This design comes from an exercise in tuning for small area, a short achievable clock period and few clock cycles per item on the open sky130 flow, not from production work.
RTL that was checked went through simulation tests only; none was proved equivalent to the original.
Not every run is shown, and edits may drop behaviour that the tests do not exercise.
No functional check of the RTL was part of runs 6 to 8.

**Run 1: clock wires, drivers and flops**

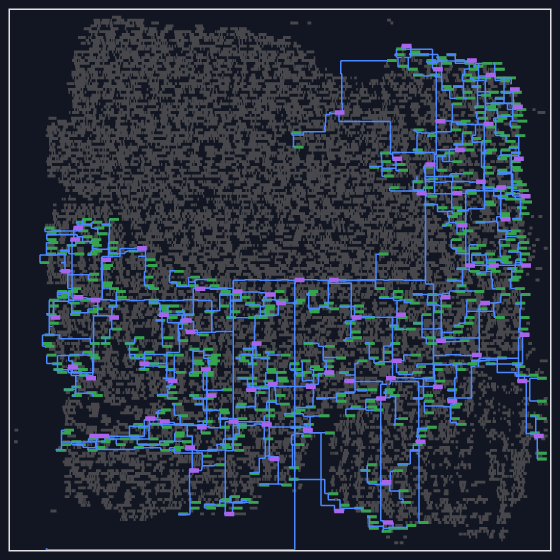
**Run 1: the metal 3 layer**

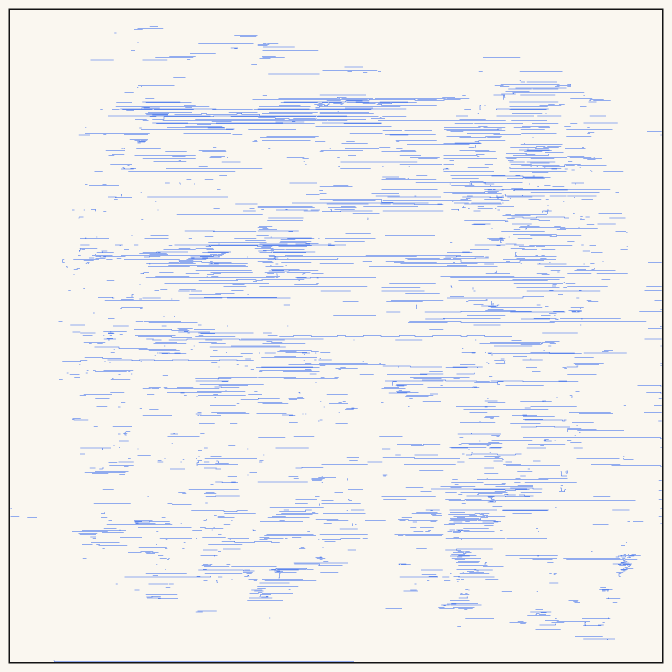
**Run 1: wiring by layer**

Bar = 200 um.
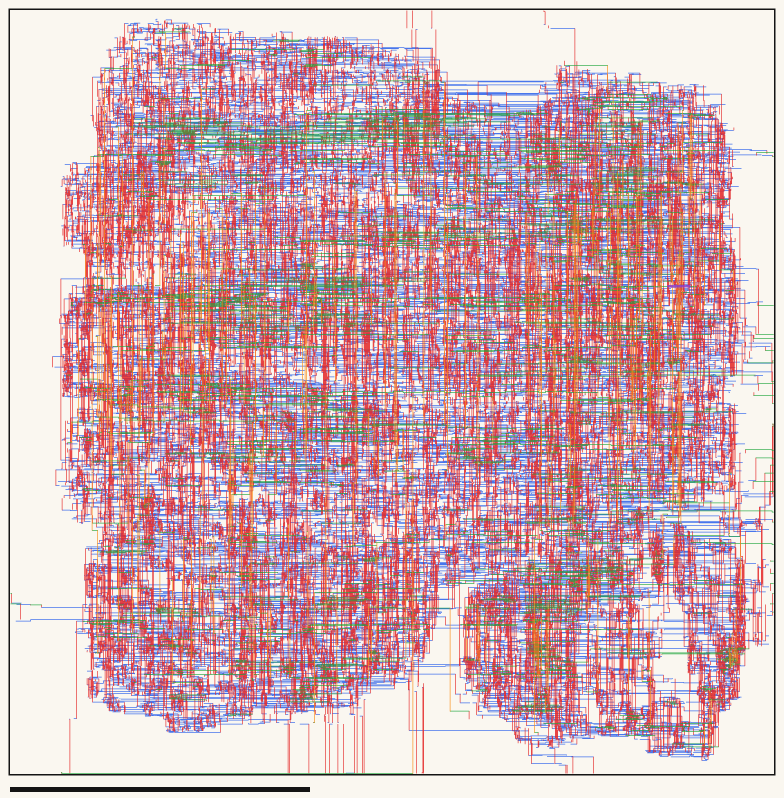
==> design.v <==
`timescale 1ns/100ps
`default_nettype none
module M1 (
  input logic Clock,
  input logic Resetn,
  input logic Start,
  output logic Stop,
  output logic[17:0]   SRAM_address,
  output logic[15:0]   SRAM_write_data,
  output logic         SRAM_we_n,
  input logic[15:0]    SRAM_read_data
);
localparam logic [17:0] Y_START = 18'd0;
localparam logic [17:0] U_START = 18'd38400;
localparam logic [17:0] V_START = 18'd57600;
localparam logic [17:0] RGB_START = 18'd146944;
localparam logic [15:0] IMG_WIDTH = 16'd320;
localparam logic [15:0] IMG_HEIGHT = 16'd240;
localparam logic [31:0] NUM_ITERATIONS = 32'd19200; 
logic [7:0] Yp0, Yp1, Yp2, Yp3;  
logic [7:0] YP0, YP1, YP2, YP3;
logic [7:0] Un4, Un2, U0, Up2, Up4, Up6, Up8, Up10;
logic [7:0] UP8, UP10;
logic [7:0] Vn4, Vn2, V0, Vp2, Vp4, Vp6, Vp8, Vp10;  
logic [7:0] VP8, VP10;
logic signed [31:0] mult00, mult01, mult10, mult11, mult20, mult21, mult30, mult31;
logic signed [63:0] MULT0, MULT1, MULT2, MULT3;
logic [7:0] R0, G0, B0, R1, G1, B1, R2, G2, B2, R3, G3, B3;  
logic [7:0] r0, g0, b0, r1, g1, b1, r2, g2, b2, r3, g3, b3;  
logic signed [31:0] r_unclipped, g_unclipped, b_unclipped;  
logic signed [31:0] U_0, U_1, U_2, U_3,
                    V_0, V_1, V_2, V_3;
logic signed [31:0] U_3B0, U_3B1, U_3B2;
logic signed [63:0] A11, A21, A31_0, A31_1, A31_2, A31_3;
logic[17:0] ITERATION;
enum logic [7:0] {
  IDLE,
  I0, I1, I2, I3, I4, I5, I6,
  C0, C1, C2, C3, C4, C5, C6, C7, C8, C9, C10, C11,
  O0
} STATE;
always_comb begin
  MULT0 = $signed(mult00 * mult01);
  MULT1 = $signed(mult10 * mult11);
  MULT2 = $signed(mult20 * mult21);
  MULT3 = $signed(mult30 * mult31);
end
always_comb begin
  YP0 = 0; YP1 = 0; YP2 = 0; YP3 = 0;
  UP8 = 0; UP10 = 0;
  VP8 = 0; VP10 = 0;
  r_unclipped = 0; g_unclipped = 0; b_unclipped = 0;
  mult00 = 0; mult01 = 0;
  mult10 = 0; mult11 = 0;
  mult20 = 0; mult21 = 0;
  mult30 = 0; mult31 = 0;
  r0 = 0; r1 = 0; r2 = 0; r3 = 0;
  g0 =0; g1 = 0; g2 = 0; g3 = 0;
  b0 = 0; b1 = 0; b2 = 0; b3 = 0;
  case(STATE)
	C3: begin
		YP0 = SRAM_read_data[15:8];
		YP1 = SRAM_read_data[7:0];
		mult00 = 32'd76284;
		mult01 = YP0 - 8'd16;
		mult10 = 32'd76284;
		mult11 = YP1 - 8'd16;
	end
	C4: begin
		YP2 = SRAM_read_data[15:8];
		YP3 = SRAM_read_data[7:0];
		mult20 = 32'd76284;
		mult21 = YP2 - 8'd16;
		mult30 = 32'd76284;
		mult31 = YP3 - 8'd16;
	end
	C5: begin
		if((ITERATION % (IMG_WIDTH >> 2)) > ((IMG_WIDTH >> 2) - 3)) begin
			UP8 = Up6;
			UP10 = Up6;
		end
		else begin
			UP8 = SRAM_read_data[15:8];
			UP10 = SRAM_read_data[7:0];
		end
		mult00 = 32'd21;
		mult01 = Up6 + Un4;
		mult10 = 32'd52;
		mult11 = Up4 + Un2;
		mult20 = 32'd159;
		mult21 = Up2 + U0;  
		mult30 = 32'd21;
		mult31 = UP8 + Un2;
	end
	C6: begin
		if((ITERATION % (IMG_WIDTH >> 2)) > ((IMG_WIDTH >> 2) - 3)) begin
			VP8 = Vp6;
			VP10 = Vp6;
		end
		else begin
			VP8 = SRAM_read_data[15:8];
			VP10 = SRAM_read_data[7:0];
		end
		mult00 = 32'd21;
		mult01 = Vp6 + Vn4;
		mult10 = 32'd52;
		mult11 = Vp4 + Vn2;
		mult20 = 32'd159;
		mult21 = Vp2 + V0;  
		mult30 = 32'd52;
		mult31 = Up6 + U0;
	end
	C7: begin
		mult00 = 32'd104595;
		mult01 = V_0 - 32'd128;
		mult10 = -32'd25624;
		mult11 = U_0 - 32'd128;
		mult20 = -32'd53281;
		mult21 = V_0 - 32'd128;
		mult30 = 32'd132251;
		mult31 = U_0 - 32'd128;
		r_unclipped = (A31_0 + MULT0) >>> 16;
		g_unclipped = (A31_0 + MULT1 + MULT2) >>> 16;
		b_unclipped = (A31_0 + MULT3) >>> 16;
		if(r_unclipped >= 0) begin
			if(r_unclipped < 256) r0 = r_unclipped[7:0];
			else r0 = 8'd255;
		end
		else r0 = 0;
		if(g_unclipped > 0) begin
			if(g_unclipped < 256) g0 = g_unclipped[7:0];
			else g0 = 8'd255;
		end
		else g0 = 0;
		if(b_unclipped > 0) begin
			if(b_unclipped < 256) b0 = b_unclipped[7:0];
			else b0 = 8'd255;
		end
		else b0 = 0;
	end
	C8: begin
		mult00 = 32'd104595;
		mult01 = V_1 - 32'd128;
		mult10 = -32'd25624;
		mult11 = U_1 - 32'd128;
		mult20 = -32'd53281;
		mult21 = V_1 - 32'd128;
		mult30 = 32'd132251;
		mult31 = U_1 - 32'd128;
		r_unclipped = (A31_1 + MULT0) >>> 16;
		g_unclipped = (A31_1 + MULT1 + MULT2) >>> 16;
		b_unclipped = (A31_1 + MULT3) >>> 16;
		if(r_unclipped >= 0) begin
			if(r_unclipped < 256) r1 = r_unclipped[7:0];
			else r1 = 8'd255;
		end
		else r1 = 0;
		if(g_unclipped > 0) begin
			if(g_unclipped < 256) g1 = g_unclipped[7:0];
			else g1 = 8'd255;
		end
		else g1 = 0;
		if(b_unclipped > 0) begin
			if(b_unclipped < 256) b1 = b_unclipped[7:0];
			else b1 = 8'd255;
		end
		else b1 = 0;
	end
	C9: begin
		mult00 = 32'd21;
		mult01 = Vp8 + Vn2;
		mult10 = 32'd52;
		mult11 = Vp6 + V0;
		mult20 = 32'd159;
		mult21 = Vp4 + Vp2;  
		mult30 = 32'd159;
		mult31 = Up4 + Up2;  
	end
	C10: begin
		mult00 = 32'd104595;
		mult01 = V_2 - 32'd128;
		mult10 = -32'd25624;
		mult11 = U_2 - 32'd128;
		mult20 = -32'd53281;
		mult21 = V_2 - 32'd128;
		mult30 = 32'd132251;
		mult31 = U_2 - 32'd128;
		r_unclipped = (A31_2 + MULT0) >>> 16;
		g_unclipped = (A31_2 + MULT1 + MULT2) >>> 16;
		b_unclipped = (A31_2 + MULT3) >>> 16;
		if(r_unclipped >= 0) begin
			if(r_unclipped < 256) r2 = r_unclipped[7:0];
			else r2 = 8'd255;
		end
		else r2 = 0;
		if(g_unclipped > 0) begin
			if(g_unclipped < 256) g2 = g_unclipped[7:0];
			else g2 = 8'd255;
		end
		else g2 = 0;
		if(b_unclipped > 0) begin
			if(b_unclipped < 256) b2 = b_unclipped[7:0];
			else b2 = 8'd255;
		end
		else b2 = 0;
	end
	C11: begin
		mult00 = 32'd104595;
		mult01 = V_3 - 32'd128;
		mult10 = -32'd25624;
		mult11 = U_3 - 32'd128;
		mult20 = -32'd53281;
		mult21 = V_3 - 32'd128;
		mult30 = 32'd132251;
		mult31 = U_3 - 32'd128;
		r_unclipped = (A31_3 + MULT0) >>> 16;
		g_unclipped = (A31_3 + MULT1 + MULT2) >>> 16;
		b_unclipped = (A31_3 + MULT3) >>> 16;
		if(r_unclipped >= 0) begin
			if(r_unclipped < 256) r3 = r_unclipped[7:0];
			else r3 = 8'd255;
		end
		else r3 = 0;
		if(g_unclipped > 0) begin
			if(g_unclipped < 256) g3 = g_unclipped[7:0];
			else g3 = 8'd255;
		end
		else g3 = 0;
		if(b_unclipped > 0) begin
			if(b_unclipped < 256) b3 = b_unclipped[7:0];
			else b3 = 8'd255;
		end
		else b3 = 0;
	end
  endcase
end
logic [17:0] IDLE_PERIOD_WRITE_ADDRESS;
logic [15:0] IDLE_PERIOD_WRITE_DATA;
logic IDLE_SHOULD_WRITE_BE_PERFORMED;
always_ff @(posedge Clock or negedge Resetn) begin
  if(~Resetn) begin
	STATE <= IDLE;
	Stop <= 0;
	R0 <= 0; R1 <= 0; R2 <= 0; R3 <= 0;
	G0 <= 0; G1 <= 0; G2 <= 0; G3 <= 0;
	B0 <= 0; B1 <= 0; B2 <= 0; B3 <= 0;
	U_0 <= 0; U_1 <= 0; U_2 <= 0; U_3 <= 0;
	V_0 <= 0; V_1 <= 0; V_2 <= 0; V_3 <= 0;
	Yp0 <= 0; Yp1 <= 0; Yp2 <= 0; Yp3 <=0;
	Un4 <=0; Un2 <=0; U0 <= 0; Up2 <= 0; Up4 <=0; Up6 <= 0; Up8 <= 0; Up10 <= 0;
	Vn4 <= 0; Vn2 <= 0; V0 <= 0; Vp2 <=0; Vp4 <= 0; Vp6 <= 0; Vp8 <= 0; Vp10 <=0;
	IDLE_PERIOD_WRITE_ADDRESS <= 0;
	IDLE_PERIOD_WRITE_DATA <= 0;
	IDLE_SHOULD_WRITE_BE_PERFORMED <= 0;
	SRAM_address <= 0;
	SRAM_write_data <= 0;
	SRAM_we_n <= 1;
	ITERATION <= 0;
	A31_0 <= 0; A31_1 <= 0; A31_2 <= 0; A31_3 <= 0;
	U_3B0 <= 0; U_3B1 <= 0; U_3B2 <= 0;
  end
  else begin
	case(STATE)
		IDLE: begin
			SRAM_address <= 0;
			SRAM_write_data <= 0;
			SRAM_we_n <= 1;
			ITERATION <= 0;
			if(Start && ~Stop) STATE <= I0;
			else STATE <= IDLE;
		end
		I0: begin
			SRAM_we_n <= 1;
			SRAM_address <= U_START + ITERATION;
			STATE <= I1;
		end
		I1: begin
			SRAM_we_n <= 1;
			SRAM_address <= U_START + ITERATION + 1;
			STATE <= I2;
		end
		I2: begin
			SRAM_we_n <= 1;
			SRAM_address <= V_START + ITERATION;
			STATE <= I3;
		end
		I3: begin
			Up2 <= SRAM_read_data[7:0];
			U0 <= SRAM_read_data[15:8];
			Un2 <= SRAM_read_data[15:8];
			Un4 <= SRAM_read_data[15:8];
			SRAM_we_n <= 1;
			SRAM_address <= V_START + ITERATION + 1;
			STATE <= I4;
		end
		I4: begin
			Up4 <= SRAM_read_data[15:8];
			Up6 <= SRAM_read_data[7:0];
			Up8 <= 0;
			Up10 <= 0;
			STATE <= I5;
		end
		I5: begin
			Vp2 <= SRAM_read_data[7:0];
			V0 <= SRAM_read_data[15:8];
			Vn2 <= SRAM_read_data[15:8];
			Vn4 <= SRAM_read_data[15:8];
			STATE <= I6;
		end
		I6: begin
			Vp4 <= SRAM_read_data[15:8];
			Vp6 <= SRAM_read_data[7:0];
			Vp8 <= 0;
			Vp10 <= 0;
			STATE <= C0;
		end
		C0: begin
			SRAM_address <= Y_START + (ITERATION << 1);
			SRAM_we_n <= 1;
			STATE <= C1;
		end
		C1: begin
			SRAM_address <= Y_START + 1 + (ITERATION << 1);
			SRAM_we_n <= 1;
			STATE <= C2;
		end
		C2: begin
			SRAM_address <= U_START + ITERATION + 2;  
			SRAM_we_n <= 1;
			STATE <= C3;
		end
		C3: begin
			SRAM_address <= V_START + ITERATION + 2;  
			SRAM_we_n <= 1;
			Yp0 <= YP0;
			Yp1 <= YP1;
			A31_0 <= MULT0;
			A31_1 <= MULT1;
			STATE <= C4;
		end
		C4: begin
			if(IDLE_SHOULD_WRITE_BE_PERFORMED) begin
				SRAM_we_n <= 0;
				SRAM_address <= IDLE_PERIOD_WRITE_ADDRESS;
				SRAM_write_data <= IDLE_PERIOD_WRITE_DATA;
				IDLE_SHOULD_WRITE_BE_PERFORMED <= 0;
			end
			A31_2 <= MULT2;
			A31_3 <= MULT3;
			Yp2 <= YP2;
			Yp3 <= YP3;
			STATE <= C5;
		end
		C5: begin
			Up10 <= UP10;
			Up8 <= UP8;
			U_0 <= U0;
			U_1 <= (MULT0 + MULT2 + 32'd128 - MULT1) >> 8;
			U_2 <= Up2;
			U_3B0 <= MULT3;
			SRAM_we_n <= 1;
			STATE <= C6;
		end
		C6: begin
			Vp10 <= VP10;
			Vp8 <= VP8;
			V_0 <= V0;
			V_1 <= (MULT0 - MULT1 + MULT2 + 32'd128) >> 8;
			V_2 <= Vp2;
			U_3B1 <= MULT3;
			STATE <= C7;
		end
		C7: begin
			R0 <= r0;
			G0 <= g0;
			B0 <= b0;
			SRAM_we_n <= 0;
			SRAM_address <= RGB_START + 0 + (ITERATION << 2) + (ITERATION << 1);
			SRAM_write_data <= {r0, g0};
			STATE <= C8;
		end
		C8: begin
			R1 <= r1;
			G1 <= g1;
			B1 <= b1;
			SRAM_we_n <= 0;
			SRAM_address <= RGB_START + 1 + (ITERATION << 2) + (ITERATION << 1);
			SRAM_write_data <= {B0, r1};
			STATE <= C9;
		end
		C9: begin
			U_3B2 <= MULT3;  
			U_3 <= (U_3B0 - U_3B1 + MULT3 + 32'd128) >> 8;
			V_3 <= (MULT0 - MULT1 + MULT2 + 32'd128) >> 8;
			SRAM_we_n <= 0;
			SRAM_address <= RGB_START + 2 + (ITERATION << 2) + (ITERATION << 1);
			SRAM_write_data <= {G1, B1};
			STATE <= C10;
		end
		C10: begin
			R2 <= r2;
			G2 <= g2;
			B2 <= b2;
			SRAM_we_n <= 0;
			SRAM_address <= RGB_START + 3 + (ITERATION << 2) + (ITERATION << 1);
			SRAM_write_data <= {r2, g2};
			STATE <= C11;
		end
		C11: begin
			R3 <= r3;
			G3 <= g3;
			B3 <= b3;
			SRAM_we_n <= 0;
			SRAM_address <= RGB_START + 4 + (ITERATION << 2) + (ITERATION << 1);
			SRAM_write_data <= {B2, r3};
			IDLE_PERIOD_WRITE_ADDRESS <= RGB_START + 5 + (ITERATION << 2) + (ITERATION << 1);
			IDLE_PERIOD_WRITE_DATA <= {g3, b3};
			IDLE_SHOULD_WRITE_BE_PERFORMED <= 1;
			Up10 <= 0; Up8 <= 0; 
			Up6 <= Up10; Up4 <= Up8; Up2 <= Up6; U0 <= Up4; Un2 <= Up2; Un4 <= U0;
			Vp10 <= 0; Vp8 <= 0; 
			Vp6 <= Vp10; Vp4 <= Vp8; Vp2 <= Vp6; V0 <= Vp4; Vn2 <= Vp2; Vn4 <= V0;
			ITERATION <= ITERATION + 1;
			if(ITERATION == NUM_ITERATIONS - 1) STATE <= O0;
			else if(ITERATION % (IMG_WIDTH >> 2) == ((IMG_WIDTH >> 2) - 1)) STATE <= I0;  
			else STATE <= C0;
		end
		O0: begin
			if(IDLE_SHOULD_WRITE_BE_PERFORMED) begin
				SRAM_we_n <= 0;
				SRAM_address <= IDLE_PERIOD_WRITE_ADDRESS;
				SRAM_write_data <= IDLE_PERIOD_WRITE_DATA;
				IDLE_SHOULD_WRITE_BE_PERFORMED <= 0;
			end
			STATE <= IDLE;
			Stop <= 1;
		end
	endcase
  end
end
endmodule
==> run.sh <==
#!/bin/bash
# synth_recipe.tcl (not shown) runs the flow's synth.tcl, then flattens the netlist and writes it again
# the make line also repeats each setting of config.mk as NAME=value (left out here)
make -C /OpenROAD-flow-scripts/flow DESIGN_CONFIG=/design/flow/config.mk WORK_HOME=/design/flow/orfs CLKGATE_MAP_FILE= SYNTH_SCRIPT=/design/flow/synth_recipe.tcl finish
==> config.mk <==
export PLATFORM = sky130hd
export DESIGN_NAME = M1
export DESIGN_NICKNAME = M1
export VERILOG_FILES = /design/flow/design.v
export SDC_FILE = /design/flow/constraint.sdc
export NUM_CORES = 4
export LEC_CHECK = 0
export CAP_MARGIN = 20
export CORE_MARGIN = 2
export CORE_UTILIZATION = 40
export SLEW_MARGIN = 20
==> constraint.sdc <==
create_clock -name core_clock -period 24.0 [get_ports {Clock}]
set_input_delay 4.8000 -clock core_clock [delete_from_list [all_inputs] [get_ports {Clock}]]
set_output_delay 4.8000 -clock core_clock [all_outputs]
set_load 0.01 [all_outputs]
==> flow_summary.toml, run 1 <==
[placed_design]
portBuffers = 54
dpl.hpwl_mm = 300.9
placed_cells = 15020

[sta]
fmax_ghz = 0.04398
skew_ns = 0.03764
period_needed_ns = 22.74

[outcome]
status = "complete, no violations"

[min_path]
hp-class = "reg2reg"

[critical_path]
worst_r2r_path_depth = 82
crit_top_cell = "a21boi_0"
crit_slowest_cell = "a2111oi_0"
path_buf_inv = 9
rr_startpoint = "ITERATION[15]"
regToRegSetupSlack_ns = 1.26
critPathCaptureType = "flip-flop"
arrival_ns = 23.35

[detailed_routing]
wirelength_mm = 365.1
drc = 0
wl_per_cell_um = 24.04
dr.pass1.iters = 6
vias_per_cell = 5.573
detail-route-antenna-nets = 0
drt_iter0_drc = 7906

[synthesis]
netlist_top_cells_area = "fa_1 25%, ha_1 16%, dfrtp_1 15%"
netlist.area_leader.share_pct = 25.18
syn-num-nets = 14280
synth_edf_count = 0
synthCells = 11660
syn-cell-area_sq_um = 101900
ys_ff_latch = 604

[clock_network]
root_buffer = "clkbuf_16"
clock-sinks = 604

[die]
die_x_um = 508.6
rows = 185
dieArea_sq_um = 258700

[finish]
mostFrequentLayoutCells = "2015 x inv_1, 1324 x nand2_1, 1315 x ha_1"
multiInputGateArea_sq_um = 78490
fin_cells = 15190
seqCellArea_sq_um = 15120
fin_util_pct = 43.67

[global_route]
grt_pass1_wl_mm = 551.9
grt_antenna_before_repair = 10
Testbench counts for the RTL of run 1, summed over its fixed seeds: cycles 928,332, images 4.
Notes on 'clock wires, drivers and flops' above:
[clock drivers] purple | count: 83
[flip-flops] green | count: 604
[clock wires] blue | length: 12000 um
routed clock nets	84

Notes on 'the metal 3 layer' above:
longest straight run	234 um
main direction	horizontal
share of all routed wire	7.6%
wire length on this layer	27.6 mm
nets with wire on the layer	1052

Notes on 'wiring by layer' above:
layer	colour	wire length
metal 4	orange	17600 um
metal 3	green	27.6 mm
metal 5	purple	13.8 um
metal 1	blue	159 mm
metal 2	red	161 mm

run 1: cells by family (layout without fill, tap and decap cells):
family | count (synthesis) | after routing | synth area share (%)
AOI/OAI and AO/OA | 2310 | 2310 | 14.71
xor gates and xnor gates | 757 | 757 | 6.516
adders and majority gates | 2600 | 2600 | 41.37
buffers and inverters | 2342 | 2496 | 8.656
DFF | 604 | 604 | 14.84
muxes | 96 | 96 | 0.9716
other | 0 | 5 | 0
and+or+nand+nor | 2952 | 2952 | 12.94
run 1: metal layers:
metal  GRT usage, %  vias to the layer above  wire [um]
met2          43.66                     3367     161100
met3          4.386                      617      27590
met5              0                        -         13
li1               -                    38580          -
met4          11.73                        2      17570
met1          39.46                    42060     158800
run 1: per-stage QoR:
step	setup WS, ns	TNS [ns]	instance area, sq um	hold WS, ns
2_1_floorplan	3.890	0	101900	0.4401
3_3_place_gp	-0.07525	-0.6760	107800	0.4574
3_5_place_dp	-0.1072	-1.004	107800	0.4582
4_1_cts	0.04202	0	110600	0.4777
5_1_grt	0.003308	0	110800	0.4940
6_report	1.262	0	110800	0.4735
run 1: flip-flops by register name, summed over array words and instances (netlist names), 16 cells and up:
signal and flops:
V_3 32, V_1 32, U_1 32, A31_3 32, U_3B0 32, A31_1 30
IDLE_PERIOD_WRITE_ADDRESS 18, U_3B1 32, A31_0 32, IDLE_PERIOD_WRITE_DATA 16, U_3 32, SRAM_write_data 16
ITERATION 18, A31_2 32, SRAM_address 18
run 1: Yosys cell counts (158+ instances only):
cell / n
a21o_1: 163
a21oi_1: 543
clkbuf_1: 271
dfrtp_1: 603
fa_1: 1281
ha_1: 1315
inv_1: 2015
nand2_1: 1332
nor2_1: 702
nor3_1: 184
o21a_1: 158
o21ai_0: 608
xnor2_1: 538
xor2_1: 218
run 1: worst reg2reg max path, delay by kind of cell (launching register included):
kind	cells	cell delay [ns]
XOR/XNOR	1	0.11
buffers and inverters	9	1.15
AND/OR/NAND/NOR	18	6.06
adder cells (fa/ha/maj)	11	4.19
AO/OA/AOI/OAI	42	10.24
flip-flops	1	0.60
multiplexers	1	0.27
run 1: timing repair:
item                                    4_1_cts  5_1_grt
endpoints found under the setup margin       15       46
setup buffers                                 0        8
hold endpoints to repair                      0        0
pin swaps                                     0        5
gates resized for setup                       3       26
run 1: worst max path at each step:
stage	from	to	slack [ns]	depth (start not counted)
floorplan	ITERATION[12]	U_3[25]	3.89	84
global placement	ITERATION[15]	B1[1]	-0.08	83
detailed placement	ITERATION[15]	B1[5]	-0.11	83
CTS	ITERATION[10]	B1[5]	0.04	84
global route	ITERATION[2]	B0[0]	0.003	89
finish	ITERATION[15]	U_3[25]	1.26	82
run 1: cell type report:
class | count | share of cell area [%]
Clock inverter | 41 | 0.4133
Timing Repair Buffer | 323 | 2.336
Sequential cell | 604 | 13.64
Clock buffer | 113 | 2.112
Multi-Input combinational cell | 8715 | 70.84
Tap cell | 3366 | 3.801
Inverter | 2019 | 6.840
Antenna cell | 5 | 0.01129
## Run 2: files that changed since run 1, shown whole
==> design.v <==
`timescale 1ns/100ps
`default_nettype none
module M1 (
  input logic Clock,
  input logic Resetn,
  input logic Start,
  output logic Stop,
  output logic[17:0]   SRAM_address,
  output logic[15:0]   SRAM_write_data,
  output logic         SRAM_we_n,
  input logic[15:0]    SRAM_read_data
);
localparam logic [17:0] U_START   = 18'd38400;
localparam logic [17:0] V_START   = 18'd57600;
localparam logic [17:0] RGB_START = 18'd146944;
logic        act;
logic [3:0]  ph;
logic [15:0] ya;       
logic [14:0] ca;       
logic [17:0] wa;       
logic [6:0]  col;      
logic        wen;
logic [7:0]  wu [0:7];    
logic [7:0]  wv [0:7];
logic [15:0] y0w, y1w;    
logic [8:0] iu, iv;           
logic        i_v;     
logic        i_3;     
always_comb begin
  i_v = (ph == 4'd0) || (ph == 4'd2);
  i_3 = (ph == 4'd1) || (ph == 4'd2);
end
logic [7:0] p [0:6];
logic [7:0] q [0:6];
always_comb begin
  for (int k = 0; k < 7; k++) p[k] = i_v ? wv[k] : wu[k];
  q[0] = (col == 7'd0) ? p[2] : p[0];
  q[1] = (col == 7'd0) ? p[2] : p[1];
  q[2] = p[2];
  q[3] = p[3];
  q[4] = (col == 7'd79) ? p[3] : p[4];
  q[5] = (col == 7'd79) ? p[3] : p[5];
  q[6] = (col == 7'd79) ? p[3] : (col == 7'd78) ? p[5] : p[6];
end
logic [8:0] ia, ib, ic;
logic [16:0] isum;
always_comb begin
  ia = i_3 ? ({1'b0, q[1]} + {1'b0, q[6]}) : ({1'b0, q[0]} + {1'b0, q[5]});
  ib = i_3 ? ({1'b0, q[2]} + {1'b0, q[5]}) : ({1'b0, q[1]} + {1'b0, q[4]});
  ic = i_3 ? ({1'b0, q[3]} + {1'b0, q[4]}) : ({1'b0, q[2]} + {1'b0, q[3]});
  isum = ({8'd0, ia} << 0) + ({8'd0, ia} << 2) + ({8'd0, ia} << 4) + ({8'd0, ~ib} << 2) + ({8'd0, ~ib} << 4) + ({8'd0, ~ib} << 5) + ({8'd0, ~ic} << 0) + ({8'd0, ic} << 5) + ({8'd0, ic} << 7) + 17'd5813;
end
logic [7:0] ey;
logic [8:0] eu, ev;
always_comb begin
  case (ph)
    4'd0:    begin ey = y0w[15:8]; eu = {wu[2][7], ~wu[2][7], wu[2][6:0]}; ev = {wv[2][7], ~wv[2][7], wv[2][6:0]}; end
    4'd3:    begin ey = y1w[15:8]; eu = {wu[1][7], ~wu[1][7], wu[1][6:0]}; ev = {wv[3][7], ~wv[3][7], wv[3][6:0]}; end
    4'd1:    begin ey = y0w[7:0];  eu = iu; ev = iv; end
    default: begin ey = y1w[7:0];  eu = iu; ev = iv; end
  endcase
end
logic [26:0] sR, sG, sB;
always_comb begin
  sR = ({19'd0, ~ey} << 2) + ({19'd0, ey} << 9) + ({19'd0, ey} << 11) + ({19'd0, ey} << 13) + ({19'd0, ey} << 16) + ({18'd0, ev} << 0) + ({18'd0, ev} << 1) + ({18'd0, ev} << 4) + ({18'd0, ev} << 7) + ({18'd0, ev} << 11) + ({18'd0, ev} << 12) + ({18'd0, ev} << 15) + ({18'd0, ev} << 16) + 27'd106219844;
  sG = ({19'd0, ~ey} << 2) + ({19'd0, ey} << 9) + ({19'd0, ey} << 11) + ({19'd0, ey} << 13) + ({19'd0, ey} << 16) + ({18'd0, ~eu} << 3) + ({18'd0, ~eu} << 4) + ({18'd0, ~eu} << 10) + ({18'd0, ~eu} << 13) + ({18'd0, ~eu} << 14) + ({18'd0, ~ev} << 0) + ({18'd0, ~ev} << 5) + ({18'd0, ~ev} << 12) + ({18'd0, ~ev} << 14) + ({18'd0, ~ev} << 15) + 27'd112875389;
  sB = ({19'd0, ~ey} << 2) + ({19'd0, ey} << 9) + ({19'd0, ey} << 11) + ({19'd0, ey} << 13) + ({19'd0, ey} << 16) + ({18'd0, ~eu} << 0) + ({18'd0, ~eu} << 2) + ({18'd0, eu} << 5) + ({18'd0, eu} << 7) + ({18'd0, eu} << 10) + ({18'd0, eu} << 17) + 27'd99137353;
end
logic signed [10:0] qr, qg, qb;     
logic [7:0] cr, cg, cb, hb;
function automatic logic [7:0] clip(input logic signed [10:0] x);
  if (x[10]) clip = 8'd0;
  else if (x[9:8] != 2'b00) clip = 8'd255;
  else clip = x[7:0];
endfunction
always_comb begin
  cr = clip(qr);
  cg = clip(qg);
  cb = clip(qb);
end
logic [3:0] ph_n;
always_comb ph_n = (ph == 4'd9) ? 4'd0 : ph + 4'd1;
always_ff @(posedge Clock or negedge Resetn) begin
  if (~Resetn) begin
    act <= 1'b0;
    Stop <= 1'b0;
    SRAM_we_n <= 1'b1;
  end else begin
    SRAM_we_n <= 1'b1;
    if (!act) begin
      if (Start && !Stop) act <= 1'b1;
    end else if (wen && ph_n >= 4'd2 && ph_n <= 4'd7) begin
      SRAM_we_n <= 1'b0;
      if (wa == 18'h3FFFF) begin
        Stop <= 1'b1;
        act <= 1'b0;
      end
    end
  end
end
always_ff @(posedge Clock) begin
  if (!act) begin
    ph <= 4'd0;
    ya <= 16'hFFFD;
    ca <= 15'd0;
    wa <= RGB_START;
    col <= 7'd77;
    wen <= 1'b0;
    SRAM_address <= U_START;
  end else begin
    ph <= ph_n;
    case (ph_n)
      4'd0: SRAM_address <= U_START + {3'd0, ca};
      4'd1: SRAM_address <= V_START + {3'd0, ca};
      4'd8, 4'd9: begin SRAM_address <= {2'd0, ya}; ya <= ya + 16'd1; end
      default: if (wen) begin SRAM_address <= wa; wa <= wa + 18'd1; end
    endcase
    if (ph == 4'd1) ca <= ca + 15'd1;
    if (ph == 4'd0 && ca == 15'd3) wen <= 1'b1;
    if (ph == 4'd8) col <= (col == 7'd79) ? 7'd0 : col + 7'd1;
  end
end
always_ff @(posedge Clock) begin
  if (ph == 4'd0) y1w <= SRAM_read_data;
  if (ph == 4'd1) y0w <= SRAM_read_data;
  if (ph == 4'd2) begin
    for (int k = 0; k < 6; k++) wu[k] <= wu[k+2];
    wu[6] <= SRAM_read_data[15:8];
    wu[7] <= SRAM_read_data[7:0];
  end
  if (ph == 4'd3) begin
    for (int k = 0; k < 6; k++) wv[k] <= wv[k+2];
    wv[6] <= SRAM_read_data[15:8];
    wv[7] <= SRAM_read_data[7:0];
  end
  if (ph == 4'd9 || ph == 4'd1) iu <= isum[16:8];
  if (ph == 4'd0 || ph == 4'd2) iv <= isum[16:8];
  if (ph == 4'd0 || ph == 4'd1 || ph == 4'd3 || ph == 4'd4) begin
    qr <= sR[26:16];
    qg <= sG[26:16];
    qb <= sB[26:16];
  end
  case (ph)
    4'd1, 4'd4: begin SRAM_write_data <= {cr, cg}; hb <= cb; end
    4'd2, 4'd5: SRAM_write_data <= {hb, cr};
    4'd3, 4'd6: SRAM_write_data <= {cg, cb};
    default: ;
  endcase
end
endmodule
**Run 2: where the registers sit**

Other sequential cells in the stronger grey, the rest of the logic in the fainter grey.
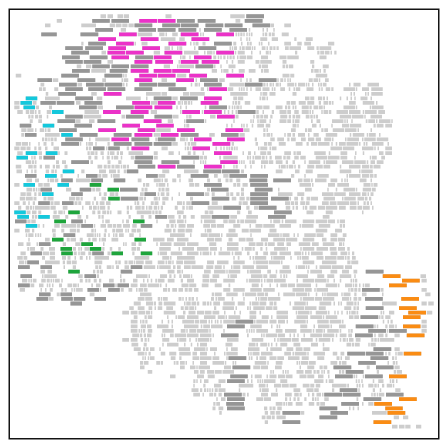
signal	colour	placed flops
wa	cyan	18
ca	green	15
SRAM_write_data	orange	16
wu	magenta	64
sequential cell area share: 31.19%
fin util: 44.54%
Reg area: 8716 sq um

**Run 2: layout detail**

Bar = 10 um. Region (51, 179) to (76, 204) um. Cells in grey, sequential cells in the stronger grey; small squares are vias.
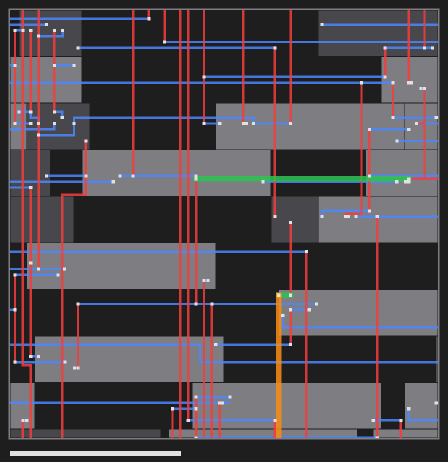
layer	colour
metal 2	red
metal 1	blue
metal 4	orange
metal 3	green
sequential cells in the window	7
most frequent	edfxtp_1 (7), a221o_1 (2)
cells with their middle in the window	11
netlist names of flops here include	wv (4), wu (3)

==> run 2 against run 1 <==
Net effect:
- hold slack got worse by 0.054 ns
- area after synthesis fell by 75%
- via count fell by 79%
- largest cell class unchanged
- utilization rose by 0.87 points
==> flow_summary.toml, run 2 <==
[sta]
period_needed_ns = 10.59
drv_slew = 0
worst_hold_slack_ns = 0.4193
grt_setup_unrepaired = "no"
setup_viol = 0
hold_violations = 0
skew_ns = 0.05051
fmax_ghz = 0.09442
tightestPinTransition_ns = 1.146
period_share_pct = 44.13
fin_tns_setup_ns = 0
slew-limit-headroom_pct = 23.36

[global_route]
grt_antenna_before_repair = 3
grtUsageTotal_pct = 19.41
grt_max_degree = 89
grt_pass1_wl_mm = 99.51
grt_pass1_vias = 17700
overflow = 0

[synthesis]
synthCells = 2367
avgSynthCellArea_sq_um = 10.67
synth_ff_type = "edfxtp_1"
synth_top_family_by_area = "adder cells"
seq_area_frac_synth_pct = 34.49
synth_xor_area_share_pct = 3.947
ys_types = 92
syn-num-nets = 2901
synthMuxAreaShare_pct = 2.318
yosysMostFrequentCell = "ha_1"
synth-adder-area-share_pct = 31.53
synthSimpleGateAreaFrac_pct = 11.25
syn-cell-area_sq_um = 25270
synth_compound_area_share_pct = 10.64
async_flop_share_pct = 0.9464
ys_ff_latch = 317
netlist.area_leader.share_pct = 27.93
ys_warn_count = 5
synth.largest_area_cell = "edfxtp_1"
netlist_top_cells_area = "edfxtp_1 28%, fa_1 16%, ha_1 15%"
synth_edf_count = 235
netlist_top_cells_count = "312 x ha_1, 309 x inv_1, 235 x edfxtp_1"

[clock_network]
cts_tree = "built"
htree_levels = 2
cts_buffers = 37
clock-sinks = 317
root_buffer = "clkbuf_16"
cts_setup_buffers = 0
clk_latency_ns = 0.58
cts.path.max_buffers = 3
postCtsHoldBufs = 0
clkTransAtPathRegs_ns = 0.07
post_cts_resized = 0

[finish]
final_common_cell = "ha_1"
reg_top3 = "wu: 64 flops, wv: 64 flops"
antenna_cells = 0
drive_gt1_share_pct = 5.615
fillers = 5839
area_growth_pct = 10.60
fin_cells = 3286
mostFrequentLayoutCells = "312 x ha_1, 309 x inv_1, 235 x edfxtp_1"
multiInputGateArea_sq_um = 15100
layout.nets = 2945

[die]
initial_core_util_pct = 40.28
rows = 92
core-area_sq_um = 62740
top_level_ports = 55
dieArea_sq_um = 65190
die_x_um = 255.3
die_h_um = 255.3

[flow_run]
maxCapViolCount = 0

[placed_design]
dpl.hpwl_mm = 49.57
placed_cells = 3218
portBuffers = 54
place.gp.congestion = 0.8782

[detailed_routing]
detail-route-antenna-nets = 0
vias = 17380
wl_per_cell_um = 19.30
wirelength_mm = 63.42
dr.pass1.iters = 6
drt_iter0_drc = 1265
vias_per_cell = 5.288
drc = 0

[critical_path]
critPathLaunchType = "flip-flop"
required_ns = 24.31
crit_slowest_cell = "nor2_4"
arrival_ns = 10.90
crit_path_max_incr_delay_ns = 0.89
path_buf_inv = 8
cp_top_family = "adder cells"
critPathCaptureType = "flip-flop"
path_class = "reg2reg"
crit_fanout = 55

[min_path]
hp-class = "reg2reg"

[outcome]
status = "complete, no violations"
Testbench counts for the RTL of run 2, summed over its fixed seeds: cycles 768,116, images 4.
**Run 2: clock wires, drivers and flops**

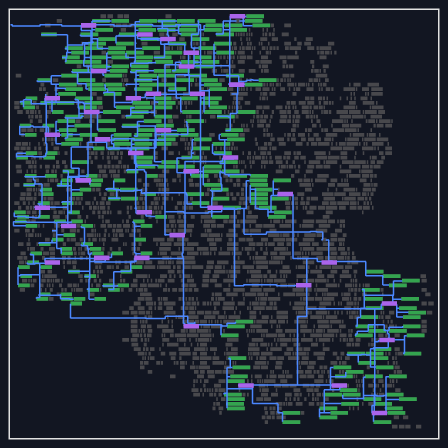
[clock wires] blue | length: 4460 um
[clock drivers] purple | count: 37
[flip-flops] green | count: 317
flops lie	all over the die
routed clock nets	38

run 2: cell types whose count changed in the layout (fill, tap and decap cells not counted), moves of 178 or more:
cell / delta
xnor2_1: -434
inv_1: -1706
buf_4: -245
nand2_1: -1093
a21oi_1: -465
xor2_1: -178
edfxtp_1: +235
o21ai_0: -519
fa_1: -1078
dfrtp_1: -601
ha_1: -1003
nor2_1: -562
run 2: worst paths after layout:
kind | from | end | slack, ns | depth (start not counted)
min | wv[7][2] | wv[5][2] | 0.42 | 0
min reg2reg | wv[7][2] | wv[5][2] | 0.42 | 0
min in group asynchronous | Resetn | Stop | 4.42 | 1
max reg2reg | ph[0] | iu[8] | 13.41 | 37
max | ph[0] | iu[8] | 13.41 | 37
max in group asynchronous | Resetn | SRAM_we_n | 19.35 | 1
run 2: through the flow:
step,setup slack [ns],area [sq um]
global placement,13.73,26740
detailed placement,13.43,26740
CTS,13.42,27940
floorplan,13.92,25270
finish,13.41,27940
global route,12.62,27940
run 2: final cells by class:
type                       count  share of cell area (%)
multi-input combinational   1669                   54.04
clock buffer                  42                   3.452
sequential                   317                   31.19
inverter                     313                   4.240
timing repair buffer          73                   2.445
tap                          846                   3.788
clock inverter                26                  0.8462
run 2: kinds of logic after synthesis:
family | after synthesis
AO/OA/AOI/OAI | 384
XOR/XNOR | 113
adder cells (fa/ha/maj) | 515
buffers and inverters | 381
flip-flops | 317
multiplexers | 55
AND/OR/NAND/NOR | 602
run 2: metal layers:
layer	global-route usage, %	vias to the layer above	part of all wire, %
met4	5.474	2	2.5
met5	0	-	0.020
met3	2.490	90	5.1
met1	27.68	8512	47
li1	-	8298	-
met2	30.99	475	45
## Run 3: large edit since run 2, in outline
design.v: 150 -> 488 lines; modules unchanged: 0
  M1: edited, 148 -> 486 lines
**Run 3: where the registers sit**

Other sequential cells in the stronger grey, the rest of the logic in the fainter grey.
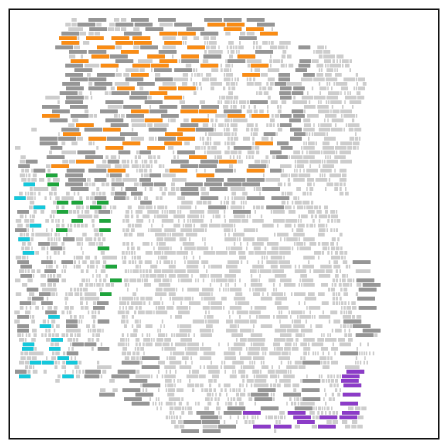
signal	colour	placed flops
SRAM_write_data	purple	16
wa	cyan	18
pv	orange	64
ca	green	15
fin util: 44.98%
Reg area: 9378 sq um
sequential cell area share: 33.66%

**Run 3: clock wires, drivers and flops**

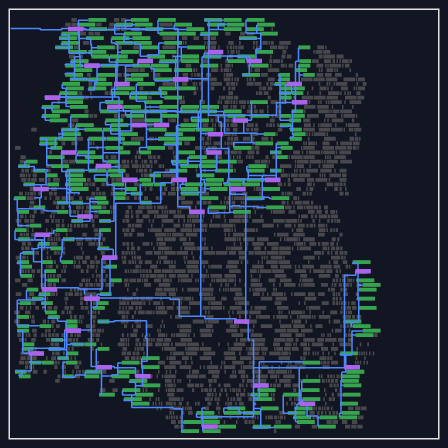
[clock drivers] purple | count: 39
[flip-flops] green | count: 350
[clock wires] blue | length: 4760 um
routed clock nets	40

==> run 3 against run 2 <==
Net effect:
- largest cell class unchanged
- highest routed layer is now met4
- non-clock buffer count unchanged
- count of clock-buffer cells in the layout increased by 10
- still clean
- clock skew decreased by 0.031 ns
- first-iteration DRC count increased by 5.3%
- utilization increased by 0.43 points
- sequential share of layout area increased by 2.5 points
==> flow_summary.toml, run 3 <==
[outcome]
status = "complete, no violations"

[detailed_routing]
wl_per_cell_um = 19.14
detail-route-antenna-nets = 0
vias = 16930
drc = 0
dr.pass1.iters = 5
vias_per_cell = 5.182
drt_iter0_drc = 1332

[synthesis]
synthCells = 2349
netlist_top_cells_count = "421 x inv_1, 237 x fa_1, 235 x edfxtp_1"
ys_ff_latch = 350
synth.largest_area_cell = "edfxtp_1"
avgSynthCellArea_sq_um = 10.71
yosysMostFrequentCell = "inv_1"
syn-cell-area_sq_um = 25160
netlist.area_leader.share_pct = 28.05
netlist_top_cells_area = "edfxtp_1 28%, fa_1 19%, ha_1 11%"
ys_types = 68
async_flop_share_pct = 0.8571
ys_warn_count = 4
synth_ff_type = "edfxtp_1"
synth_edf_count = 235

[clock_network]
root_buffer = "clkbuf_16"
clk_latency_ns = 0.59
cts_setup_buffers = 0
clock-sinks = 350
post_cts_resized = 0
cts.path.max_buffers = 3
postCtsHoldBufs = 0
cts_buffers = 39
cts_tree = "built"
clkTransAtPathRegs_ns = 0.06
htree_levels = 2

[finish]
reg_top3 = "pu: 64 flops, pv: 64 flops"
layout.nets = 2868
final_common_cell = "inv_1"
mostFrequentLayoutCells = "421 x inv_1, 237 x fa_1, 235 x edfxtp_1"
drive_gt1_share_pct = 5.476

[die]
core-area_sq_um = 61940
die_x_um = 254.8
top_level_ports = 55
initial_core_util_pct = 40.62
dieArea_sq_um = 64930
die_h_um = 254.8

[critical_path]
critPathCaptureType = "flip-flop"
required_ns = 24.32
startpoint = "ph[4]"
crit_fanout = 21
arrival_ns = 7.99
critPathLaunchType = "flip-flop"
worst_r2r_path_depth = 16
rr_startpoint = "ph[4]"
regToRegSetupSlack_ns = 16.33
crit-reg2reg-capture = "qg[8]"

[sta]
setup_viol = 0
slew-limit-headroom_pct = 30.00
drv_slew = 0
grt_setup_unrepaired = "no"
period_share_pct = 31.95
tightestPinTransition_ns = 1.049
fin_tns_setup_ns = 0
fmax_ghz = 0.1304
skew_ns = 0.01963
period_needed_ns = 7.669
hold_violations = 0

[flow_run]
maxCapViolCount = 0

[min_path]
whs_path_depth = 0
min-delay-start = "pv[6][1]"
worstHoldEndpoint = "pv[5][1]"
hp-class = "reg2reg"

[placed_design]
dpl.hpwl_mm = 48.09
portBuffers = 54
place.gp.congestion = 0.9398

[global_route]
grt_pass1_wl_mm = 98.24
use_met1_pct = 27.18
top_usage_layer = "met2"
overflow = 0
grtUsageTotal_pct = 19.66
gr-usage-met2_pct = 32.59
grt_antenna_before_repair = 0
grt_max_degree = 89
grt_pass1_vias = 17210
grtUsageMet3_pct = 2.694
Testbench counts for the RTL of run 3, summed over its fixed seeds: cycles 768,116, images 4.
**Run 3: layout detail**

Bar = 10 um. Region (51, 179) to (76, 204) um. Cells in grey, sequential cells in the stronger grey; small squares are vias.
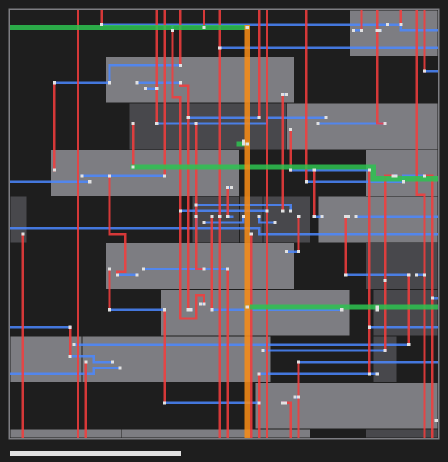
layer	colour
metal 1	blue
metal 3	green
metal 4	orange
metal 2	red
sequential cells in the window	8
cells with their middle in the window	14
most frequent	edfxtp_1 (8), a22oi_1 (2)
netlist names of flops here include	y0w (3), pu (2), y1w (2)

[run 3: changes by cell type after synthesis, moves of 15 or more]
cell and change:
fa_1 +34, mux2i_1 +27, a22oi_1 +16, a21oi_1 +31, and3_1 -25, nor3_1 -15, inv_1 +112, dfxtp_1 +33
ha_1 -99, nand2_1 -52, xnor2_1 -17, a221o_1 -39, o211ai_1 +27
[run 3: logic make-up after synthesis]
family / after synthesis / synth area share (%)
XOR/XNOR: 92 / 3.202
buffers and inverters: 487 / 7.340
adder cells (fa/ha/maj): 450 / 29.45
AO/OA/AOI/OAI: 361 / 9.115
AND/OR/NAND/NOR: 531 / 10.05
flip-flops: 350 / 37.26
multiplexers: 78 / 3.580
[run 3: routing by layer]
metal / wire, um / share of wire (%) / vias to the layer above
met3: 3007 / 4.8 / 84
met4: 1466 / 2.3 / 0
met5: 0 / 0 / -
met2: 29600 / 47 / 417
met1: 28460 / 46 / 8479
li1: - / - / 7948
[run 3: through the flow]
stage | instances | hold slack, ns | cell area [sq um] | worst slack [ns] | util, %
detailed placement | 3194 | 0.4054 | 26650 | 16.37 | 43.02
global placement | 3194 | 0.4025 | 26650 | 16.63 | 43.02
floorplan | 2349 | 0.4003 | 25160 | 17.77 | -
global route | 3266 | 0.4314 | 27860 | 15.75 | 44.97
finish | 3267 | 0.4159 | 27860 | 16.33 | 44.98
CTS | 3265 | 0.4194 | 27850 | 16.33 | 44.96
[run 3: how the worst max path moves through the flow]
stage                        to  slack (ns)
after floorplan           qr[9]       17.77
after global placement    qg[8]       16.63
after detailed placement  qg[8]       16.37
after CTS                 qg[8]       16.33
after global routing      qr[9]       15.75
final                     qg[8]       16.33
[run 3: worst max-delay path, cell delays in order, from the launching register on]
cell and delay, ns:
dfxtp_1 0.49, nor2_2 0.81, clkinv_1 1.04, mux2i_1 0.97, inv_1 0.51, fa_1 0.55
fa_1 0.50, inv_1 0.05, fa_1 0.49, fa_1 0.41, ha_1 0.39, a21oi_1 0.35
nand3b_1 0.12, nor3_1 0.27, o31ai_1 0.14, a21oi_1 0.20, xnor2_1 0.08
[run 3: cell type report]
| type | count | area [sq um] |
|---|---|---|
| repair buffers | 73 | 686.9 |
| clock inverters | 19 | 155.1 |
| well taps | 837 | 1047 |
| flip-flops and latches | 350 | 9378 |
| diodes | 1 | 2.502 |
| multi-input cells | 1512 | 13960 |
| clock buffers | 52 | 1045 |
| fillers | 5795 | 34080 |
| inverters | 423 | 1588 |
==> run 4, diff against run 3 <==
--- a/design.v
+++ b/design.v
@@ -28,4 +28,4 @@
 always_comb begin
-  i_v = ph[9] | ph[1];        
-  i_3 = ph[0] | ph[1];        
+  i_v = ph[8] | ph[0];        
+  i_3 = ph[9] | ph[0];        
   m0  = (col == 7'd0);
@@ -126,11 +126,11 @@
 logic [8:0] eu, ev;
-always_comb begin
-  ey = ({8{ph[0]}} & y0w[15:8]) | ({8{ph[1]}} & y0w[7:0])
-     | ({8{ph[3]}} & y1w[15:8]) | ({8{ph[4]}} & y1w[7:0]);
-  if (ph[1] | ph[4]) begin
-    eu = iu;
-    ev = iv;
+always_ff @(posedge Clock) begin
+  ey <= ({8{ph[9]}} & y0w[15:8]) | ({8{ph[0]}} & y0w[7:0])
+      | ({8{ph[2]}} & y1w[15:8]) | ({8{ph[3]}} & y1w[7:0]);
+  if (ph[0] | ph[3]) begin
+    eu <= iu;
+    ev <= iv;
   end else begin
-    eu = {pu[1][7], ~pu[1][7], pu[1][6:0]};
-    ev = {pv[2][7], ~pv[2][7], pv[2][6:0]};
+    eu <= {pu[1][7], ~pu[1][7], pu[1][6:0]};
+    ev <= {pv[2][7], ~pv[2][7], pv[2][6:0]};
   end
@@ -445,4 +445,4 @@
   if (!act) begin
-    ph <= 10'd1;
-    ya <= 16'hFFFD;
+    ph <= 10'b10_0000_0000;
+    ya <= 16'hFFFC;
     ca <= 15'd0;
@@ -454,5 +454,5 @@
     ph <= {ph[8:0], ph[9]};
-    if (ph[9]) SRAM_address <= U_START + {3'd0, ca};
+    if (ph[8]) SRAM_address <= U_START + {3'd0, ca};
     if (ph[0]) SRAM_address <= V_START + {3'd0, ca};
-    if (ph[7] | ph[8]) begin SRAM_address <= {2'd0, ya}; ya <= ya + 16'd1; end
+    if (ph[7] | ph[9]) begin SRAM_address <= {2'd0, ya}; ya <= ya + 16'd1; end
     if (wr_next) begin SRAM_address <= wa; wa <= wa + 18'd1; end
@@ -460,3 +460,3 @@
     if (ph[0] && ca == 15'd3) wen <= 1'b1;
-    if (ph[7]) col <= (col == 7'd79) ? 7'd0 : col + 7'd1;
+    if (ph[6]) col <= (col == 7'd79) ? 7'd0 : col + 7'd1;
   end
@@ -465,9 +465,9 @@
   if (ph[0]) y1w <= SRAM_read_data;
-  if (ph[1]) y0w <= SRAM_read_data;
-  if (ph[8] | ph[2]) begin
+  if (ph[2]) y0w <= SRAM_read_data;
+  if (ph[8] | ph[1]) begin
     for (int k = 0; k < 6; k++) pu[k] <= pu[k+1];
-    pu[6] <= ph[2] ? SRAM_read_data[15:8] : pu[7];
+    pu[6] <= ph[1] ? SRAM_read_data[15:8] : pu[7];
     pu[7] <= SRAM_read_data[7:0];
   end
-  if (ph[0] | ph[3]) begin
+  if (ph[9] | ph[3]) begin
     for (int k = 0; k < 6; k++) pv[k] <= pv[k+1];
@@ -476,4 +476,4 @@
   end
-  if (ph[9] | ph[1]) iu <= isum[16:8];
-  if (ph[0] | ph[2]) iv <= isum[16:8];
+  if (ph[8] | ph[0]) iu <= isum[16:8];
+  if (ph[9] | ph[1]) iv <= isum[16:8];
   if (ph[0] | ph[1] | ph[3] | ph[4]) begin
**Run 4: clock wires, drivers and flops**

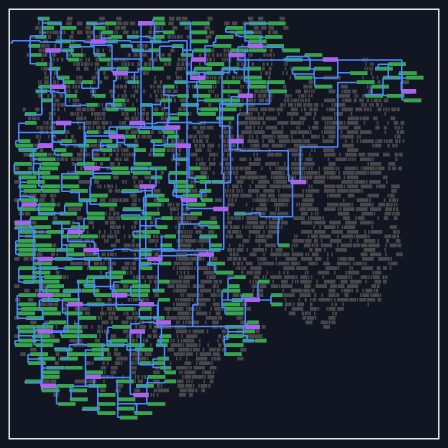
[clock wires] blue | length: 5120 um
[flip-flops] green | count: 376
[clock drivers] purple | count: 43
routed clock nets	44

**Run 4: full-chip view from the flow's report step**

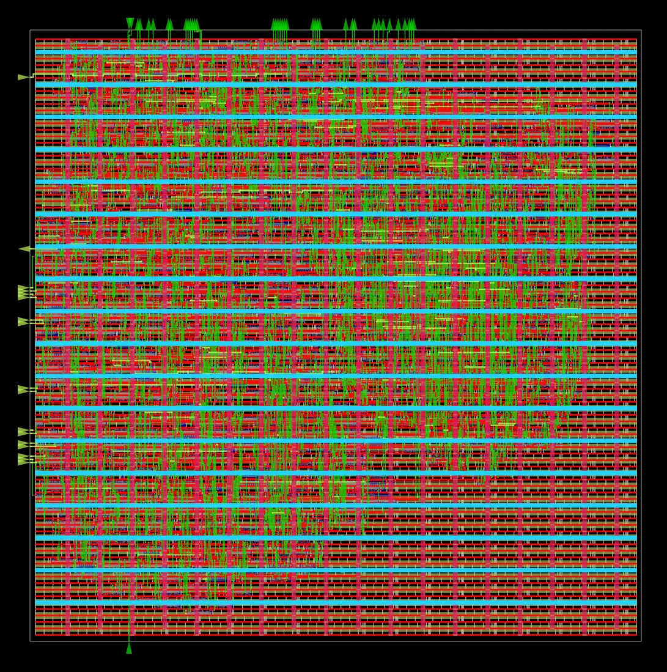
Die Width: 256.8 um
fin area: 28440 sq um
Die Y: 256.8 um

==> run 4 against run 3 <==
Net effect:
- hold slack worse by 0.0099 ns
- first-iteration DRC count is 33% lower
- design area increased by 2.1%
- register-to-register slack better by 2.3 ns
- die area up 1.6%
- area after synthesis rose by 1.6%
- global-route usage fell by 1.8 points
- fmax up 20%
- count of clock-buffer cells in the layout increased by 4
- critical path type is now reg2out
==> flow_summary.toml, run 4 <==
[outcome]
status = "complete, no violations"

[critical_path]
cp_top_family = "buffers and inverters"
crit_slowest_cell = "clkdlybuf4s50_1"
critPathCaptureType = "output pin"
required_ns = 19.20
path_buf_inv = 1
path_class = "reg2out"
regToRegSetupSlack_ns = 18.62
worst_r2r_path_depth = 13
critPathLaunchType = "flip-flop"
crit_path_max_incr_delay_ns = 0.52

[sta]
drv_slew = 0
fin_tns_setup_ns = 0
setup_viol = 0
hold_violations = 0
tightestPinTransition_ns = 0.9451
period_needed_ns = 6.409
period_share_pct = 26.70
skew_ns = 0.02461

[synthesis]
syn-num-nets = 2812
ys_types = 74
synth_xor_area_share_pct = 3.014
synthCells = 2343
synth_ff_type = "edfxtp_1"
netlist_top_cells_count = "425 x inv_1, 237 x fa_1, 235 x edfxtp_1"
synth-adder-area-share_pct = 28.98
netlist.area_leader.share_pct = 27.60
ys_warn_count = 4
synthSimpleGateAreaFrac_pct = 9.272
ys_ff_latch = 376
syn-cell-area_sq_um = 25570

[die]
initial_core_util_pct = 40.46

[clock_network]
postCtsHoldBufs = 0
clk_latency_ns = 0.58
clkTransAtPathRegs_ns = 0.06
htree_levels = 2
clock-sinks = 376
root_buffer = "clkbuf_16"
cts.path.max_buffers = 3
cts_tree = "built"

[detailed_routing]
wl_per_cell_um = 17.60
drc = 0
vias_per_cell = 5.079

[placed_design]
placed_cells = 3197
dpl.hpwl_mm = 44.18
portBuffers = 54

[min_path]
hp-class = "reg2reg"
min-delay-start = "pu[6][5]"
whs_path_depth = 0
worstHoldEndpoint = "pu[5][5]"

[global_route]
grt_max_degree = 89
grt_pass1_vias = 17580
grt_pass1_wl_mm = 93.85
overflow = 0

[finish]
drive_gt1_share_pct = 6.129
mostFrequentLayoutCells = "425 x inv_1, 237 x fa_1, 235 x edfxtp_1"
Testbench counts for the RTL of run 4, summed over its fixed seeds: cycles 768,120, images 4.
**Run 4: layout detail**

Bar = 10 um. Region (52, 180) to (77, 205) um. Cells in grey, sequential cells in the stronger grey; small squares are vias.
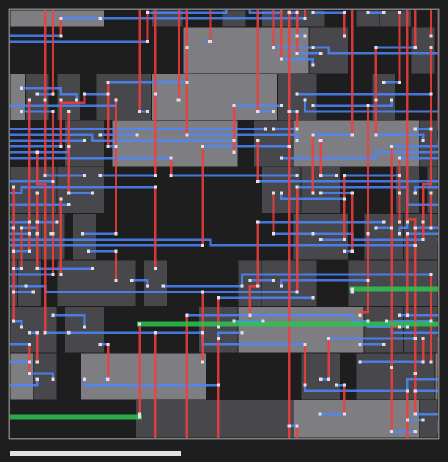
layer	colour
metal 2	red
metal 3	green
metal 1	blue
netlist names of flops here include	ca (5), ya (2)
most frequent	dfxtp_1 (7), nand2_1 (5), and2_1 (5)
cells with their middle in the window	43
sequential cells in the window	7

run 4: worst max-delay path by stage:
| stage | start | endpoint | slack [ns] | depth (start not counted) |
|---|---|---|---|---|
| 2_1_floorplan | SRAM_we_n | SRAM_we_n | 18.68 | 0 |
| 3_3_place_gp | SRAM_we_n | SRAM_we_n | 18.18 | 1 |
| 3_5_place_dp | SRAM_read_data[13] | pu[6][5] | 18.18 | 2 |
| 4_1_cts | SRAM_we_n | SRAM_we_n | 17.55 | 1 |
| 5_1_grt | SRAM_we_n | SRAM_we_n | 17.54 | 1 |
| 6_report | SRAM_we_n | SRAM_we_n | 17.59 | 1 |
run 4: logic make-up after synthesis:
group	count (synthesis)
muxes	88
AOI/OAI and AO/OA	345
DFF	376
and+or+nand+nor	507
adders and majority gates	450
buffers and inverters	489
xor gates and xnor gates	88
run 4: layout make-up:
type	instances	area (sq um)	share of cell area, %
Antenna cell	1	2.502	0.008797
Clock buffer	56	1175	4.130
Clock inverter	24	222.7	0.7830
Inverter	426	1602	5.630
Multi-Input combinational cell	1478	13820	48.58
Sequential cell	376	9898	34.80
Tap cell	846	1059	3.721
Timing Repair Buffer	71	668.1	2.349
run 4: stage by stage:
step / util, %
2_1_floorplan: -
3_3_place_gp: 42.80
3_5_place_dp: 42.80
4_1_cts: 45.01
5_1_grt: 45.01
6_report: 45.01
run 4: metal layers:
metal	up-vias	part of all wire [%]	track usage [%]
li1	7947	-	-
met1	8333	46	23.81
met2	277	49	30.64
met3	92	3.1	2.214
met4	0	2.6	5.152
met5	-	0	0
==> run 5, diff against run 4 <==
--- a/design.v
+++ b/design.v
@@ -17,3 +17,3 @@
 logic [9:0]  ph;       
-logic [15:0] ya;       
+logic [14:0] yz;       
 logic [14:0] ca;       
@@ -24,3 +24,4 @@
 logic [7:0]  pv [0:7];
-logic [15:0] y0w, y1w;        
+logic [15:0] y0w;             
+logic [7:0]  y3;              
 logic [8:0]  iu, iv;          
@@ -28,4 +29,4 @@
 always_comb begin
-  i_v = ph[8] | ph[0];        
-  i_3 = ph[9] | ph[0];        
+  i_v = ph[8] | ph[1];        
+  i_3 = ph[0] | ph[1];        
   m0  = (col == 7'd0);
@@ -127,5 +128,5 @@
 always_ff @(posedge Clock) begin
-  ey <= ({8{ph[9]}} & y0w[15:8]) | ({8{ph[0]}} & y0w[7:0])
-      | ({8{ph[2]}} & y1w[15:8]) | ({8{ph[3]}} & y1w[7:0]);
-  if (ph[0] | ph[3]) begin
+  ey <= ({8{ph[9]}} & y0w[15:8]) | ({8{ph[0] | ph[1]}} & y0w[7:0])
+      | ({8{ph[2]}} & SRAM_read_data[15:8]) | ({8{ph[3] | ph[4]}} & y3);
+  if (ph[0] | ph[1] | ph[3] | ph[4]) begin
     eu <= iu;
@@ -445,4 +446,4 @@
   if (!act) begin
-    ph <= 10'b10_0000_0000;
-    ya <= 16'hFFFC;
+    ph <= 10'b01_0000_0000;
+    yz <= 15'h7FFD;
     ca <= 15'd0;
@@ -454,5 +455,6 @@
     ph <= {ph[8:0], ph[9]};
-    if (ph[8]) SRAM_address <= U_START + {3'd0, ca};
+    if (ph[7]) SRAM_address <= U_START + {3'd0, ca};
+    if (ph[8]) SRAM_address <= {2'd0, yz + 15'd1, 1'b0};
+    if (ph[9]) begin SRAM_address <= {2'd0, yz, 1'b1}; yz <= yz + 15'd1; end
     if (ph[0]) SRAM_address <= V_START + {3'd0, ca};
-    if (ph[7] | ph[9]) begin SRAM_address <= {2'd0, ya}; ya <= ya + 16'd1; end
     if (wr_next) begin SRAM_address <= wa; wa <= wa + 18'd1; end
@@ -464,7 +466,7 @@
 always_ff @(posedge Clock) begin
-  if (ph[0]) y1w <= SRAM_read_data;
-  if (ph[2]) y0w <= SRAM_read_data;
-  if (ph[8] | ph[1]) begin
+  if (ph[1]) y0w <= SRAM_read_data;
+  if (ph[2]) y3 <= SRAM_read_data[7:0];
+  if (ph[8] | ph[0]) begin
     for (int k = 0; k < 6; k++) pu[k] <= pu[k+1];
-    pu[6] <= ph[1] ? SRAM_read_data[15:8] : pu[7];
+    pu[6] <= ph[0] ? SRAM_read_data[15:8] : pu[7];
     pu[7] <= SRAM_read_data[7:0];
@@ -476,12 +478,11 @@
   end
-  if (ph[8] | ph[0]) iu <= isum[16:8];
-  if (ph[9] | ph[1]) iv <= isum[16:8];
-  if (ph[0] | ph[1] | ph[3] | ph[4]) begin
-    qr <= sR[26:16];
-    qg <= sG[26:16];
-    qb <= sB[26:16];
-  end
-  if (ph[1] | ph[4]) begin SRAM_write_data <= {cr, cg}; hb <= cb; end
-  if (ph[2] | ph[5]) SRAM_write_data <= {hb, cr};
-  if (ph[3] | ph[6]) SRAM_write_data <= {cg, cb};
+  if (ph[8] | ph[1]) iu <= isum[16:8];
+  if (ph[9] | ph[2]) iv <= isum[16:8];
+  qr <= sR[26:16];
+  qg <= sG[26:16];
+  qb <= sB[26:16];
+  hb <= cb;
+  if (ph[1] | ph[4]) SRAM_write_data <= {cr, cg};
+  else if (ph[2] | ph[5]) SRAM_write_data <= {hb, cr};
+  else SRAM_write_data <= {cg, cb};
 end
**Run 5: where the registers sit**

Other sequential cells in the stronger grey, the rest of the logic in the fainter grey.
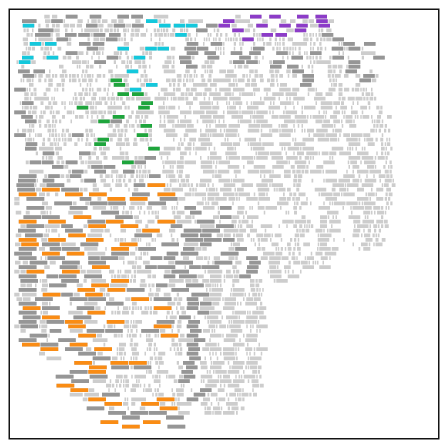
signal	colour	placed flops
SRAM_write_data	purple	16
wa	cyan	18
ca	green	15
pv	orange	64
not coloured	254

**Run 5: full-chip view from the flow's report step**

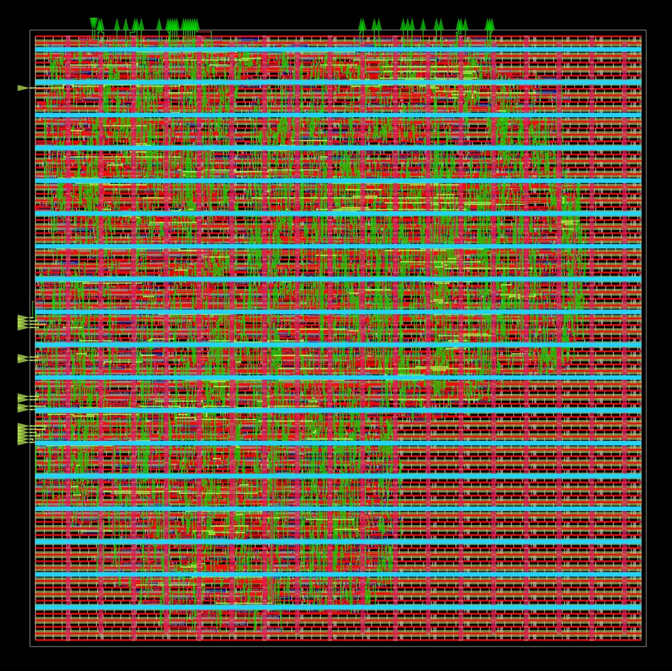
fin area: 28110 sq um
Post-Layout Cell Count: 3354

==> run 5 against run 4 <==
Net effect:
- fmax about the same
- first-iteration DRC count up 20%
- critical endpoint unchanged
- largest cell class unchanged
- count of clock-buffer cells in the layout down 5
- critical path type unchanged
- clock skew down 0.0035 ns
==> flow_summary.toml, run 5 <==
[detailed_routing]
dr.pass1.iters = 7
wl_met3_mm = 2.864
detail-route-antenna-nets = 0
drt-met1-wl_mm = 26.38
drc = 0
top_layer = "met4"
drt_iter0_drc = 1070
vias_per_cell = 5.091
dr_wl_met2_mm = 28.24

[die]
dieArea_sq_um = 65310
rows = 92
top_level_ports = 55
die_x_um = 255.6
core-area_sq_um = 62850
initial_core_util_pct = 40.28
die_h_um = 255.6

[min_path]
hp-class = "reg2reg"

[clock_network]
cts_setup_buffers = 0
clock-sinks = 367
cts_tree = "built"
root_buffer = "clkbuf_16"
cts.path.max_buffers = 3
post_cts_resized = 0
postCtsHoldBufs = 0
clk_latency_ns = 0.57
htree_levels = 2
clkTransAtPathRegs_ns = 0.06
cts_buffers = 40

[critical_path]
crit_fanout = 1
path_class = "reg2out"
rr_startpoint = "ey[4]"
path_cells = "clkdlybuf4s50_1"
path_buf_inv = 1
endpoint = "SRAM_we_n"
required_ns = 19.20
cp.depth = 1
worst_r2r_path_depth = 14
critPathLaunchType = "flip-flop"
cp_top_family = "buffers and inverters"
crit_path_max_incr_delay_ns = 0.53
arrival_ns = 1.61
crit_slowest_cell = "clkdlybuf4s50_1"
critPathCaptureType = "output pin"
crit-reg2reg-capture = "qg[8]"
regToRegSetupSlack_ns = 18.58
startpoint = "SRAM_we_n"

[placed_design]
dpl.hpwl_mm = 44.56
place.gp.congestion = 0.8924
dpl_cell_area_sq_um = 26750
placed_cells = 3280
portBuffers = 54

[synthesis]
seq_area_frac_synth_pct = 35.81
netlist.area_leader.share_pct = 20.17
syn-cell-area_sq_um = 25310
ys_warn_count = 4
synthCells = 2438
yosysMostFrequentCell = "inv_1"
netlist_top_cells_count = "436 x inv_1, 237 x fa_1, 213 x ha_1"
synth_edf_count = 170
ys_types = 78
syn-num-nets = 2907
async_flop_share_pct = 0.8174
avgSynthCellArea_sq_um = 10.38
ys_ff_latch = 367
netlist_top_cells_area = "edfxtp_1 20%, fa_1 19%, dfxtp_1 15%"
synth_ff_type = "dfxtp_1"
synth.largest_area_cell = "edfxtp_1"

[sta]
setup_viol = 0
fin_tns_setup_ns = 0
fmax_ghz = 0.1560
skew_ns = 0.02111
grt_setup_unrepaired = "no"
tightestPinTransition_ns = 0.9156
slew-limit-headroom_pct = 38.96
hold_violations = 0
drv_slew = 0
period_share_pct = 26.70
period_needed_ns = 6.409

[outcome]
status = "complete, no violations"

[finish]
mostFrequentLayoutCells = "436 x inv_1, 237 x fa_1, 213 x ha_1"
antenna_cells = 0
area_growth_pct = 11.06
final_common_cell = "inv_1"
multiInputGateArea_sq_um = 14310
seqCellArea_sq_um = 9066
layout.nets = 2945
reg_top3 = "pu: 64 flops, pv: 64 flops"
drive_gt1_share_pct = 5.821
fillers = 5955

[global_route]
grt_pass1_vias = 17900
overflow = 0
grt_pass1_wl_mm = 95.61
grt_max_degree = 68
grt_antenna_before_repair = 0

[flow_run]
maxCapViolCount = 0
Testbench counts for the RTL of run 5, summed over its fixed seeds: cycles 768,124, images 4.
**Run 5: wiring by layer**

Bar = 100 um.
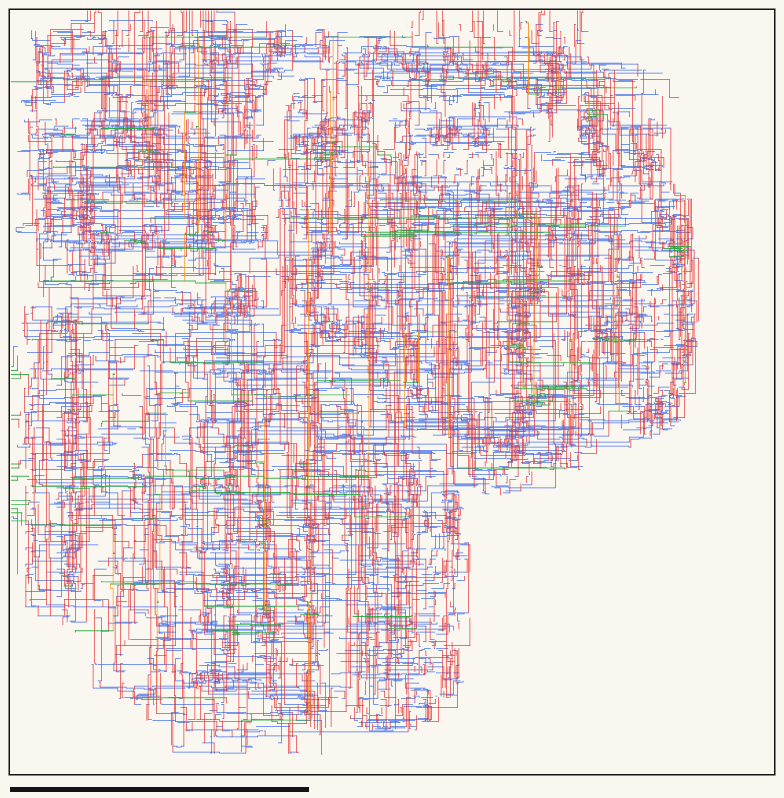
layer	colour	wire length
metal 3	green	2860 um
metal 1	blue	26.4 mm
metal 2	red	28.2 mm
metal 4	orange	1440 um
Post-Route WL: 58.93 mm
WL/cell: 17.57 um
vias: 17070
GRT Total Usage: 18.34%

[run 5: cell count changes in the layout (fill, tap and decap cells not counted), sizes merged, moves of 8 or more]
cell    change
dfxtp      +56
xor2        +9
a22oi      -14
a21o       +13
a211oi     -11
a222oi      +8
and3       +10
edfxtp     -65
o21ai      +13
a21oi      +41
[run 5: layout make-up]
cell class / instances / share of cell area [%]
Timing Repair Buffer: 72 / 2.403
Multi-Input combinational cell: 1558 / 50.91
Tap cell: 846 / 3.765
Clock buffer: 51 / 3.921
Inverter: 437 / 5.835
Sequential cell: 367 / 32.25
Clock inverter: 23 / 0.9169
[run 5: per-layer routing]
layer,up-vias,track usage (%)
met2,399,31.17
met3,88,2.505
met5,-,0
li1,8193,-
met4,0,5.133
met1,8394,24.54
[run 5: metrics by stage]
stage | hold WS, ns | util (%) | setup WS [ns]
CTS | 0.4160 | 44.73 | 17.56
detailed placement | 0.4052 | 42.56 | 18.11
floorplan | 0.4003 | - | 18.68
finish | 0.4126 | 44.73 | 17.59
global placement | 0.4069 | 42.56 | 18.15
global route | 0.4192 | 44.73 | 17.55
[run 5: how the worst min path moves through the flow]
stage                        start  endpoint  slack (ns)  cells after the start
after floorplan           pu[6][0]  pu[5][0]        0.40                      0
after global placement    pu[6][2]  pu[5][2]        0.41                      0
after detailed placement  pu[6][7]  pu[5][7]        0.41                      0
after CTS                 pu[6][7]  pu[5][7]        0.42                      0
after global routing      pu[6][7]  pu[5][7]        0.42                      0
final                     pu[6][7]  pu[5][7]        0.41                      0
[run 5: kinds of logic after synthesis]
group / share of synthesized area, %
fa+ha+maj: 29.27
compound gates: 10.25
xor+xnor: 3.391
simple gates: 9.713
flops: 35.81
mux: 3.875
buf+inv: 7.691
==> run 6, diff against run 5 <==
--- a/design.v
+++ b/design.v
@@ -17,4 +17,3 @@
 logic [9:0]  ph;       
-logic [14:0] yz;       
-logic [14:0] ca;       
+logic [15:0] yz;       
 logic [17:0] wa;       
@@ -39,8 +38,8 @@
   for (int k = 0; k < 6; k++) t[k] = i_v ? pv[k] : pu[k];
-  s0 = (m0 & ~i_3) ? t[2] : (m0 & i_3) ? t[1] : t[0];
   s1 = (m0 & ~i_3) ? t[2] : t[1];
+  s0 = m0 ? s1 : t[0];
   s2 = t[2];
   s3 = (m79 & i_3) ? t[2] : t[3];
-  s4 = (m79 & ~i_3) ? t[3] : (m79 & i_3) ? t[2] : t[4];
-  s5 = (m79 & ~i_3) ? t[3] : (m79 & i_3) ? t[2] : (m78 & i_3) ? t[4] : t[5];
+  s4 = m79 ? s3 : t[4];
+  s5 = m79 ? s3 : (m78 & i_3) ? t[4] : t[5];
 end
@@ -426,2 +425,4 @@
 always_comb wr_next = wen & (ph[1] | ph[2] | ph[3] | ph[4] | ph[5] | ph[6]);
+logic we;          
+assign SRAM_we_n = ~we;
 always_ff @(posedge Clock or negedge Resetn) begin
@@ -430,5 +431,5 @@
     Stop <= 1'b0;
-    SRAM_we_n <= 1'b1;
+    we <= 1'b0;
   end else begin
-    SRAM_we_n <= 1'b1;
+    we <= 1'b0;
     if (!act) begin
@@ -436,3 +437,3 @@
     end else if (wr_next) begin
-      SRAM_we_n <= 1'b0;
+      we <= 1'b1;
       if (wa == 18'h3FFFF) begin
@@ -447,4 +448,3 @@
     ph <= 10'b01_0000_0000;
-    yz <= 15'h7FFD;
-    ca <= 15'd0;
+    yz <= 16'hFFFD;
     wa <= RGB_START;
@@ -455,9 +455,8 @@
     ph <= {ph[8:0], ph[9]};
-    if (ph[7]) SRAM_address <= U_START + {3'd0, ca};
-    if (ph[8]) SRAM_address <= {2'd0, yz + 15'd1, 1'b0};
-    if (ph[9]) begin SRAM_address <= {2'd0, yz, 1'b1}; yz <= yz + 15'd1; end
-    if (ph[0]) SRAM_address <= V_START + {3'd0, ca};
+    if (ph[7]) SRAM_address <= U_START + 18'd3 + {{2{yz[15]}}, yz};
+    if (ph[8]) SRAM_address <= {2'd0, yz[14:0] + 15'd1, 1'b0};
+    if (ph[9]) begin SRAM_address <= {2'd0, yz[14:0], 1'b1}; yz <= yz + 16'd1; end
+    if (ph[0]) SRAM_address <= V_START + 18'd2 + {{2{yz[15]}}, yz};
     if (wr_next) begin SRAM_address <= wa; wa <= wa + 18'd1; end
-    if (ph[1]) ca <= ca + 15'd1;
-    if (ph[0] && ca == 15'd3) wen <= 1'b1;
+    if (ph[0] && yz == 16'd1) wen <= 1'b1;
     if (ph[6]) col <= (col == 7'd79) ? 7'd0 : col + 7'd1;
==> flow/run.sh (new file) <==
#!/bin/bash
# Standard synthesis and layout, with faster port buffers (buf_4) and
# clock-tree clustering settings from flow/cts.env. Logs go to this folder.
set -uo pipefail
here=$(pwd)
bash standard.sh synth > "$here/synth.log" 2>&1 || exit 1
bash standard.sh finish "BUFFER_PORTS_ARGS=-buffer_cell sky130_fd_sc_hd__buf_4" \
  $(cat flow/cts.env) > "$here/layout.log" 2>&1 || exit 1
==> flow/cts.env (new file) <==

==> standard.sh (new file) <==
#!/bin/bash
# synth_recipe.tcl (not shown) runs the flow's synth.tcl, then flattens the netlist and writes it again
# the make line also repeats each setting of config.mk as NAME=value (left out here)
make -C /OpenROAD-flow-scripts/flow DESIGN_CONFIG=/design/flow/config.mk WORK_HOME=/design/flow/orfs CLKGATE_MAP_FILE= SYNTH_SCRIPT=/design/flow/synth_recipe.tcl "${@:-finish}"
removed: run.sh
**Run 6: full-chip view from the flow's report step**

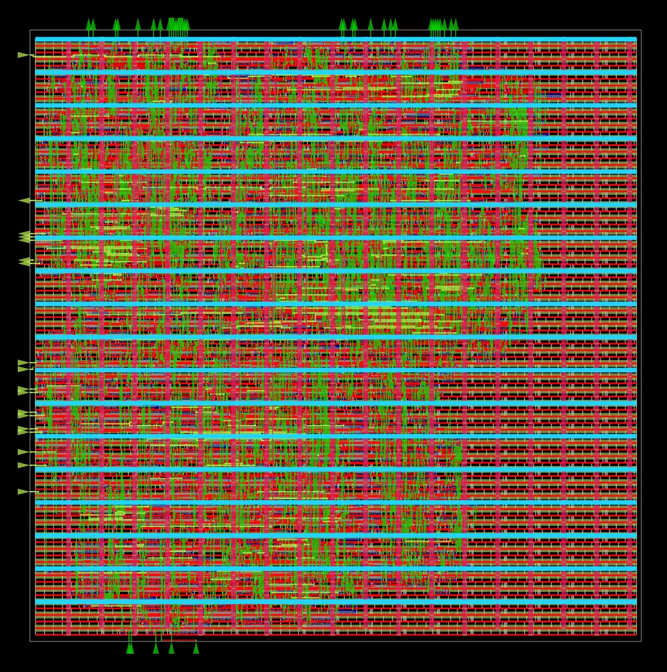
Post-Layout Cell Count: 3230
fin area: 27090 sq um
Die Y: 251.3 um

**Run 6: layout detail**

Bar = 10 um. Region (50, 176) to (75, 201) um. Cells in grey, sequential cells in the stronger grey; small squares are vias.
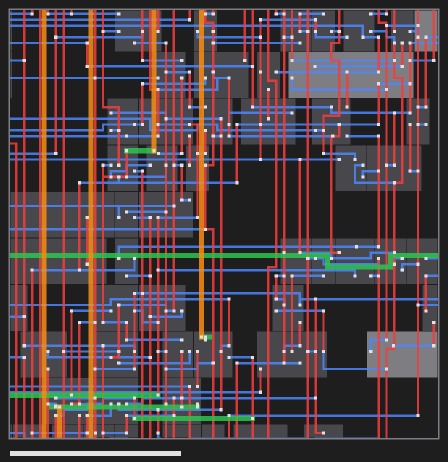
layer	colour
metal 3	green
metal 4	orange
metal 2	red
metal 1	blue
cells with their middle in the window	45
netlist names of flops here include	yz (2)
sequential cells in the window	2
most frequent	nand2_1 (8), a21oi_1 (6)

==> run 6 against run 5 <==
Net effect:
- first-iteration DRC count grew 11%
- critical path depth is the same
- clock skew shrank 0.0021 ns
- non-clock buffer count grew 4
- design area shrank 3.6%
- area after synthesis shrank 3.3%
- final cell count shrank 3.7%
- register-to-register slack gained 0.06 ns
- wire length shrank 0.30%
- critical endpoint is now Stop
==> flow_summary.toml, run 6 <==
[outcome]
status = "complete, no violations"

[synthesis]
synth.largest_area_cell = "edfxtp_1"
synthCells = 2384
seq_area_frac_synth_pct = 35.90
synth_edf_count = 170
syn-cell-area_sq_um = 24470
yosysMostFrequentCell = "inv_1"
ys_types = 67
syn-num-nets = 2852
netlist_top_cells_area = "edfxtp_1 21%, fa_1 19%, dfxtp_1 15%"
avgSynthCellArea_sq_um = 10.26
ys_warn_count = 4
netlist_top_cells_count = "418 x inv_1, 237 x fa_1, 212 x ha_1"

[global_route]
grt_pass1_vias = 17450
grt_antenna_before_repair = 0
grtUsageTotal_pct = 19.17
overflow = 0
grt_pass1_wl_mm = 94.92

[finish]
area_growth_pct = 10.70
layout.nets = 2885
reg_top3 = "pu: 64 flops, pv: 64 flops"
drive_gt1_share_pct = 8.333
mostFrequentLayoutCells = "417 x inv_1, 237 x fa_1, 212 x ha_1"

[critical_path]
required_ns = 19.20
critPathLaunchType = "flip-flop"
path_cells = "buf_4"
regToRegSetupSlack_ns = 18.64
path_buf_inv = 1
arrival_ns = 1.13
cp.depth = 1
crit_fanout = 3
startpoint = "Stop"

[sta]
slew-limit-headroom_pct = 33.97
period_share_pct = 24.69
hold_violations = 0
period_needed_ns = 5.926
setup_viol = 0
tightestPinTransition_ns = 0.9891
drv_slew = 0

[detailed_routing]
vias_per_cell = 5.171
wl_per_cell_um = 18.19
wirelength_mm = 58.75
vias = 16700

[placed_design]
portBuffers = 54
dpl.hpwl_mm = 44.31

[clock_network]
clock-sinks = 353
cts_buffers = 39
postCtsHoldBufs = 0
root_buffer = "clkbuf_16"
cts.path.max_buffers = 3
cts_tree = "built"
cts_setup_buffers = 0
clkTransAtPathRegs_ns = 0.06

[flow_run]
maxCapViolCount = 0

[die]
dieArea_sq_um = 63170
initial_core_util_pct = 40.46
core-area_sq_um = 60470
top_level_ports = 55
**Run 6: clock wires, drivers and flops**

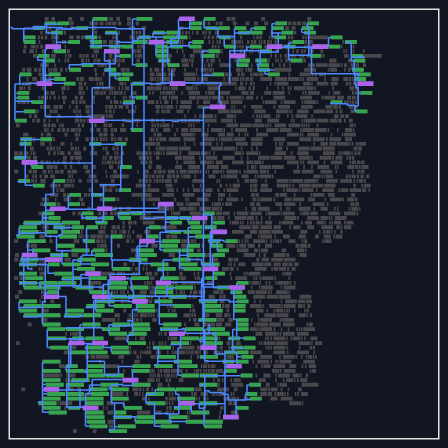
[clock drivers] purple | count: 39
[flip-flops] green | count: 353
[clock wires] blue | length: 4480 um
routed clock nets	40
worst skew pair latency: 0.58 ns
Setup Skew: 0.01903 ns

run 6: cell types whose count changed in the layout (fill, tap and decap cells not counted), sizes merged, moves of 9 or more:
cell,before,now
a31oi,19,41
buf,18,76
nand3,45,34
clkdlybuf4s50,54,0
xor2,35,26
dfxtp,194,180
o21bai,7,17
nand2,171,201
nor2,130,157
a21oi,133,122
inv,436,420
mux2i,44,12
and2,38,26
run 6: how the worst min path moves through the flow:
stage / startpoint / to / slack [ns] / depth (start not counted)
after floorplan: pu[6][0] / pu[5][0] / 0.40 / 0
after global placement: pu[6][2] / pu[5][2] / 0.40 / 0
after detailed placement: pu[6][4] / pu[5][4] / 0.40 / 0
after CTS: pu[6][4] / pu[5][4] / 0.42 / 0
after global routing: pu[6][3] / pu[5][3] / 0.42 / 0
final: pv[6][6] / pv[5][6] / 0.42 / 0
run 6: metal layers:
metal | wire length [um] | GRT usage (%) | part of all wire (%)
met4 | 1868 | 6.565 | 3.2
met3 | 3040 | 3.096 | 5.2
met2 | 27670 | 31.93 | 47
met1 | 26170 | 25.41 | 45
met5 | 0 | 0 | 0
run 6: logic make-up after synthesis:
kind of cell | synth area share, %
AND/OR/NAND/NOR | 10.32
flip-flops | 35.90
adder cells (fa/ha/maj) | 30.23
buffers and inverters | 7.706
XOR/XNOR | 3.007
AO/OA/AOI/OAI | 10.14
multiplexers | 2.700
run 6: area by class of cell:
| cell class | count | area [sq um] |
|---|---|---|
| Sequential cell | 353 | 8785 |
| Timing Repair Buffer | 76 | 570.5 |
| Clock inverter | 23 | 289.0 |
| Fill cell | 5603 | 33380 |
| Clock buffer | 49 | 1076 |
| Tap cell | 782 | 978.4 |
| Inverter | 418 | 1569 |
| Multi-Input combinational cell | 1529 | 13820 |
run 6: stage by stage:
step	util, %	hold slack (ns)	std cells	instance area, sq um	setup slack [ns]
2_1_floorplan	-	0.4003	2384	24470	18.70
3_3_place_gp	42.53	0.4028	3158	25720	18.51
3_5_place_dp	42.53	0.4045	3158	25720	18.52
4_1_cts	44.79	0.4173	3230	27090	18.06
5_1_grt	44.79	0.4240	3230	27090	18.03
6_report	44.79	0.4181	3230	27090	18.07
==> run 7, diff against run 6 <==
==> flow/cts.env (replaced) <==
CTS_CLUSTER_SIZE=25 CTS_CLUSTER_DIAMETER=100
**Run 7: wiring by layer**

Bar = 100 um.
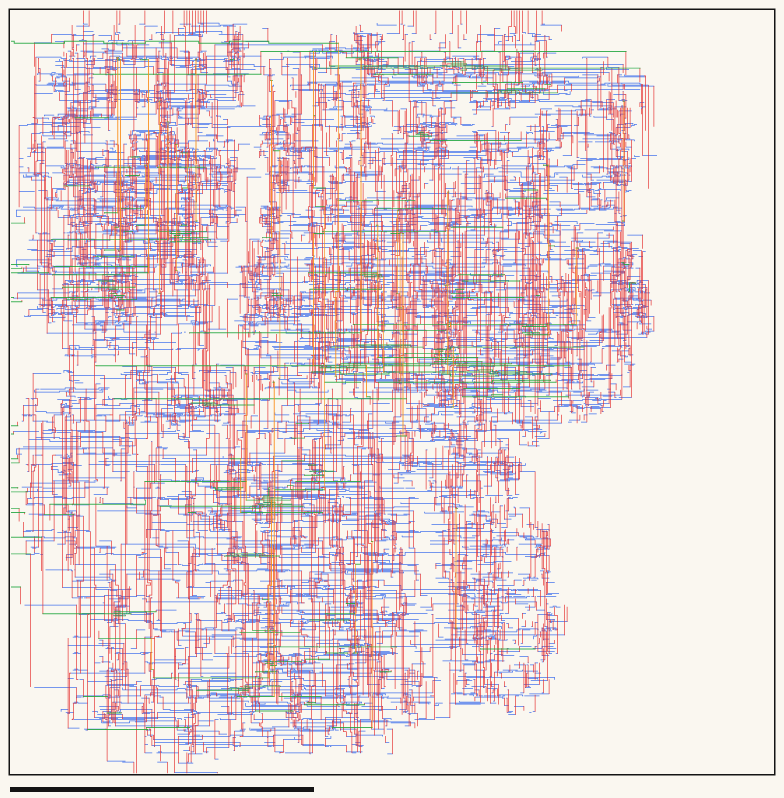
layer	colour	wire length
metal 1	blue	25.8 mm
metal 2	red	27.8 mm
metal 3	green	3020 um
metal 4	orange	1720 um
GRT Total Usage: 18.94%
Post-Route WL: 58.42 mm
WL/cell: 18.30 um
vias: 16550

**Run 7: layout detail**

Bar = 10 um. Region (50, 176) to (75, 201) um. Cells in grey, sequential cells in the stronger grey; small squares are vias.
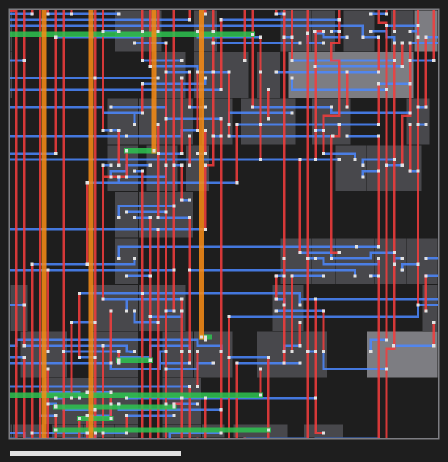
layer	colour
metal 3	green
metal 1	blue
metal 2	red
metal 4	orange
cells with their middle in the window	43
netlist names of flops here include	yz (2)
most frequent	nand2_1 (8), a21oi_1 (6)
sequential cells in the window	2

==> run 7 against run 6 <==
Net effect:
- hold slack improved by 0.0049 ns
- sequential share of layout area increased by 0.96 points
- area after synthesis unchanged
- synthesized cell count unchanged
- final cell count decreased by 1.2%
- critical endpoint unchanged
- clock skew increased by 0.0068 ns
- global-route usage decreased by 0.23 points
- setup slack improved by 0.0029 ns
- utilization decreased by 1.3 points
==> flow_summary.toml, run 7 <==
[outcome]
status = "complete, no violations"

[synthesis]
ys_ff_latch = 353
yosysMostFrequentCell = "inv_1"
netlist_top_cells_count = "418 x inv_1, 237 x fa_1, 212 x ha_1"
ys_types = 67
netlist_top_cells_area = "edfxtp_1 21%, fa_1 19%, dfxtp_1 15%"
syn-num-nets = 2852
synth_ff_type = "dfxtp_1"
ys_warn_count = 4
synth_edf_count = 170

[finish]
seqCellArea_sq_um = 8785
area_growth_pct = 7.522
fin_util_pct = 43.51
multiInputGateArea_sq_um = 13820
final_common_cell = "inv_1"
reg_top3 = "pu: 64 flops, pv: 64 flops"
layout.nets = 2865

[clock_network]
postCtsHoldBufs = 0
cts_setup_buffers = 0
post_cts_resized = 0
cts_tree = "built"
cts_buffers = 19
cts.path.max_buffers = 3
clock-sinks = 353
htree_levels = 1
root_buffer = "clkbuf_16"

[placed_design]
place.gp.congestion = 0.9045
dpl.hpwl_mm = 44.31
portBuffers = 54

[sta]
worst_hold_slack_ns = 0.4231
period_needed_ns = 5.924
period_share_pct = 24.68
drv_slew = 0
fin_tns_setup_ns = 0
hold_violations = 0
slew-limit-headroom_pct = 34.96

[die]
dieArea_sq_um = 63170
die_x_um = 251.3

[critical_path]
path_buf_inv = 1
regToRegSetupSlack_ns = 18.66
path_class = "reg2out"
arrival_ns = 1.12
required_ns = 19.20
crit_path_max_incr_delay_ns = 0.42

[global_route]
grt_pass1_vias = 17280
grt_pass1_wl_mm = 94.22
overflow = 0

[detailed_routing]
drt_iter0_drc = 1128
detail-route-antenna-nets = 0

[pwr]
**Run 7: full-chip view from the flow's report step**

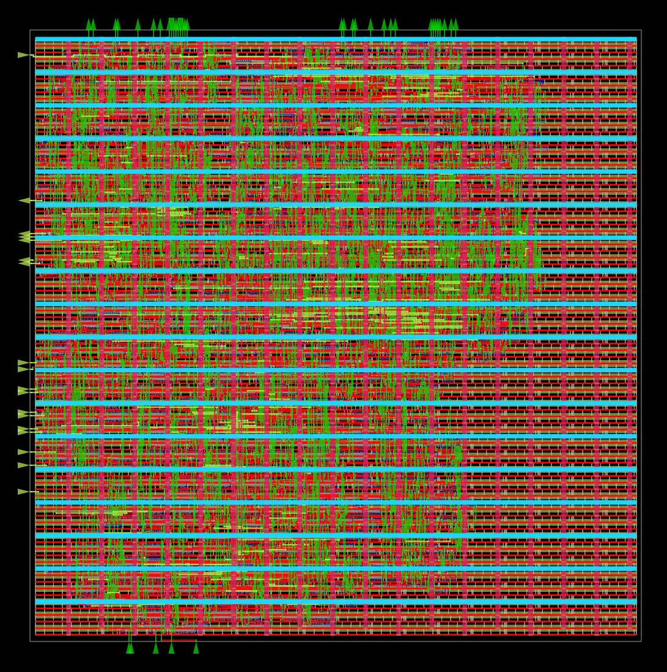
fin area: 26310 sq um
Rows: 90
I/O pin cnt: 55

run 7: cell families after synthesis:
| logic type | share of synthesized area (%) |
|---|---|
| adders and majority gates | 30.23 |
| xor gates and xnor gates | 3.007 |
| buffers and inverters | 7.706 |
| AOI/OAI and AO/OA | 10.14 |
| and+or+nand+nor | 10.32 |
| muxes | 2.700 |
| DFF | 35.90 |
run 7: per-stage QoR:
stage / cell area [sq um] / worst slack, ns / cells
floorplan: 24470 / 18.70 / 2384
global placement: 25720 / 18.51 / 3158
detailed placement: 25720 / 18.52 / 3158
CTS: 26310 / 18.05 / 3192
global route: 26310 / 18.03 / 3192
finish: 26310 / 18.08 / 3192
run 7: final cells by class:
cell class	count	area share [%]
multi-input cells	1529	52.52
flip-flops and latches	353	33.39
inverters	418	5.964
well taps	782	3.719
repair buffers	76	2.169
clock buffers	30	2.002
clock inverters	4	0.2330
run 7: layer usage:
metal  wire [um]  share of wire [%]  GRT usage [%]  up-vias
met5           0                  0              0        -
met4        1720                2.9          5.629        0
met3        3024                5.2          2.392       84
li1            -                  -              -     7903
met1       25840                 44          25.52     8154
met2       27830                 48          31.95      404
run 7: path summary, 6_finish.rpt:
kind                            startpoint        to  cells after the start
worst max register to register       ey[0]     qg[9]                     17
worst min register to register    pu[6][4]  pu[5][4]                      0
max in group asynchronous           Resetn       act                      1
min in group asynchronous           Resetn        we                      1
worst max-delay path                  Stop      Stop                      1
worst min-delay path              pu[6][4]  pu[5][4]                      0
==> run 8, diff against run 7 <==
==> flow/cts.env (replaced) <==
CTS_CLUSTER_SIZE=30 CTS_CLUSTER_DIAMETER=80
**Run 8: wiring by layer**

Bar = 100 um.
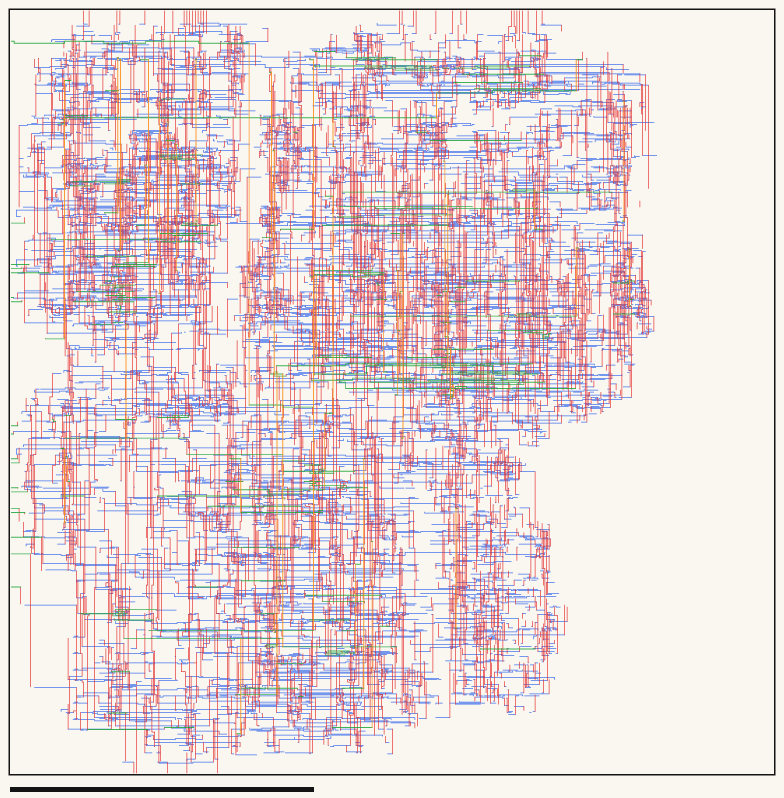
layer	colour	wire length
metal 1	blue	26.1 mm
metal 2	red	27.4 mm
metal 3	green	2800 um
metal 4	orange	2000 um
GRT Total Usage: 18.97%
vias: 16680
WL/cell: 18.25 um
Post-Route WL: 58.36 mm

**Run 8: clock wires, drivers and flops**

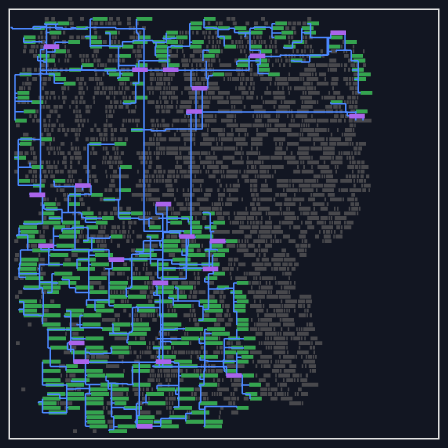
[clock wires] blue | length: 4170 um
[flip-flops] green | count: 353
[clock drivers] purple | count: 22
routed clock nets	23

==> run 8 against run 7 <==
Net effect:
- final cell count up 0.19%
- via count up 0.80%
- area after synthesis unchanged
- sequential cell count unchanged
- count of clock-buffer cells in the layout down 5
- critical path depth unchanged
- hold slack worse by 0.010 ns
- utilization up 0.39 points
- register-to-register slack worse by 0.02 ns
==> flow_summary.toml, run 8 <==
[detailed_routing]
detail-route-antenna-nets = 0
dr.pass1.iters = 5
drc = 0
vias_per_cell = 5.215

[global_route]
gr-usage-met2_pct = 31.68
top_usage_layer = "met2"
grtUsageMet3_pct = 2.361
use_met1_pct = 25.51
grt_pass1_wl_mm = 94.40
grt_pass1_vias = 17380
grt_max_degree = 78

[finish]
layout.nets = 2868
fin_util_pct = 43.90
mostFrequentLayoutCells = "417 x inv_1, 237 x fa_1, 212 x ha_1"
drive_gt1_share_pct = 7.450
area_growth_pct = 8.483
reg_top3 = "pu: 64 flops, pv: 64 flops"
antenna_cells = 0
fillers = 5648

[critical_path]
required_ns = 19.20
crit_slowest_cell = "dfrtp_1"
critPathLaunchType = "flip-flop"
crit_fanout = 3
crit_path_max_incr_delay_ns = 0.41
path_cells = "buf_4"
path_class = "reg2out"

[sta]
drv_slew = 0
skew_ns = 0.03754
hold_violations = 0
slew-limit-headroom_pct = 33.11
tightestPinTransition_ns = 1.002
grt_setup_unrepaired = "no"
fmax_ghz = 0.1683
period_share_pct = 24.76
fin_tns_setup_ns = 0

[synthesis]
synthSimpleGateAreaFrac_pct = 10.32
syn-cell-area_sq_um = 24470
synth_xor_area_share_pct = 3.007
synth-adder-area-share_pct = 30.23
synth.largest_area_cell = "edfxtp_1"
yosysMostFrequentCell = "inv_1"
async_flop_share_pct = 0.8499
seq_area_frac_synth_pct = 35.90
synth_top_family_by_area = "adder cells"
syn-num-nets = 2852
synthMuxAreaShare_pct = 2.700
synth_ff_type = "dfxtp_1"
netlist_top_cells_count = "418 x inv_1, 237 x fa_1, 212 x ha_1"
synth_edf_count = 170
synthCells = 2384

[clock_network]
clock-sinks = 353
cts_tree = "built"
clk_latency_ns = 0.58
cts_buffers = 22
postCtsHoldBufs = 0
htree_levels = 1
post_cts_resized = 0
root_buffer = "clkbuf_16"
cts_setup_buffers = 0

[die]
top_level_ports = 55
die_h_um = 251.3
dieArea_sq_um = 63170
initial_core_util_pct = 40.46
die_x_um = 251.3
rows = 90

[min_path]
hp-class = "reg2reg"

[placed_design]
place.gp.congestion = 0.9045
dpl.hpwl_mm = 44.31

[outcome]
status = "complete, no violations"
**Run 8: layout detail**

Bar = 10 um. Region (50, 176) to (75, 201) um. Cells in grey, sequential cells in the stronger grey; small squares are vias.
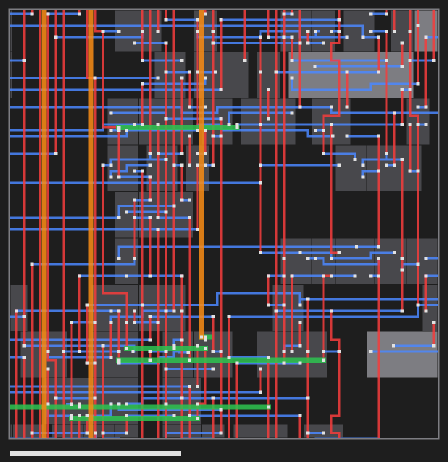
layer	colour
metal 2	red
metal 4	orange
metal 1	blue
metal 3	green
most frequent	nand2_1 (8), a21oi_1 (6)
cells with their middle in the window	43
sequential cells in the window	2
netlist names of flops here include	yz (2)

## run 8: changes by cell type in the layout (fill, tap and decap cells not counted)
cell        delta
clkbuf_16      +3
clkinv_16      +3
clkinv_4       +1
clkbuf_1       -7
clkinvlp_4     +1
bufinv_16      +1
inv_8          +2
inv_12         +4
inv_16         -1
clkbuf_8       -1
clkinv_2       +1
inv_6          -1
## run 8: through the flow
| step | worst slack [ns] | hold WS (ns) | std cells | area, sq um |
|---|---|---|---|---|
| floorplan | 18.70 | 0.4003 | 2384 | 24470 |
| global placement | 18.51 | 0.4028 | 3158 | 25720 |
| detailed placement | 18.52 | 0.4045 | 3158 | 25720 |
| CTS | 18.03 | 0.4068 | 3198 | 26540 |
| global route | 18.01 | 0.4178 | 3198 | 26540 |
| finish | 18.06 | 0.4129 | 3198 | 26540 |
## run 8: path summary, 6_finish.rpt
path / from / end / slack, ns / cells after the start
max: Stop / Stop / 18.06 / 1
min: pv[6][7] / pv[5][7] / 0.41 / 0
max reg2reg: ey[0] / qg[9] / 18.64 / 17
min reg2reg: pv[6][7] / pv[5][7] / 0.41 / 0
max in group asynchronous: Resetn / act / 19.90 / 1
min in group asynchronous: Resetn / act / 4.00 / 1
## run 8: cell families after synthesis
| logic type | after synthesis |
|---|---|
| multiplexers | 52 |
| flip-flops | 353 |
| adder cells (fa/ha/maj) | 449 |
| AND/OR/NAND/NOR | 558 |
| XOR/XNOR | 84 |
| AO/OA/AOI/OAI | 386 |
| buffers and inverters | 502 |
## run 8: cell type report
| class | instances | area (sq um) | share of cell area (%) |
|---|---|---|---|
| Clock buffer | 25 | 561.8 | 2.116 |
| Inverter | 418 | 1569 | 5.911 |
| Tap cell | 782 | 978.4 | 3.686 |
| Timing Repair Buffer | 76 | 570.5 | 2.149 |
| Sequential cell | 353 | 8785 | 33.09 |
| Clock inverter | 15 | 261.5 | 0.9852 |
| Multi-Input combinational cell | 1529 | 13820 | 52.06 |
## run 8: per-layer routing
metal  up-vias  share of wire [%]
met3        96                4.8
met4         0                3.4
li1       7920                  -
met1      8231                 45
met5         -                  0
met2       430                 47
--- run 9: outline of the changes from run 8 ---
design.v: 488 -> 437 lines; modules unchanged: 0
  M1: edited, 486 -> 435 lines
==> flow/run.sh (replaced) <==
#!/bin/bash
# Standard synthesis and layout, with faster port buffers (buf_4) and the
# extra ORFS settings listed in flow/make.env (one NAME=value per line).
# Logs go to this folder.
set -uo pipefail
here=$(pwd)
args=()
while IFS= read -r line; do [ -n "$line" ] && args+=("$line"); done < flow/make.env
bash standard.sh synth > "$here/synth.log" 2>&1 || exit 1
bash standard.sh finish "BUFFER_PORTS_ARGS=-buffer_cell sky130_fd_sc_hd__buf_4" \
  "${args[@]}" > "$here/layout.log" 2>&1 || exit 1
==> flow/make.env (new file) <==
CTS_ARGS=-sink_clustering_enable -repair_clock_nets -sink_clustering_size 25 -sink_clustering_max_diameter 100 -sink_clustering_levels 1
removed: flow/cts.env
**Run 9: full-chip view from the flow's report step**

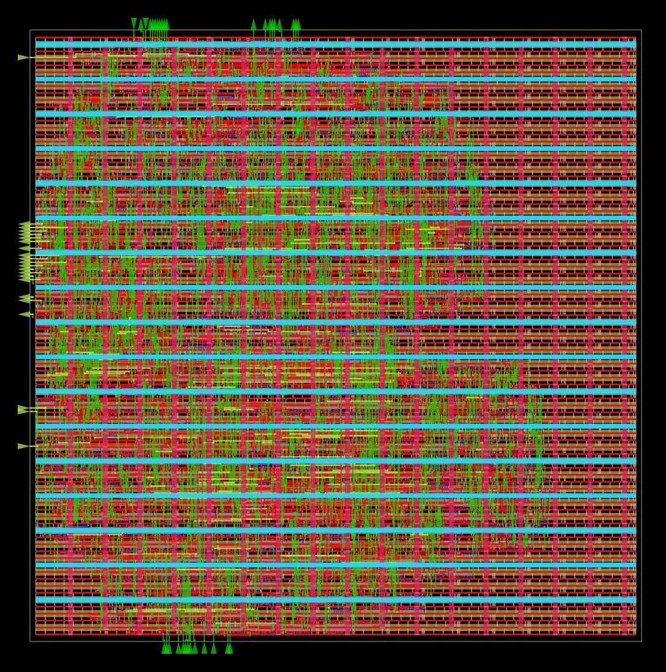
fin util: 43.52%
Post-Layout Cell Count: 2862
Post-Route WL: 50.31 mm
full die area: 57410 sq um

**Run 9: where the registers sit**

Other sequential cells in the stronger grey, the rest of the logic in the fainter grey.
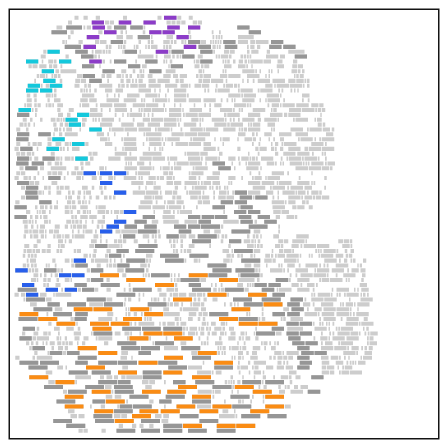
signal	colour	placed flops
ya	blue	17
pv	orange	64
wa	cyan	18
SRAM_write_data	purple	16

==> run 9 against run 8 <==
Net effect:
- still clean on timing, DRC and antenna
- wire length shrank 14%
- setup slack better by 0.044 ns
- critical path depth did not move
- clock skew down 0.0057 ns
- die area fell by 9.1%
- largest cell class unchanged
==> flow_summary.toml, run 9 <==
[synthesis]
syn-cell-area_sq_um = 22200
synth_top_family_by_area = "adder cells"
synthMuxAreaShare_pct = 3.697
synthCells = 2084
netlist.area_leader.share_pct = 21.91
synth_edf_count = 162
synthSimpleGateAreaFrac_pct = 10.41
ys_warn_count = 4
synth_xor_area_share_pct = 3.037
yosysMostFrequentCell = "inv_1"

[finish]
reg_top3 = "pu: 64 flops, pv: 64 flops"
drive_gt1_share_pct = 7.994
mostFrequentLayoutCells = "358 x inv_1, 213 x fa_1, 198 x nand2_1"
antenna_cells = 0
area_growth_pct = 7.788

[critical_path]
required_ns = 19.20
path_buf_inv = 1
crit-reg2reg-capture = "qx[10]"
regToRegSetupSlack_ns = 18.83
crit_path_max_incr_delay_ns = 0.40
cp.depth = 1

[clock_network]
htree_levels = 1
cts.path.max_buffers = 3
cts_setup_buffers = 0
clk_latency_ns = 0.56
postCtsHoldBufs = 0

[global_route]
overflow = 0
grtUsageTotal_pct = 18.17
grt_pass1_vias = 15160

[detailed_routing]
wl_per_cell_um = 17.58
dr_wl_met2_mm = 24.15
drt-met1-wl_mm = 22.66
drc = 0

[sta]
period_needed_ns = 5.897
tightestPinTransition_ns = 0.9888
grt_setup_unrepaired = "no"
skew_ns = 0.03179

[placed_design]
dpl.hpwl_mm = 38.92
place.gp.congestion = 0.8702

[die]
initial_core_util_pct = 40.38
core-area_sq_um = 54990

[outcome]
status = "complete, no violations"
Testbench counts for the RTL of run 9, summed over its fixed seeds: cycles 768,124, images 4.
**Run 9: layout detail**

Bar = 10 um. Region (47, 167) to (72, 192) um. Cells in grey, sequential cells in the stronger grey; small squares are vias.
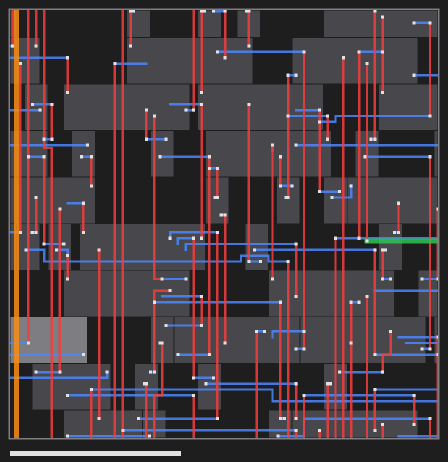
layer	colour
metal 1	blue
metal 4	orange
metal 2	red
metal 3	green
most frequent	inv_1 (20), fa_1 (14), ha_1 (2)
netlist names of flops here include	wa (1)
cells with their middle in the window	37
sequential cells in the window	1

run 9: layer usage:
layer / global-route usage, % / up-vias
li1: - / 6904
met1: 24.49 / 7151
met2: 30.89 / 287
met3: 2.017 / 52
met4: 5.246 / 0
met5: 0 / -
run 9: per-stage QoR:
step           cells  setup WS [ns]  hold slack, ns  util (%)
4_1_cts         2862          18.07          0.4214     43.52
2_1_floorplan   2084          18.70          0.4003         -
3_5_place_dp    2831          18.54          0.4045     42.52
3_3_place_gp    2831          18.57          0.4039     42.52
5_1_grt         2862          18.06          0.4262     43.52
6_report        2862          18.10          0.4197     43.52
run 9: how the worst min path moves through the flow:
stage / start / end / slack, ns / cells past startpoint
after floorplan: pu[6][0] / pu[5][0] / 0.40 / 0
after global placement: pv[6][7] / pv[5][7] / 0.40 / 0
after detailed placement: pu[6][4] / pu[5][4] / 0.40 / 0
after CTS: pv[6][2] / pv[5][2] / 0.42 / 0
after global routing: pv[6][2] / pv[5][2] / 0.43 / 0
final: pv[6][2] / pv[5][2] / 0.42 / 0
run 9: cell type report:
cell class	instances	area (sq um)
Clock inverter	3	66.31
Fill cell	5238	31050
Clock buffer	28	488.0
Inverter	360	1351
Sequential cell	345	8544
Tap cell	748	935.9
Timing Repair Buffer	68	510.5
Multi-Input combinational cell	1310	12040
run 9: kinds of logic after synthesis:
group | Yosys count
AOI/OAI and AO/OA | 310
xor gates and xnor gates | 77
muxes | 67
DFF | 345
and+or+nand+nor | 487
adders and majority gates | 369
buffers and inverters | 429
==> run 10, diff against run 9 <==
==> flow/make.env (replaced) <==
CTS_ARGS=-sink_clustering_enable -repair_clock_nets -sink_clustering_size 25 -sink_clustering_max_diameter 100 -balance_levels -num_static_layers 1
**Run 10: where the registers sit**

Other sequential cells in the stronger grey, the rest of the logic in the fainter grey.
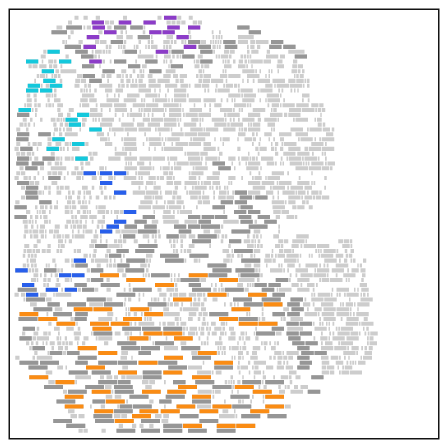
signal	colour	placed flops
wa	cyan	18
SRAM_write_data	purple	16
ya	blue	17
pv	orange	64
Reg area: 8544 sq um
sequential cell area share: 35.70%

**Run 10: full-chip view from the flow's report step**

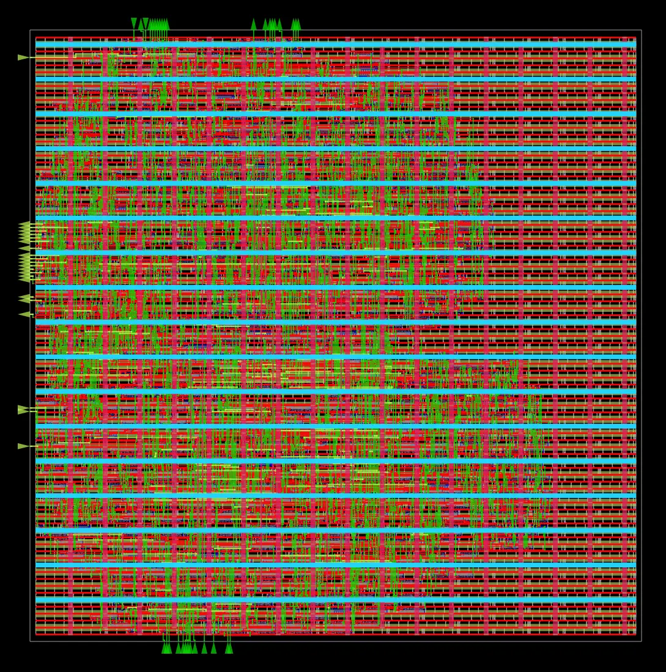
Die Width: 239.6 um
Die Y: 239.6 um
fin area: 23930 sq um
Rows: 86

==> run 10 against run 9 <==
Net effect:
- highest routed layer unchanged
- design area unchanged
- synthesized cell count unchanged
- hold slack worse by 0.0040 ns
- sequential cell count unchanged
- die area unchanged
==> flow_summary.toml, run 10 <==
[outcome]
status = "complete, no violations"

[synthesis]
avgSynthCellArea_sq_um = 10.65
ys_ff_latch = 345
netlist_top_cells_count = "358 x inv_1, 213 x fa_1, 198 x nand2_1"
async_flop_share_pct = 0.8696
synth_ff_type = "dfxtp_1"
netlist_top_cells_area = "edfxtp_1 22%, fa_1 19%, dfxtp_1 16%"
synth.largest_area_cell = "edfxtp_1"
synth_edf_count = 162
syn-cell-area_sq_um = 22200
ys_warn_count = 4

[sta]
setup_viol = 0
grt_setup_unrepaired = "no"
fin_tns_setup_ns = 0
worst_hold_slack_ns = 0.4158
skew_ns = 0.02742
tightestPinTransition_ns = 1.012
period_share_pct = 24.59
drv_slew = 0

[placed_design]
place.gp.congestion = 0.8702
placed_cells = 2831
portBuffers = 54

[critical_path]
path_class = "reg2out"
rr_startpoint = "mb"
crit_slowest_cell = "dfrtp_1"
regToRegSetupSlack_ns = 18.82
crit_path_max_incr_delay_ns = 0.40
worst_r2r_path_depth = 16
cp.depth = 1
startpoint = "Stop"
critPathCaptureType = "output pin"
cp_top_family = "flip-flops"
arrival_ns = 1.10
endpoint = "Stop"
crit-reg2reg-capture = "qx[10]"

[finish]
antenna_cells = 0
reg_top3 = "pu: 64 flops, pv: 64 flops"
layout.nets = 2491
drive_gt1_share_pct = 7.994
mostFrequentLayoutCells = "358 x inv_1, 213 x fa_1, 198 x nand2_1"

[global_route]
grt_antenna_before_repair = 0
grt_max_degree = 77

[clock_network]
post_cts_resized = 0
clkTransAtPathRegs_ns = 0.10
clock-sinks = 345
cts_buffers = 18
htree_levels = 1
cts_tree = "built"
cts.path.max_buffers = 3
postCtsHoldBufs = 0

[min_path]
whs_path_depth = 0

[detailed_routing]
vias = 14350
wl_per_cell_um = 17.57

[die]
initial_core_util_pct = 40.38

[flow_run]
maxCapViolCount = 0
**Run 10: wiring by layer**

Bar = 50 um.
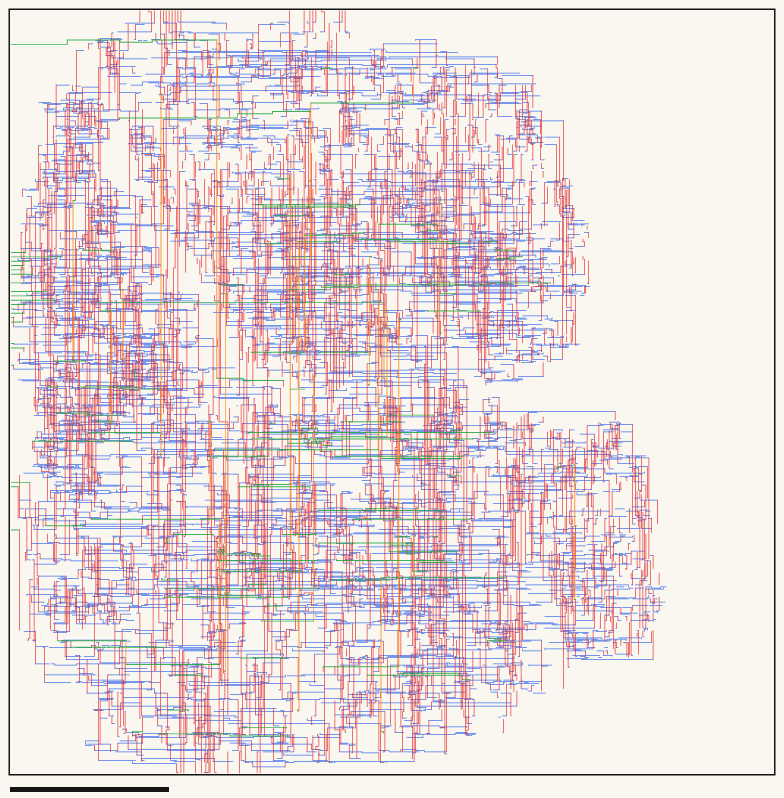
layer	colour	wire length
metal 2	red	24.1 mm
metal 1	blue	22.7 mm
metal 4	orange	1390 um
metal 3	green	2100 um

[run 10: cell counts after synthesis]
No cell type changed its count.
[run 10: worst min path at each step]
stage,startpoint,to,slack [ns]
final,pv[6][2],pv[5][2],0.42
after detailed placement,pu[6][4],pu[5][4],0.40
after CTS,pv[6][2],pv[5][2],0.42
after global routing,pv[6][2],pv[5][2],0.43
after floorplan,pu[6][0],pu[5][0],0.40
after global placement,pv[6][7],pv[5][7],0.40
[run 10: metal layers]
metal	vias to the layer above	GRT usage, %	routed length, um
li1	6898	-	-
met1	7106	24.51	22690
met2	286	30.86	24090
met3	58	1.971	2100
met4	0	5.379	1391
met5	-	0	0
[run 10: through the flow]
stage / util (%) / setup WS (ns) / area (sq um)
CTS: 43.52 / 18.07 / 23930
detailed placement: 42.52 / 18.54 / 23380
finish: 43.52 / 18.10 / 23930
floorplan: - / 18.70 / 22200
global route: 43.52 / 18.06 / 23930
global placement: 42.52 / 18.57 / 23380
[run 10: logic make-up after synthesis]
logic type                 count (synthesis)  synth area share, %
muxes                                     67                3.697
buffers and inverters                    429                7.348
AOI/OAI and AO/OA                        310                9.034
adders and majority gates                369                28.00
DFF                                      345                38.48
xor gates and xnor gates                  77                3.037
and+or+nand+nor                          487                10.41
[run 10: area by class of cell]
class                   instances  share of cell area (%)
well taps                     748                   3.911
multi-input cells            1310                   50.29
inverters                     360                   5.646
repair buffers                 68                   2.133
clock inverters                 3                  0.2771
flip-flops and latches        345                   35.70
clock buffers                  28                   2.039

[what the ideal ports hide]
No port has a modelled driver above. Below, the same layouts with a new extraction and two added sets of constraints. Step 1: set_driving_cell puts a clkbuf_16 on Clock and a buf_2 on each other input, an assumption about the parent block. Step 2, shift: input delay + t, output delay - t, t = (earliest + latest rising clock arrival at the registers) / 2. This alone moves slack from input paths to output paths. Three values: no drivers, after step 1, after step 2; two values: the first two.
run | t, ns | setup WS [ns] | worst hold slack (ns) | latest minus earliest clock arrival (ns) | worst register clock-pin slew, ns
run 1 | 0.827 | 1.262 / 1.262 / 1.262 | 0.474 / 0.474 / 0.474 | 0.037 / 0.038 | 0.07 / 0.07
run 2 | 0.617 | 13.409 / 13.409 / 13.409 | 0.419 / 0.419 / 0.419 | 0.050 / 0.051 | 0.07 / 0.07
run 3 | 0.633 | 16.331 / 16.331 / 16.331 | 0.416 / 0.416 / 0.416 | 0.022 / 0.023 | 0.07 / 0.07
run 4 | 0.629 | 17.591 / 17.533 / 18.163 | 0.406 / 0.406 / 0.406 | 0.025 / 0.025 | 0.07 / 0.07
run 5 | 0.623 | 17.591 / 17.529 / 18.094 | 0.413 / 0.413 / 0.413 | 0.022 / 0.021 | 0.06 / 0.06
run 6 | 0.627 | 18.074 / 18.016 / 18.498 | 0.418 / 0.418 / 0.418 | 0.023 / 0.022 | 0.06 / 0.06
run 7 | 0.607 | 18.076 / 18.019 / 18.494 | 0.423 / 0.423 / 0.423 | 0.030 / 0.029 | 0.11 / 0.11
run 8 | 0.621 | 18.058 / 18.001 / 18.510 | 0.413 / 0.413 / 0.413 | 0.038 / 0.037 | 0.11 / 0.11
run 9 | 0.599 | 18.103 / 18.049 / 18.531 | 0.420 / 0.420 / 0.420 | 0.032 / 0.032 | 0.11 / 0.11
run 10 | 0.604 | 18.099 / 18.045 / 18.527 | 0.416 / 0.416 / 0.416 | 0.029 / 0.028 | 0.11 / 0.11
After both steps every run listed still meets setup and hold.
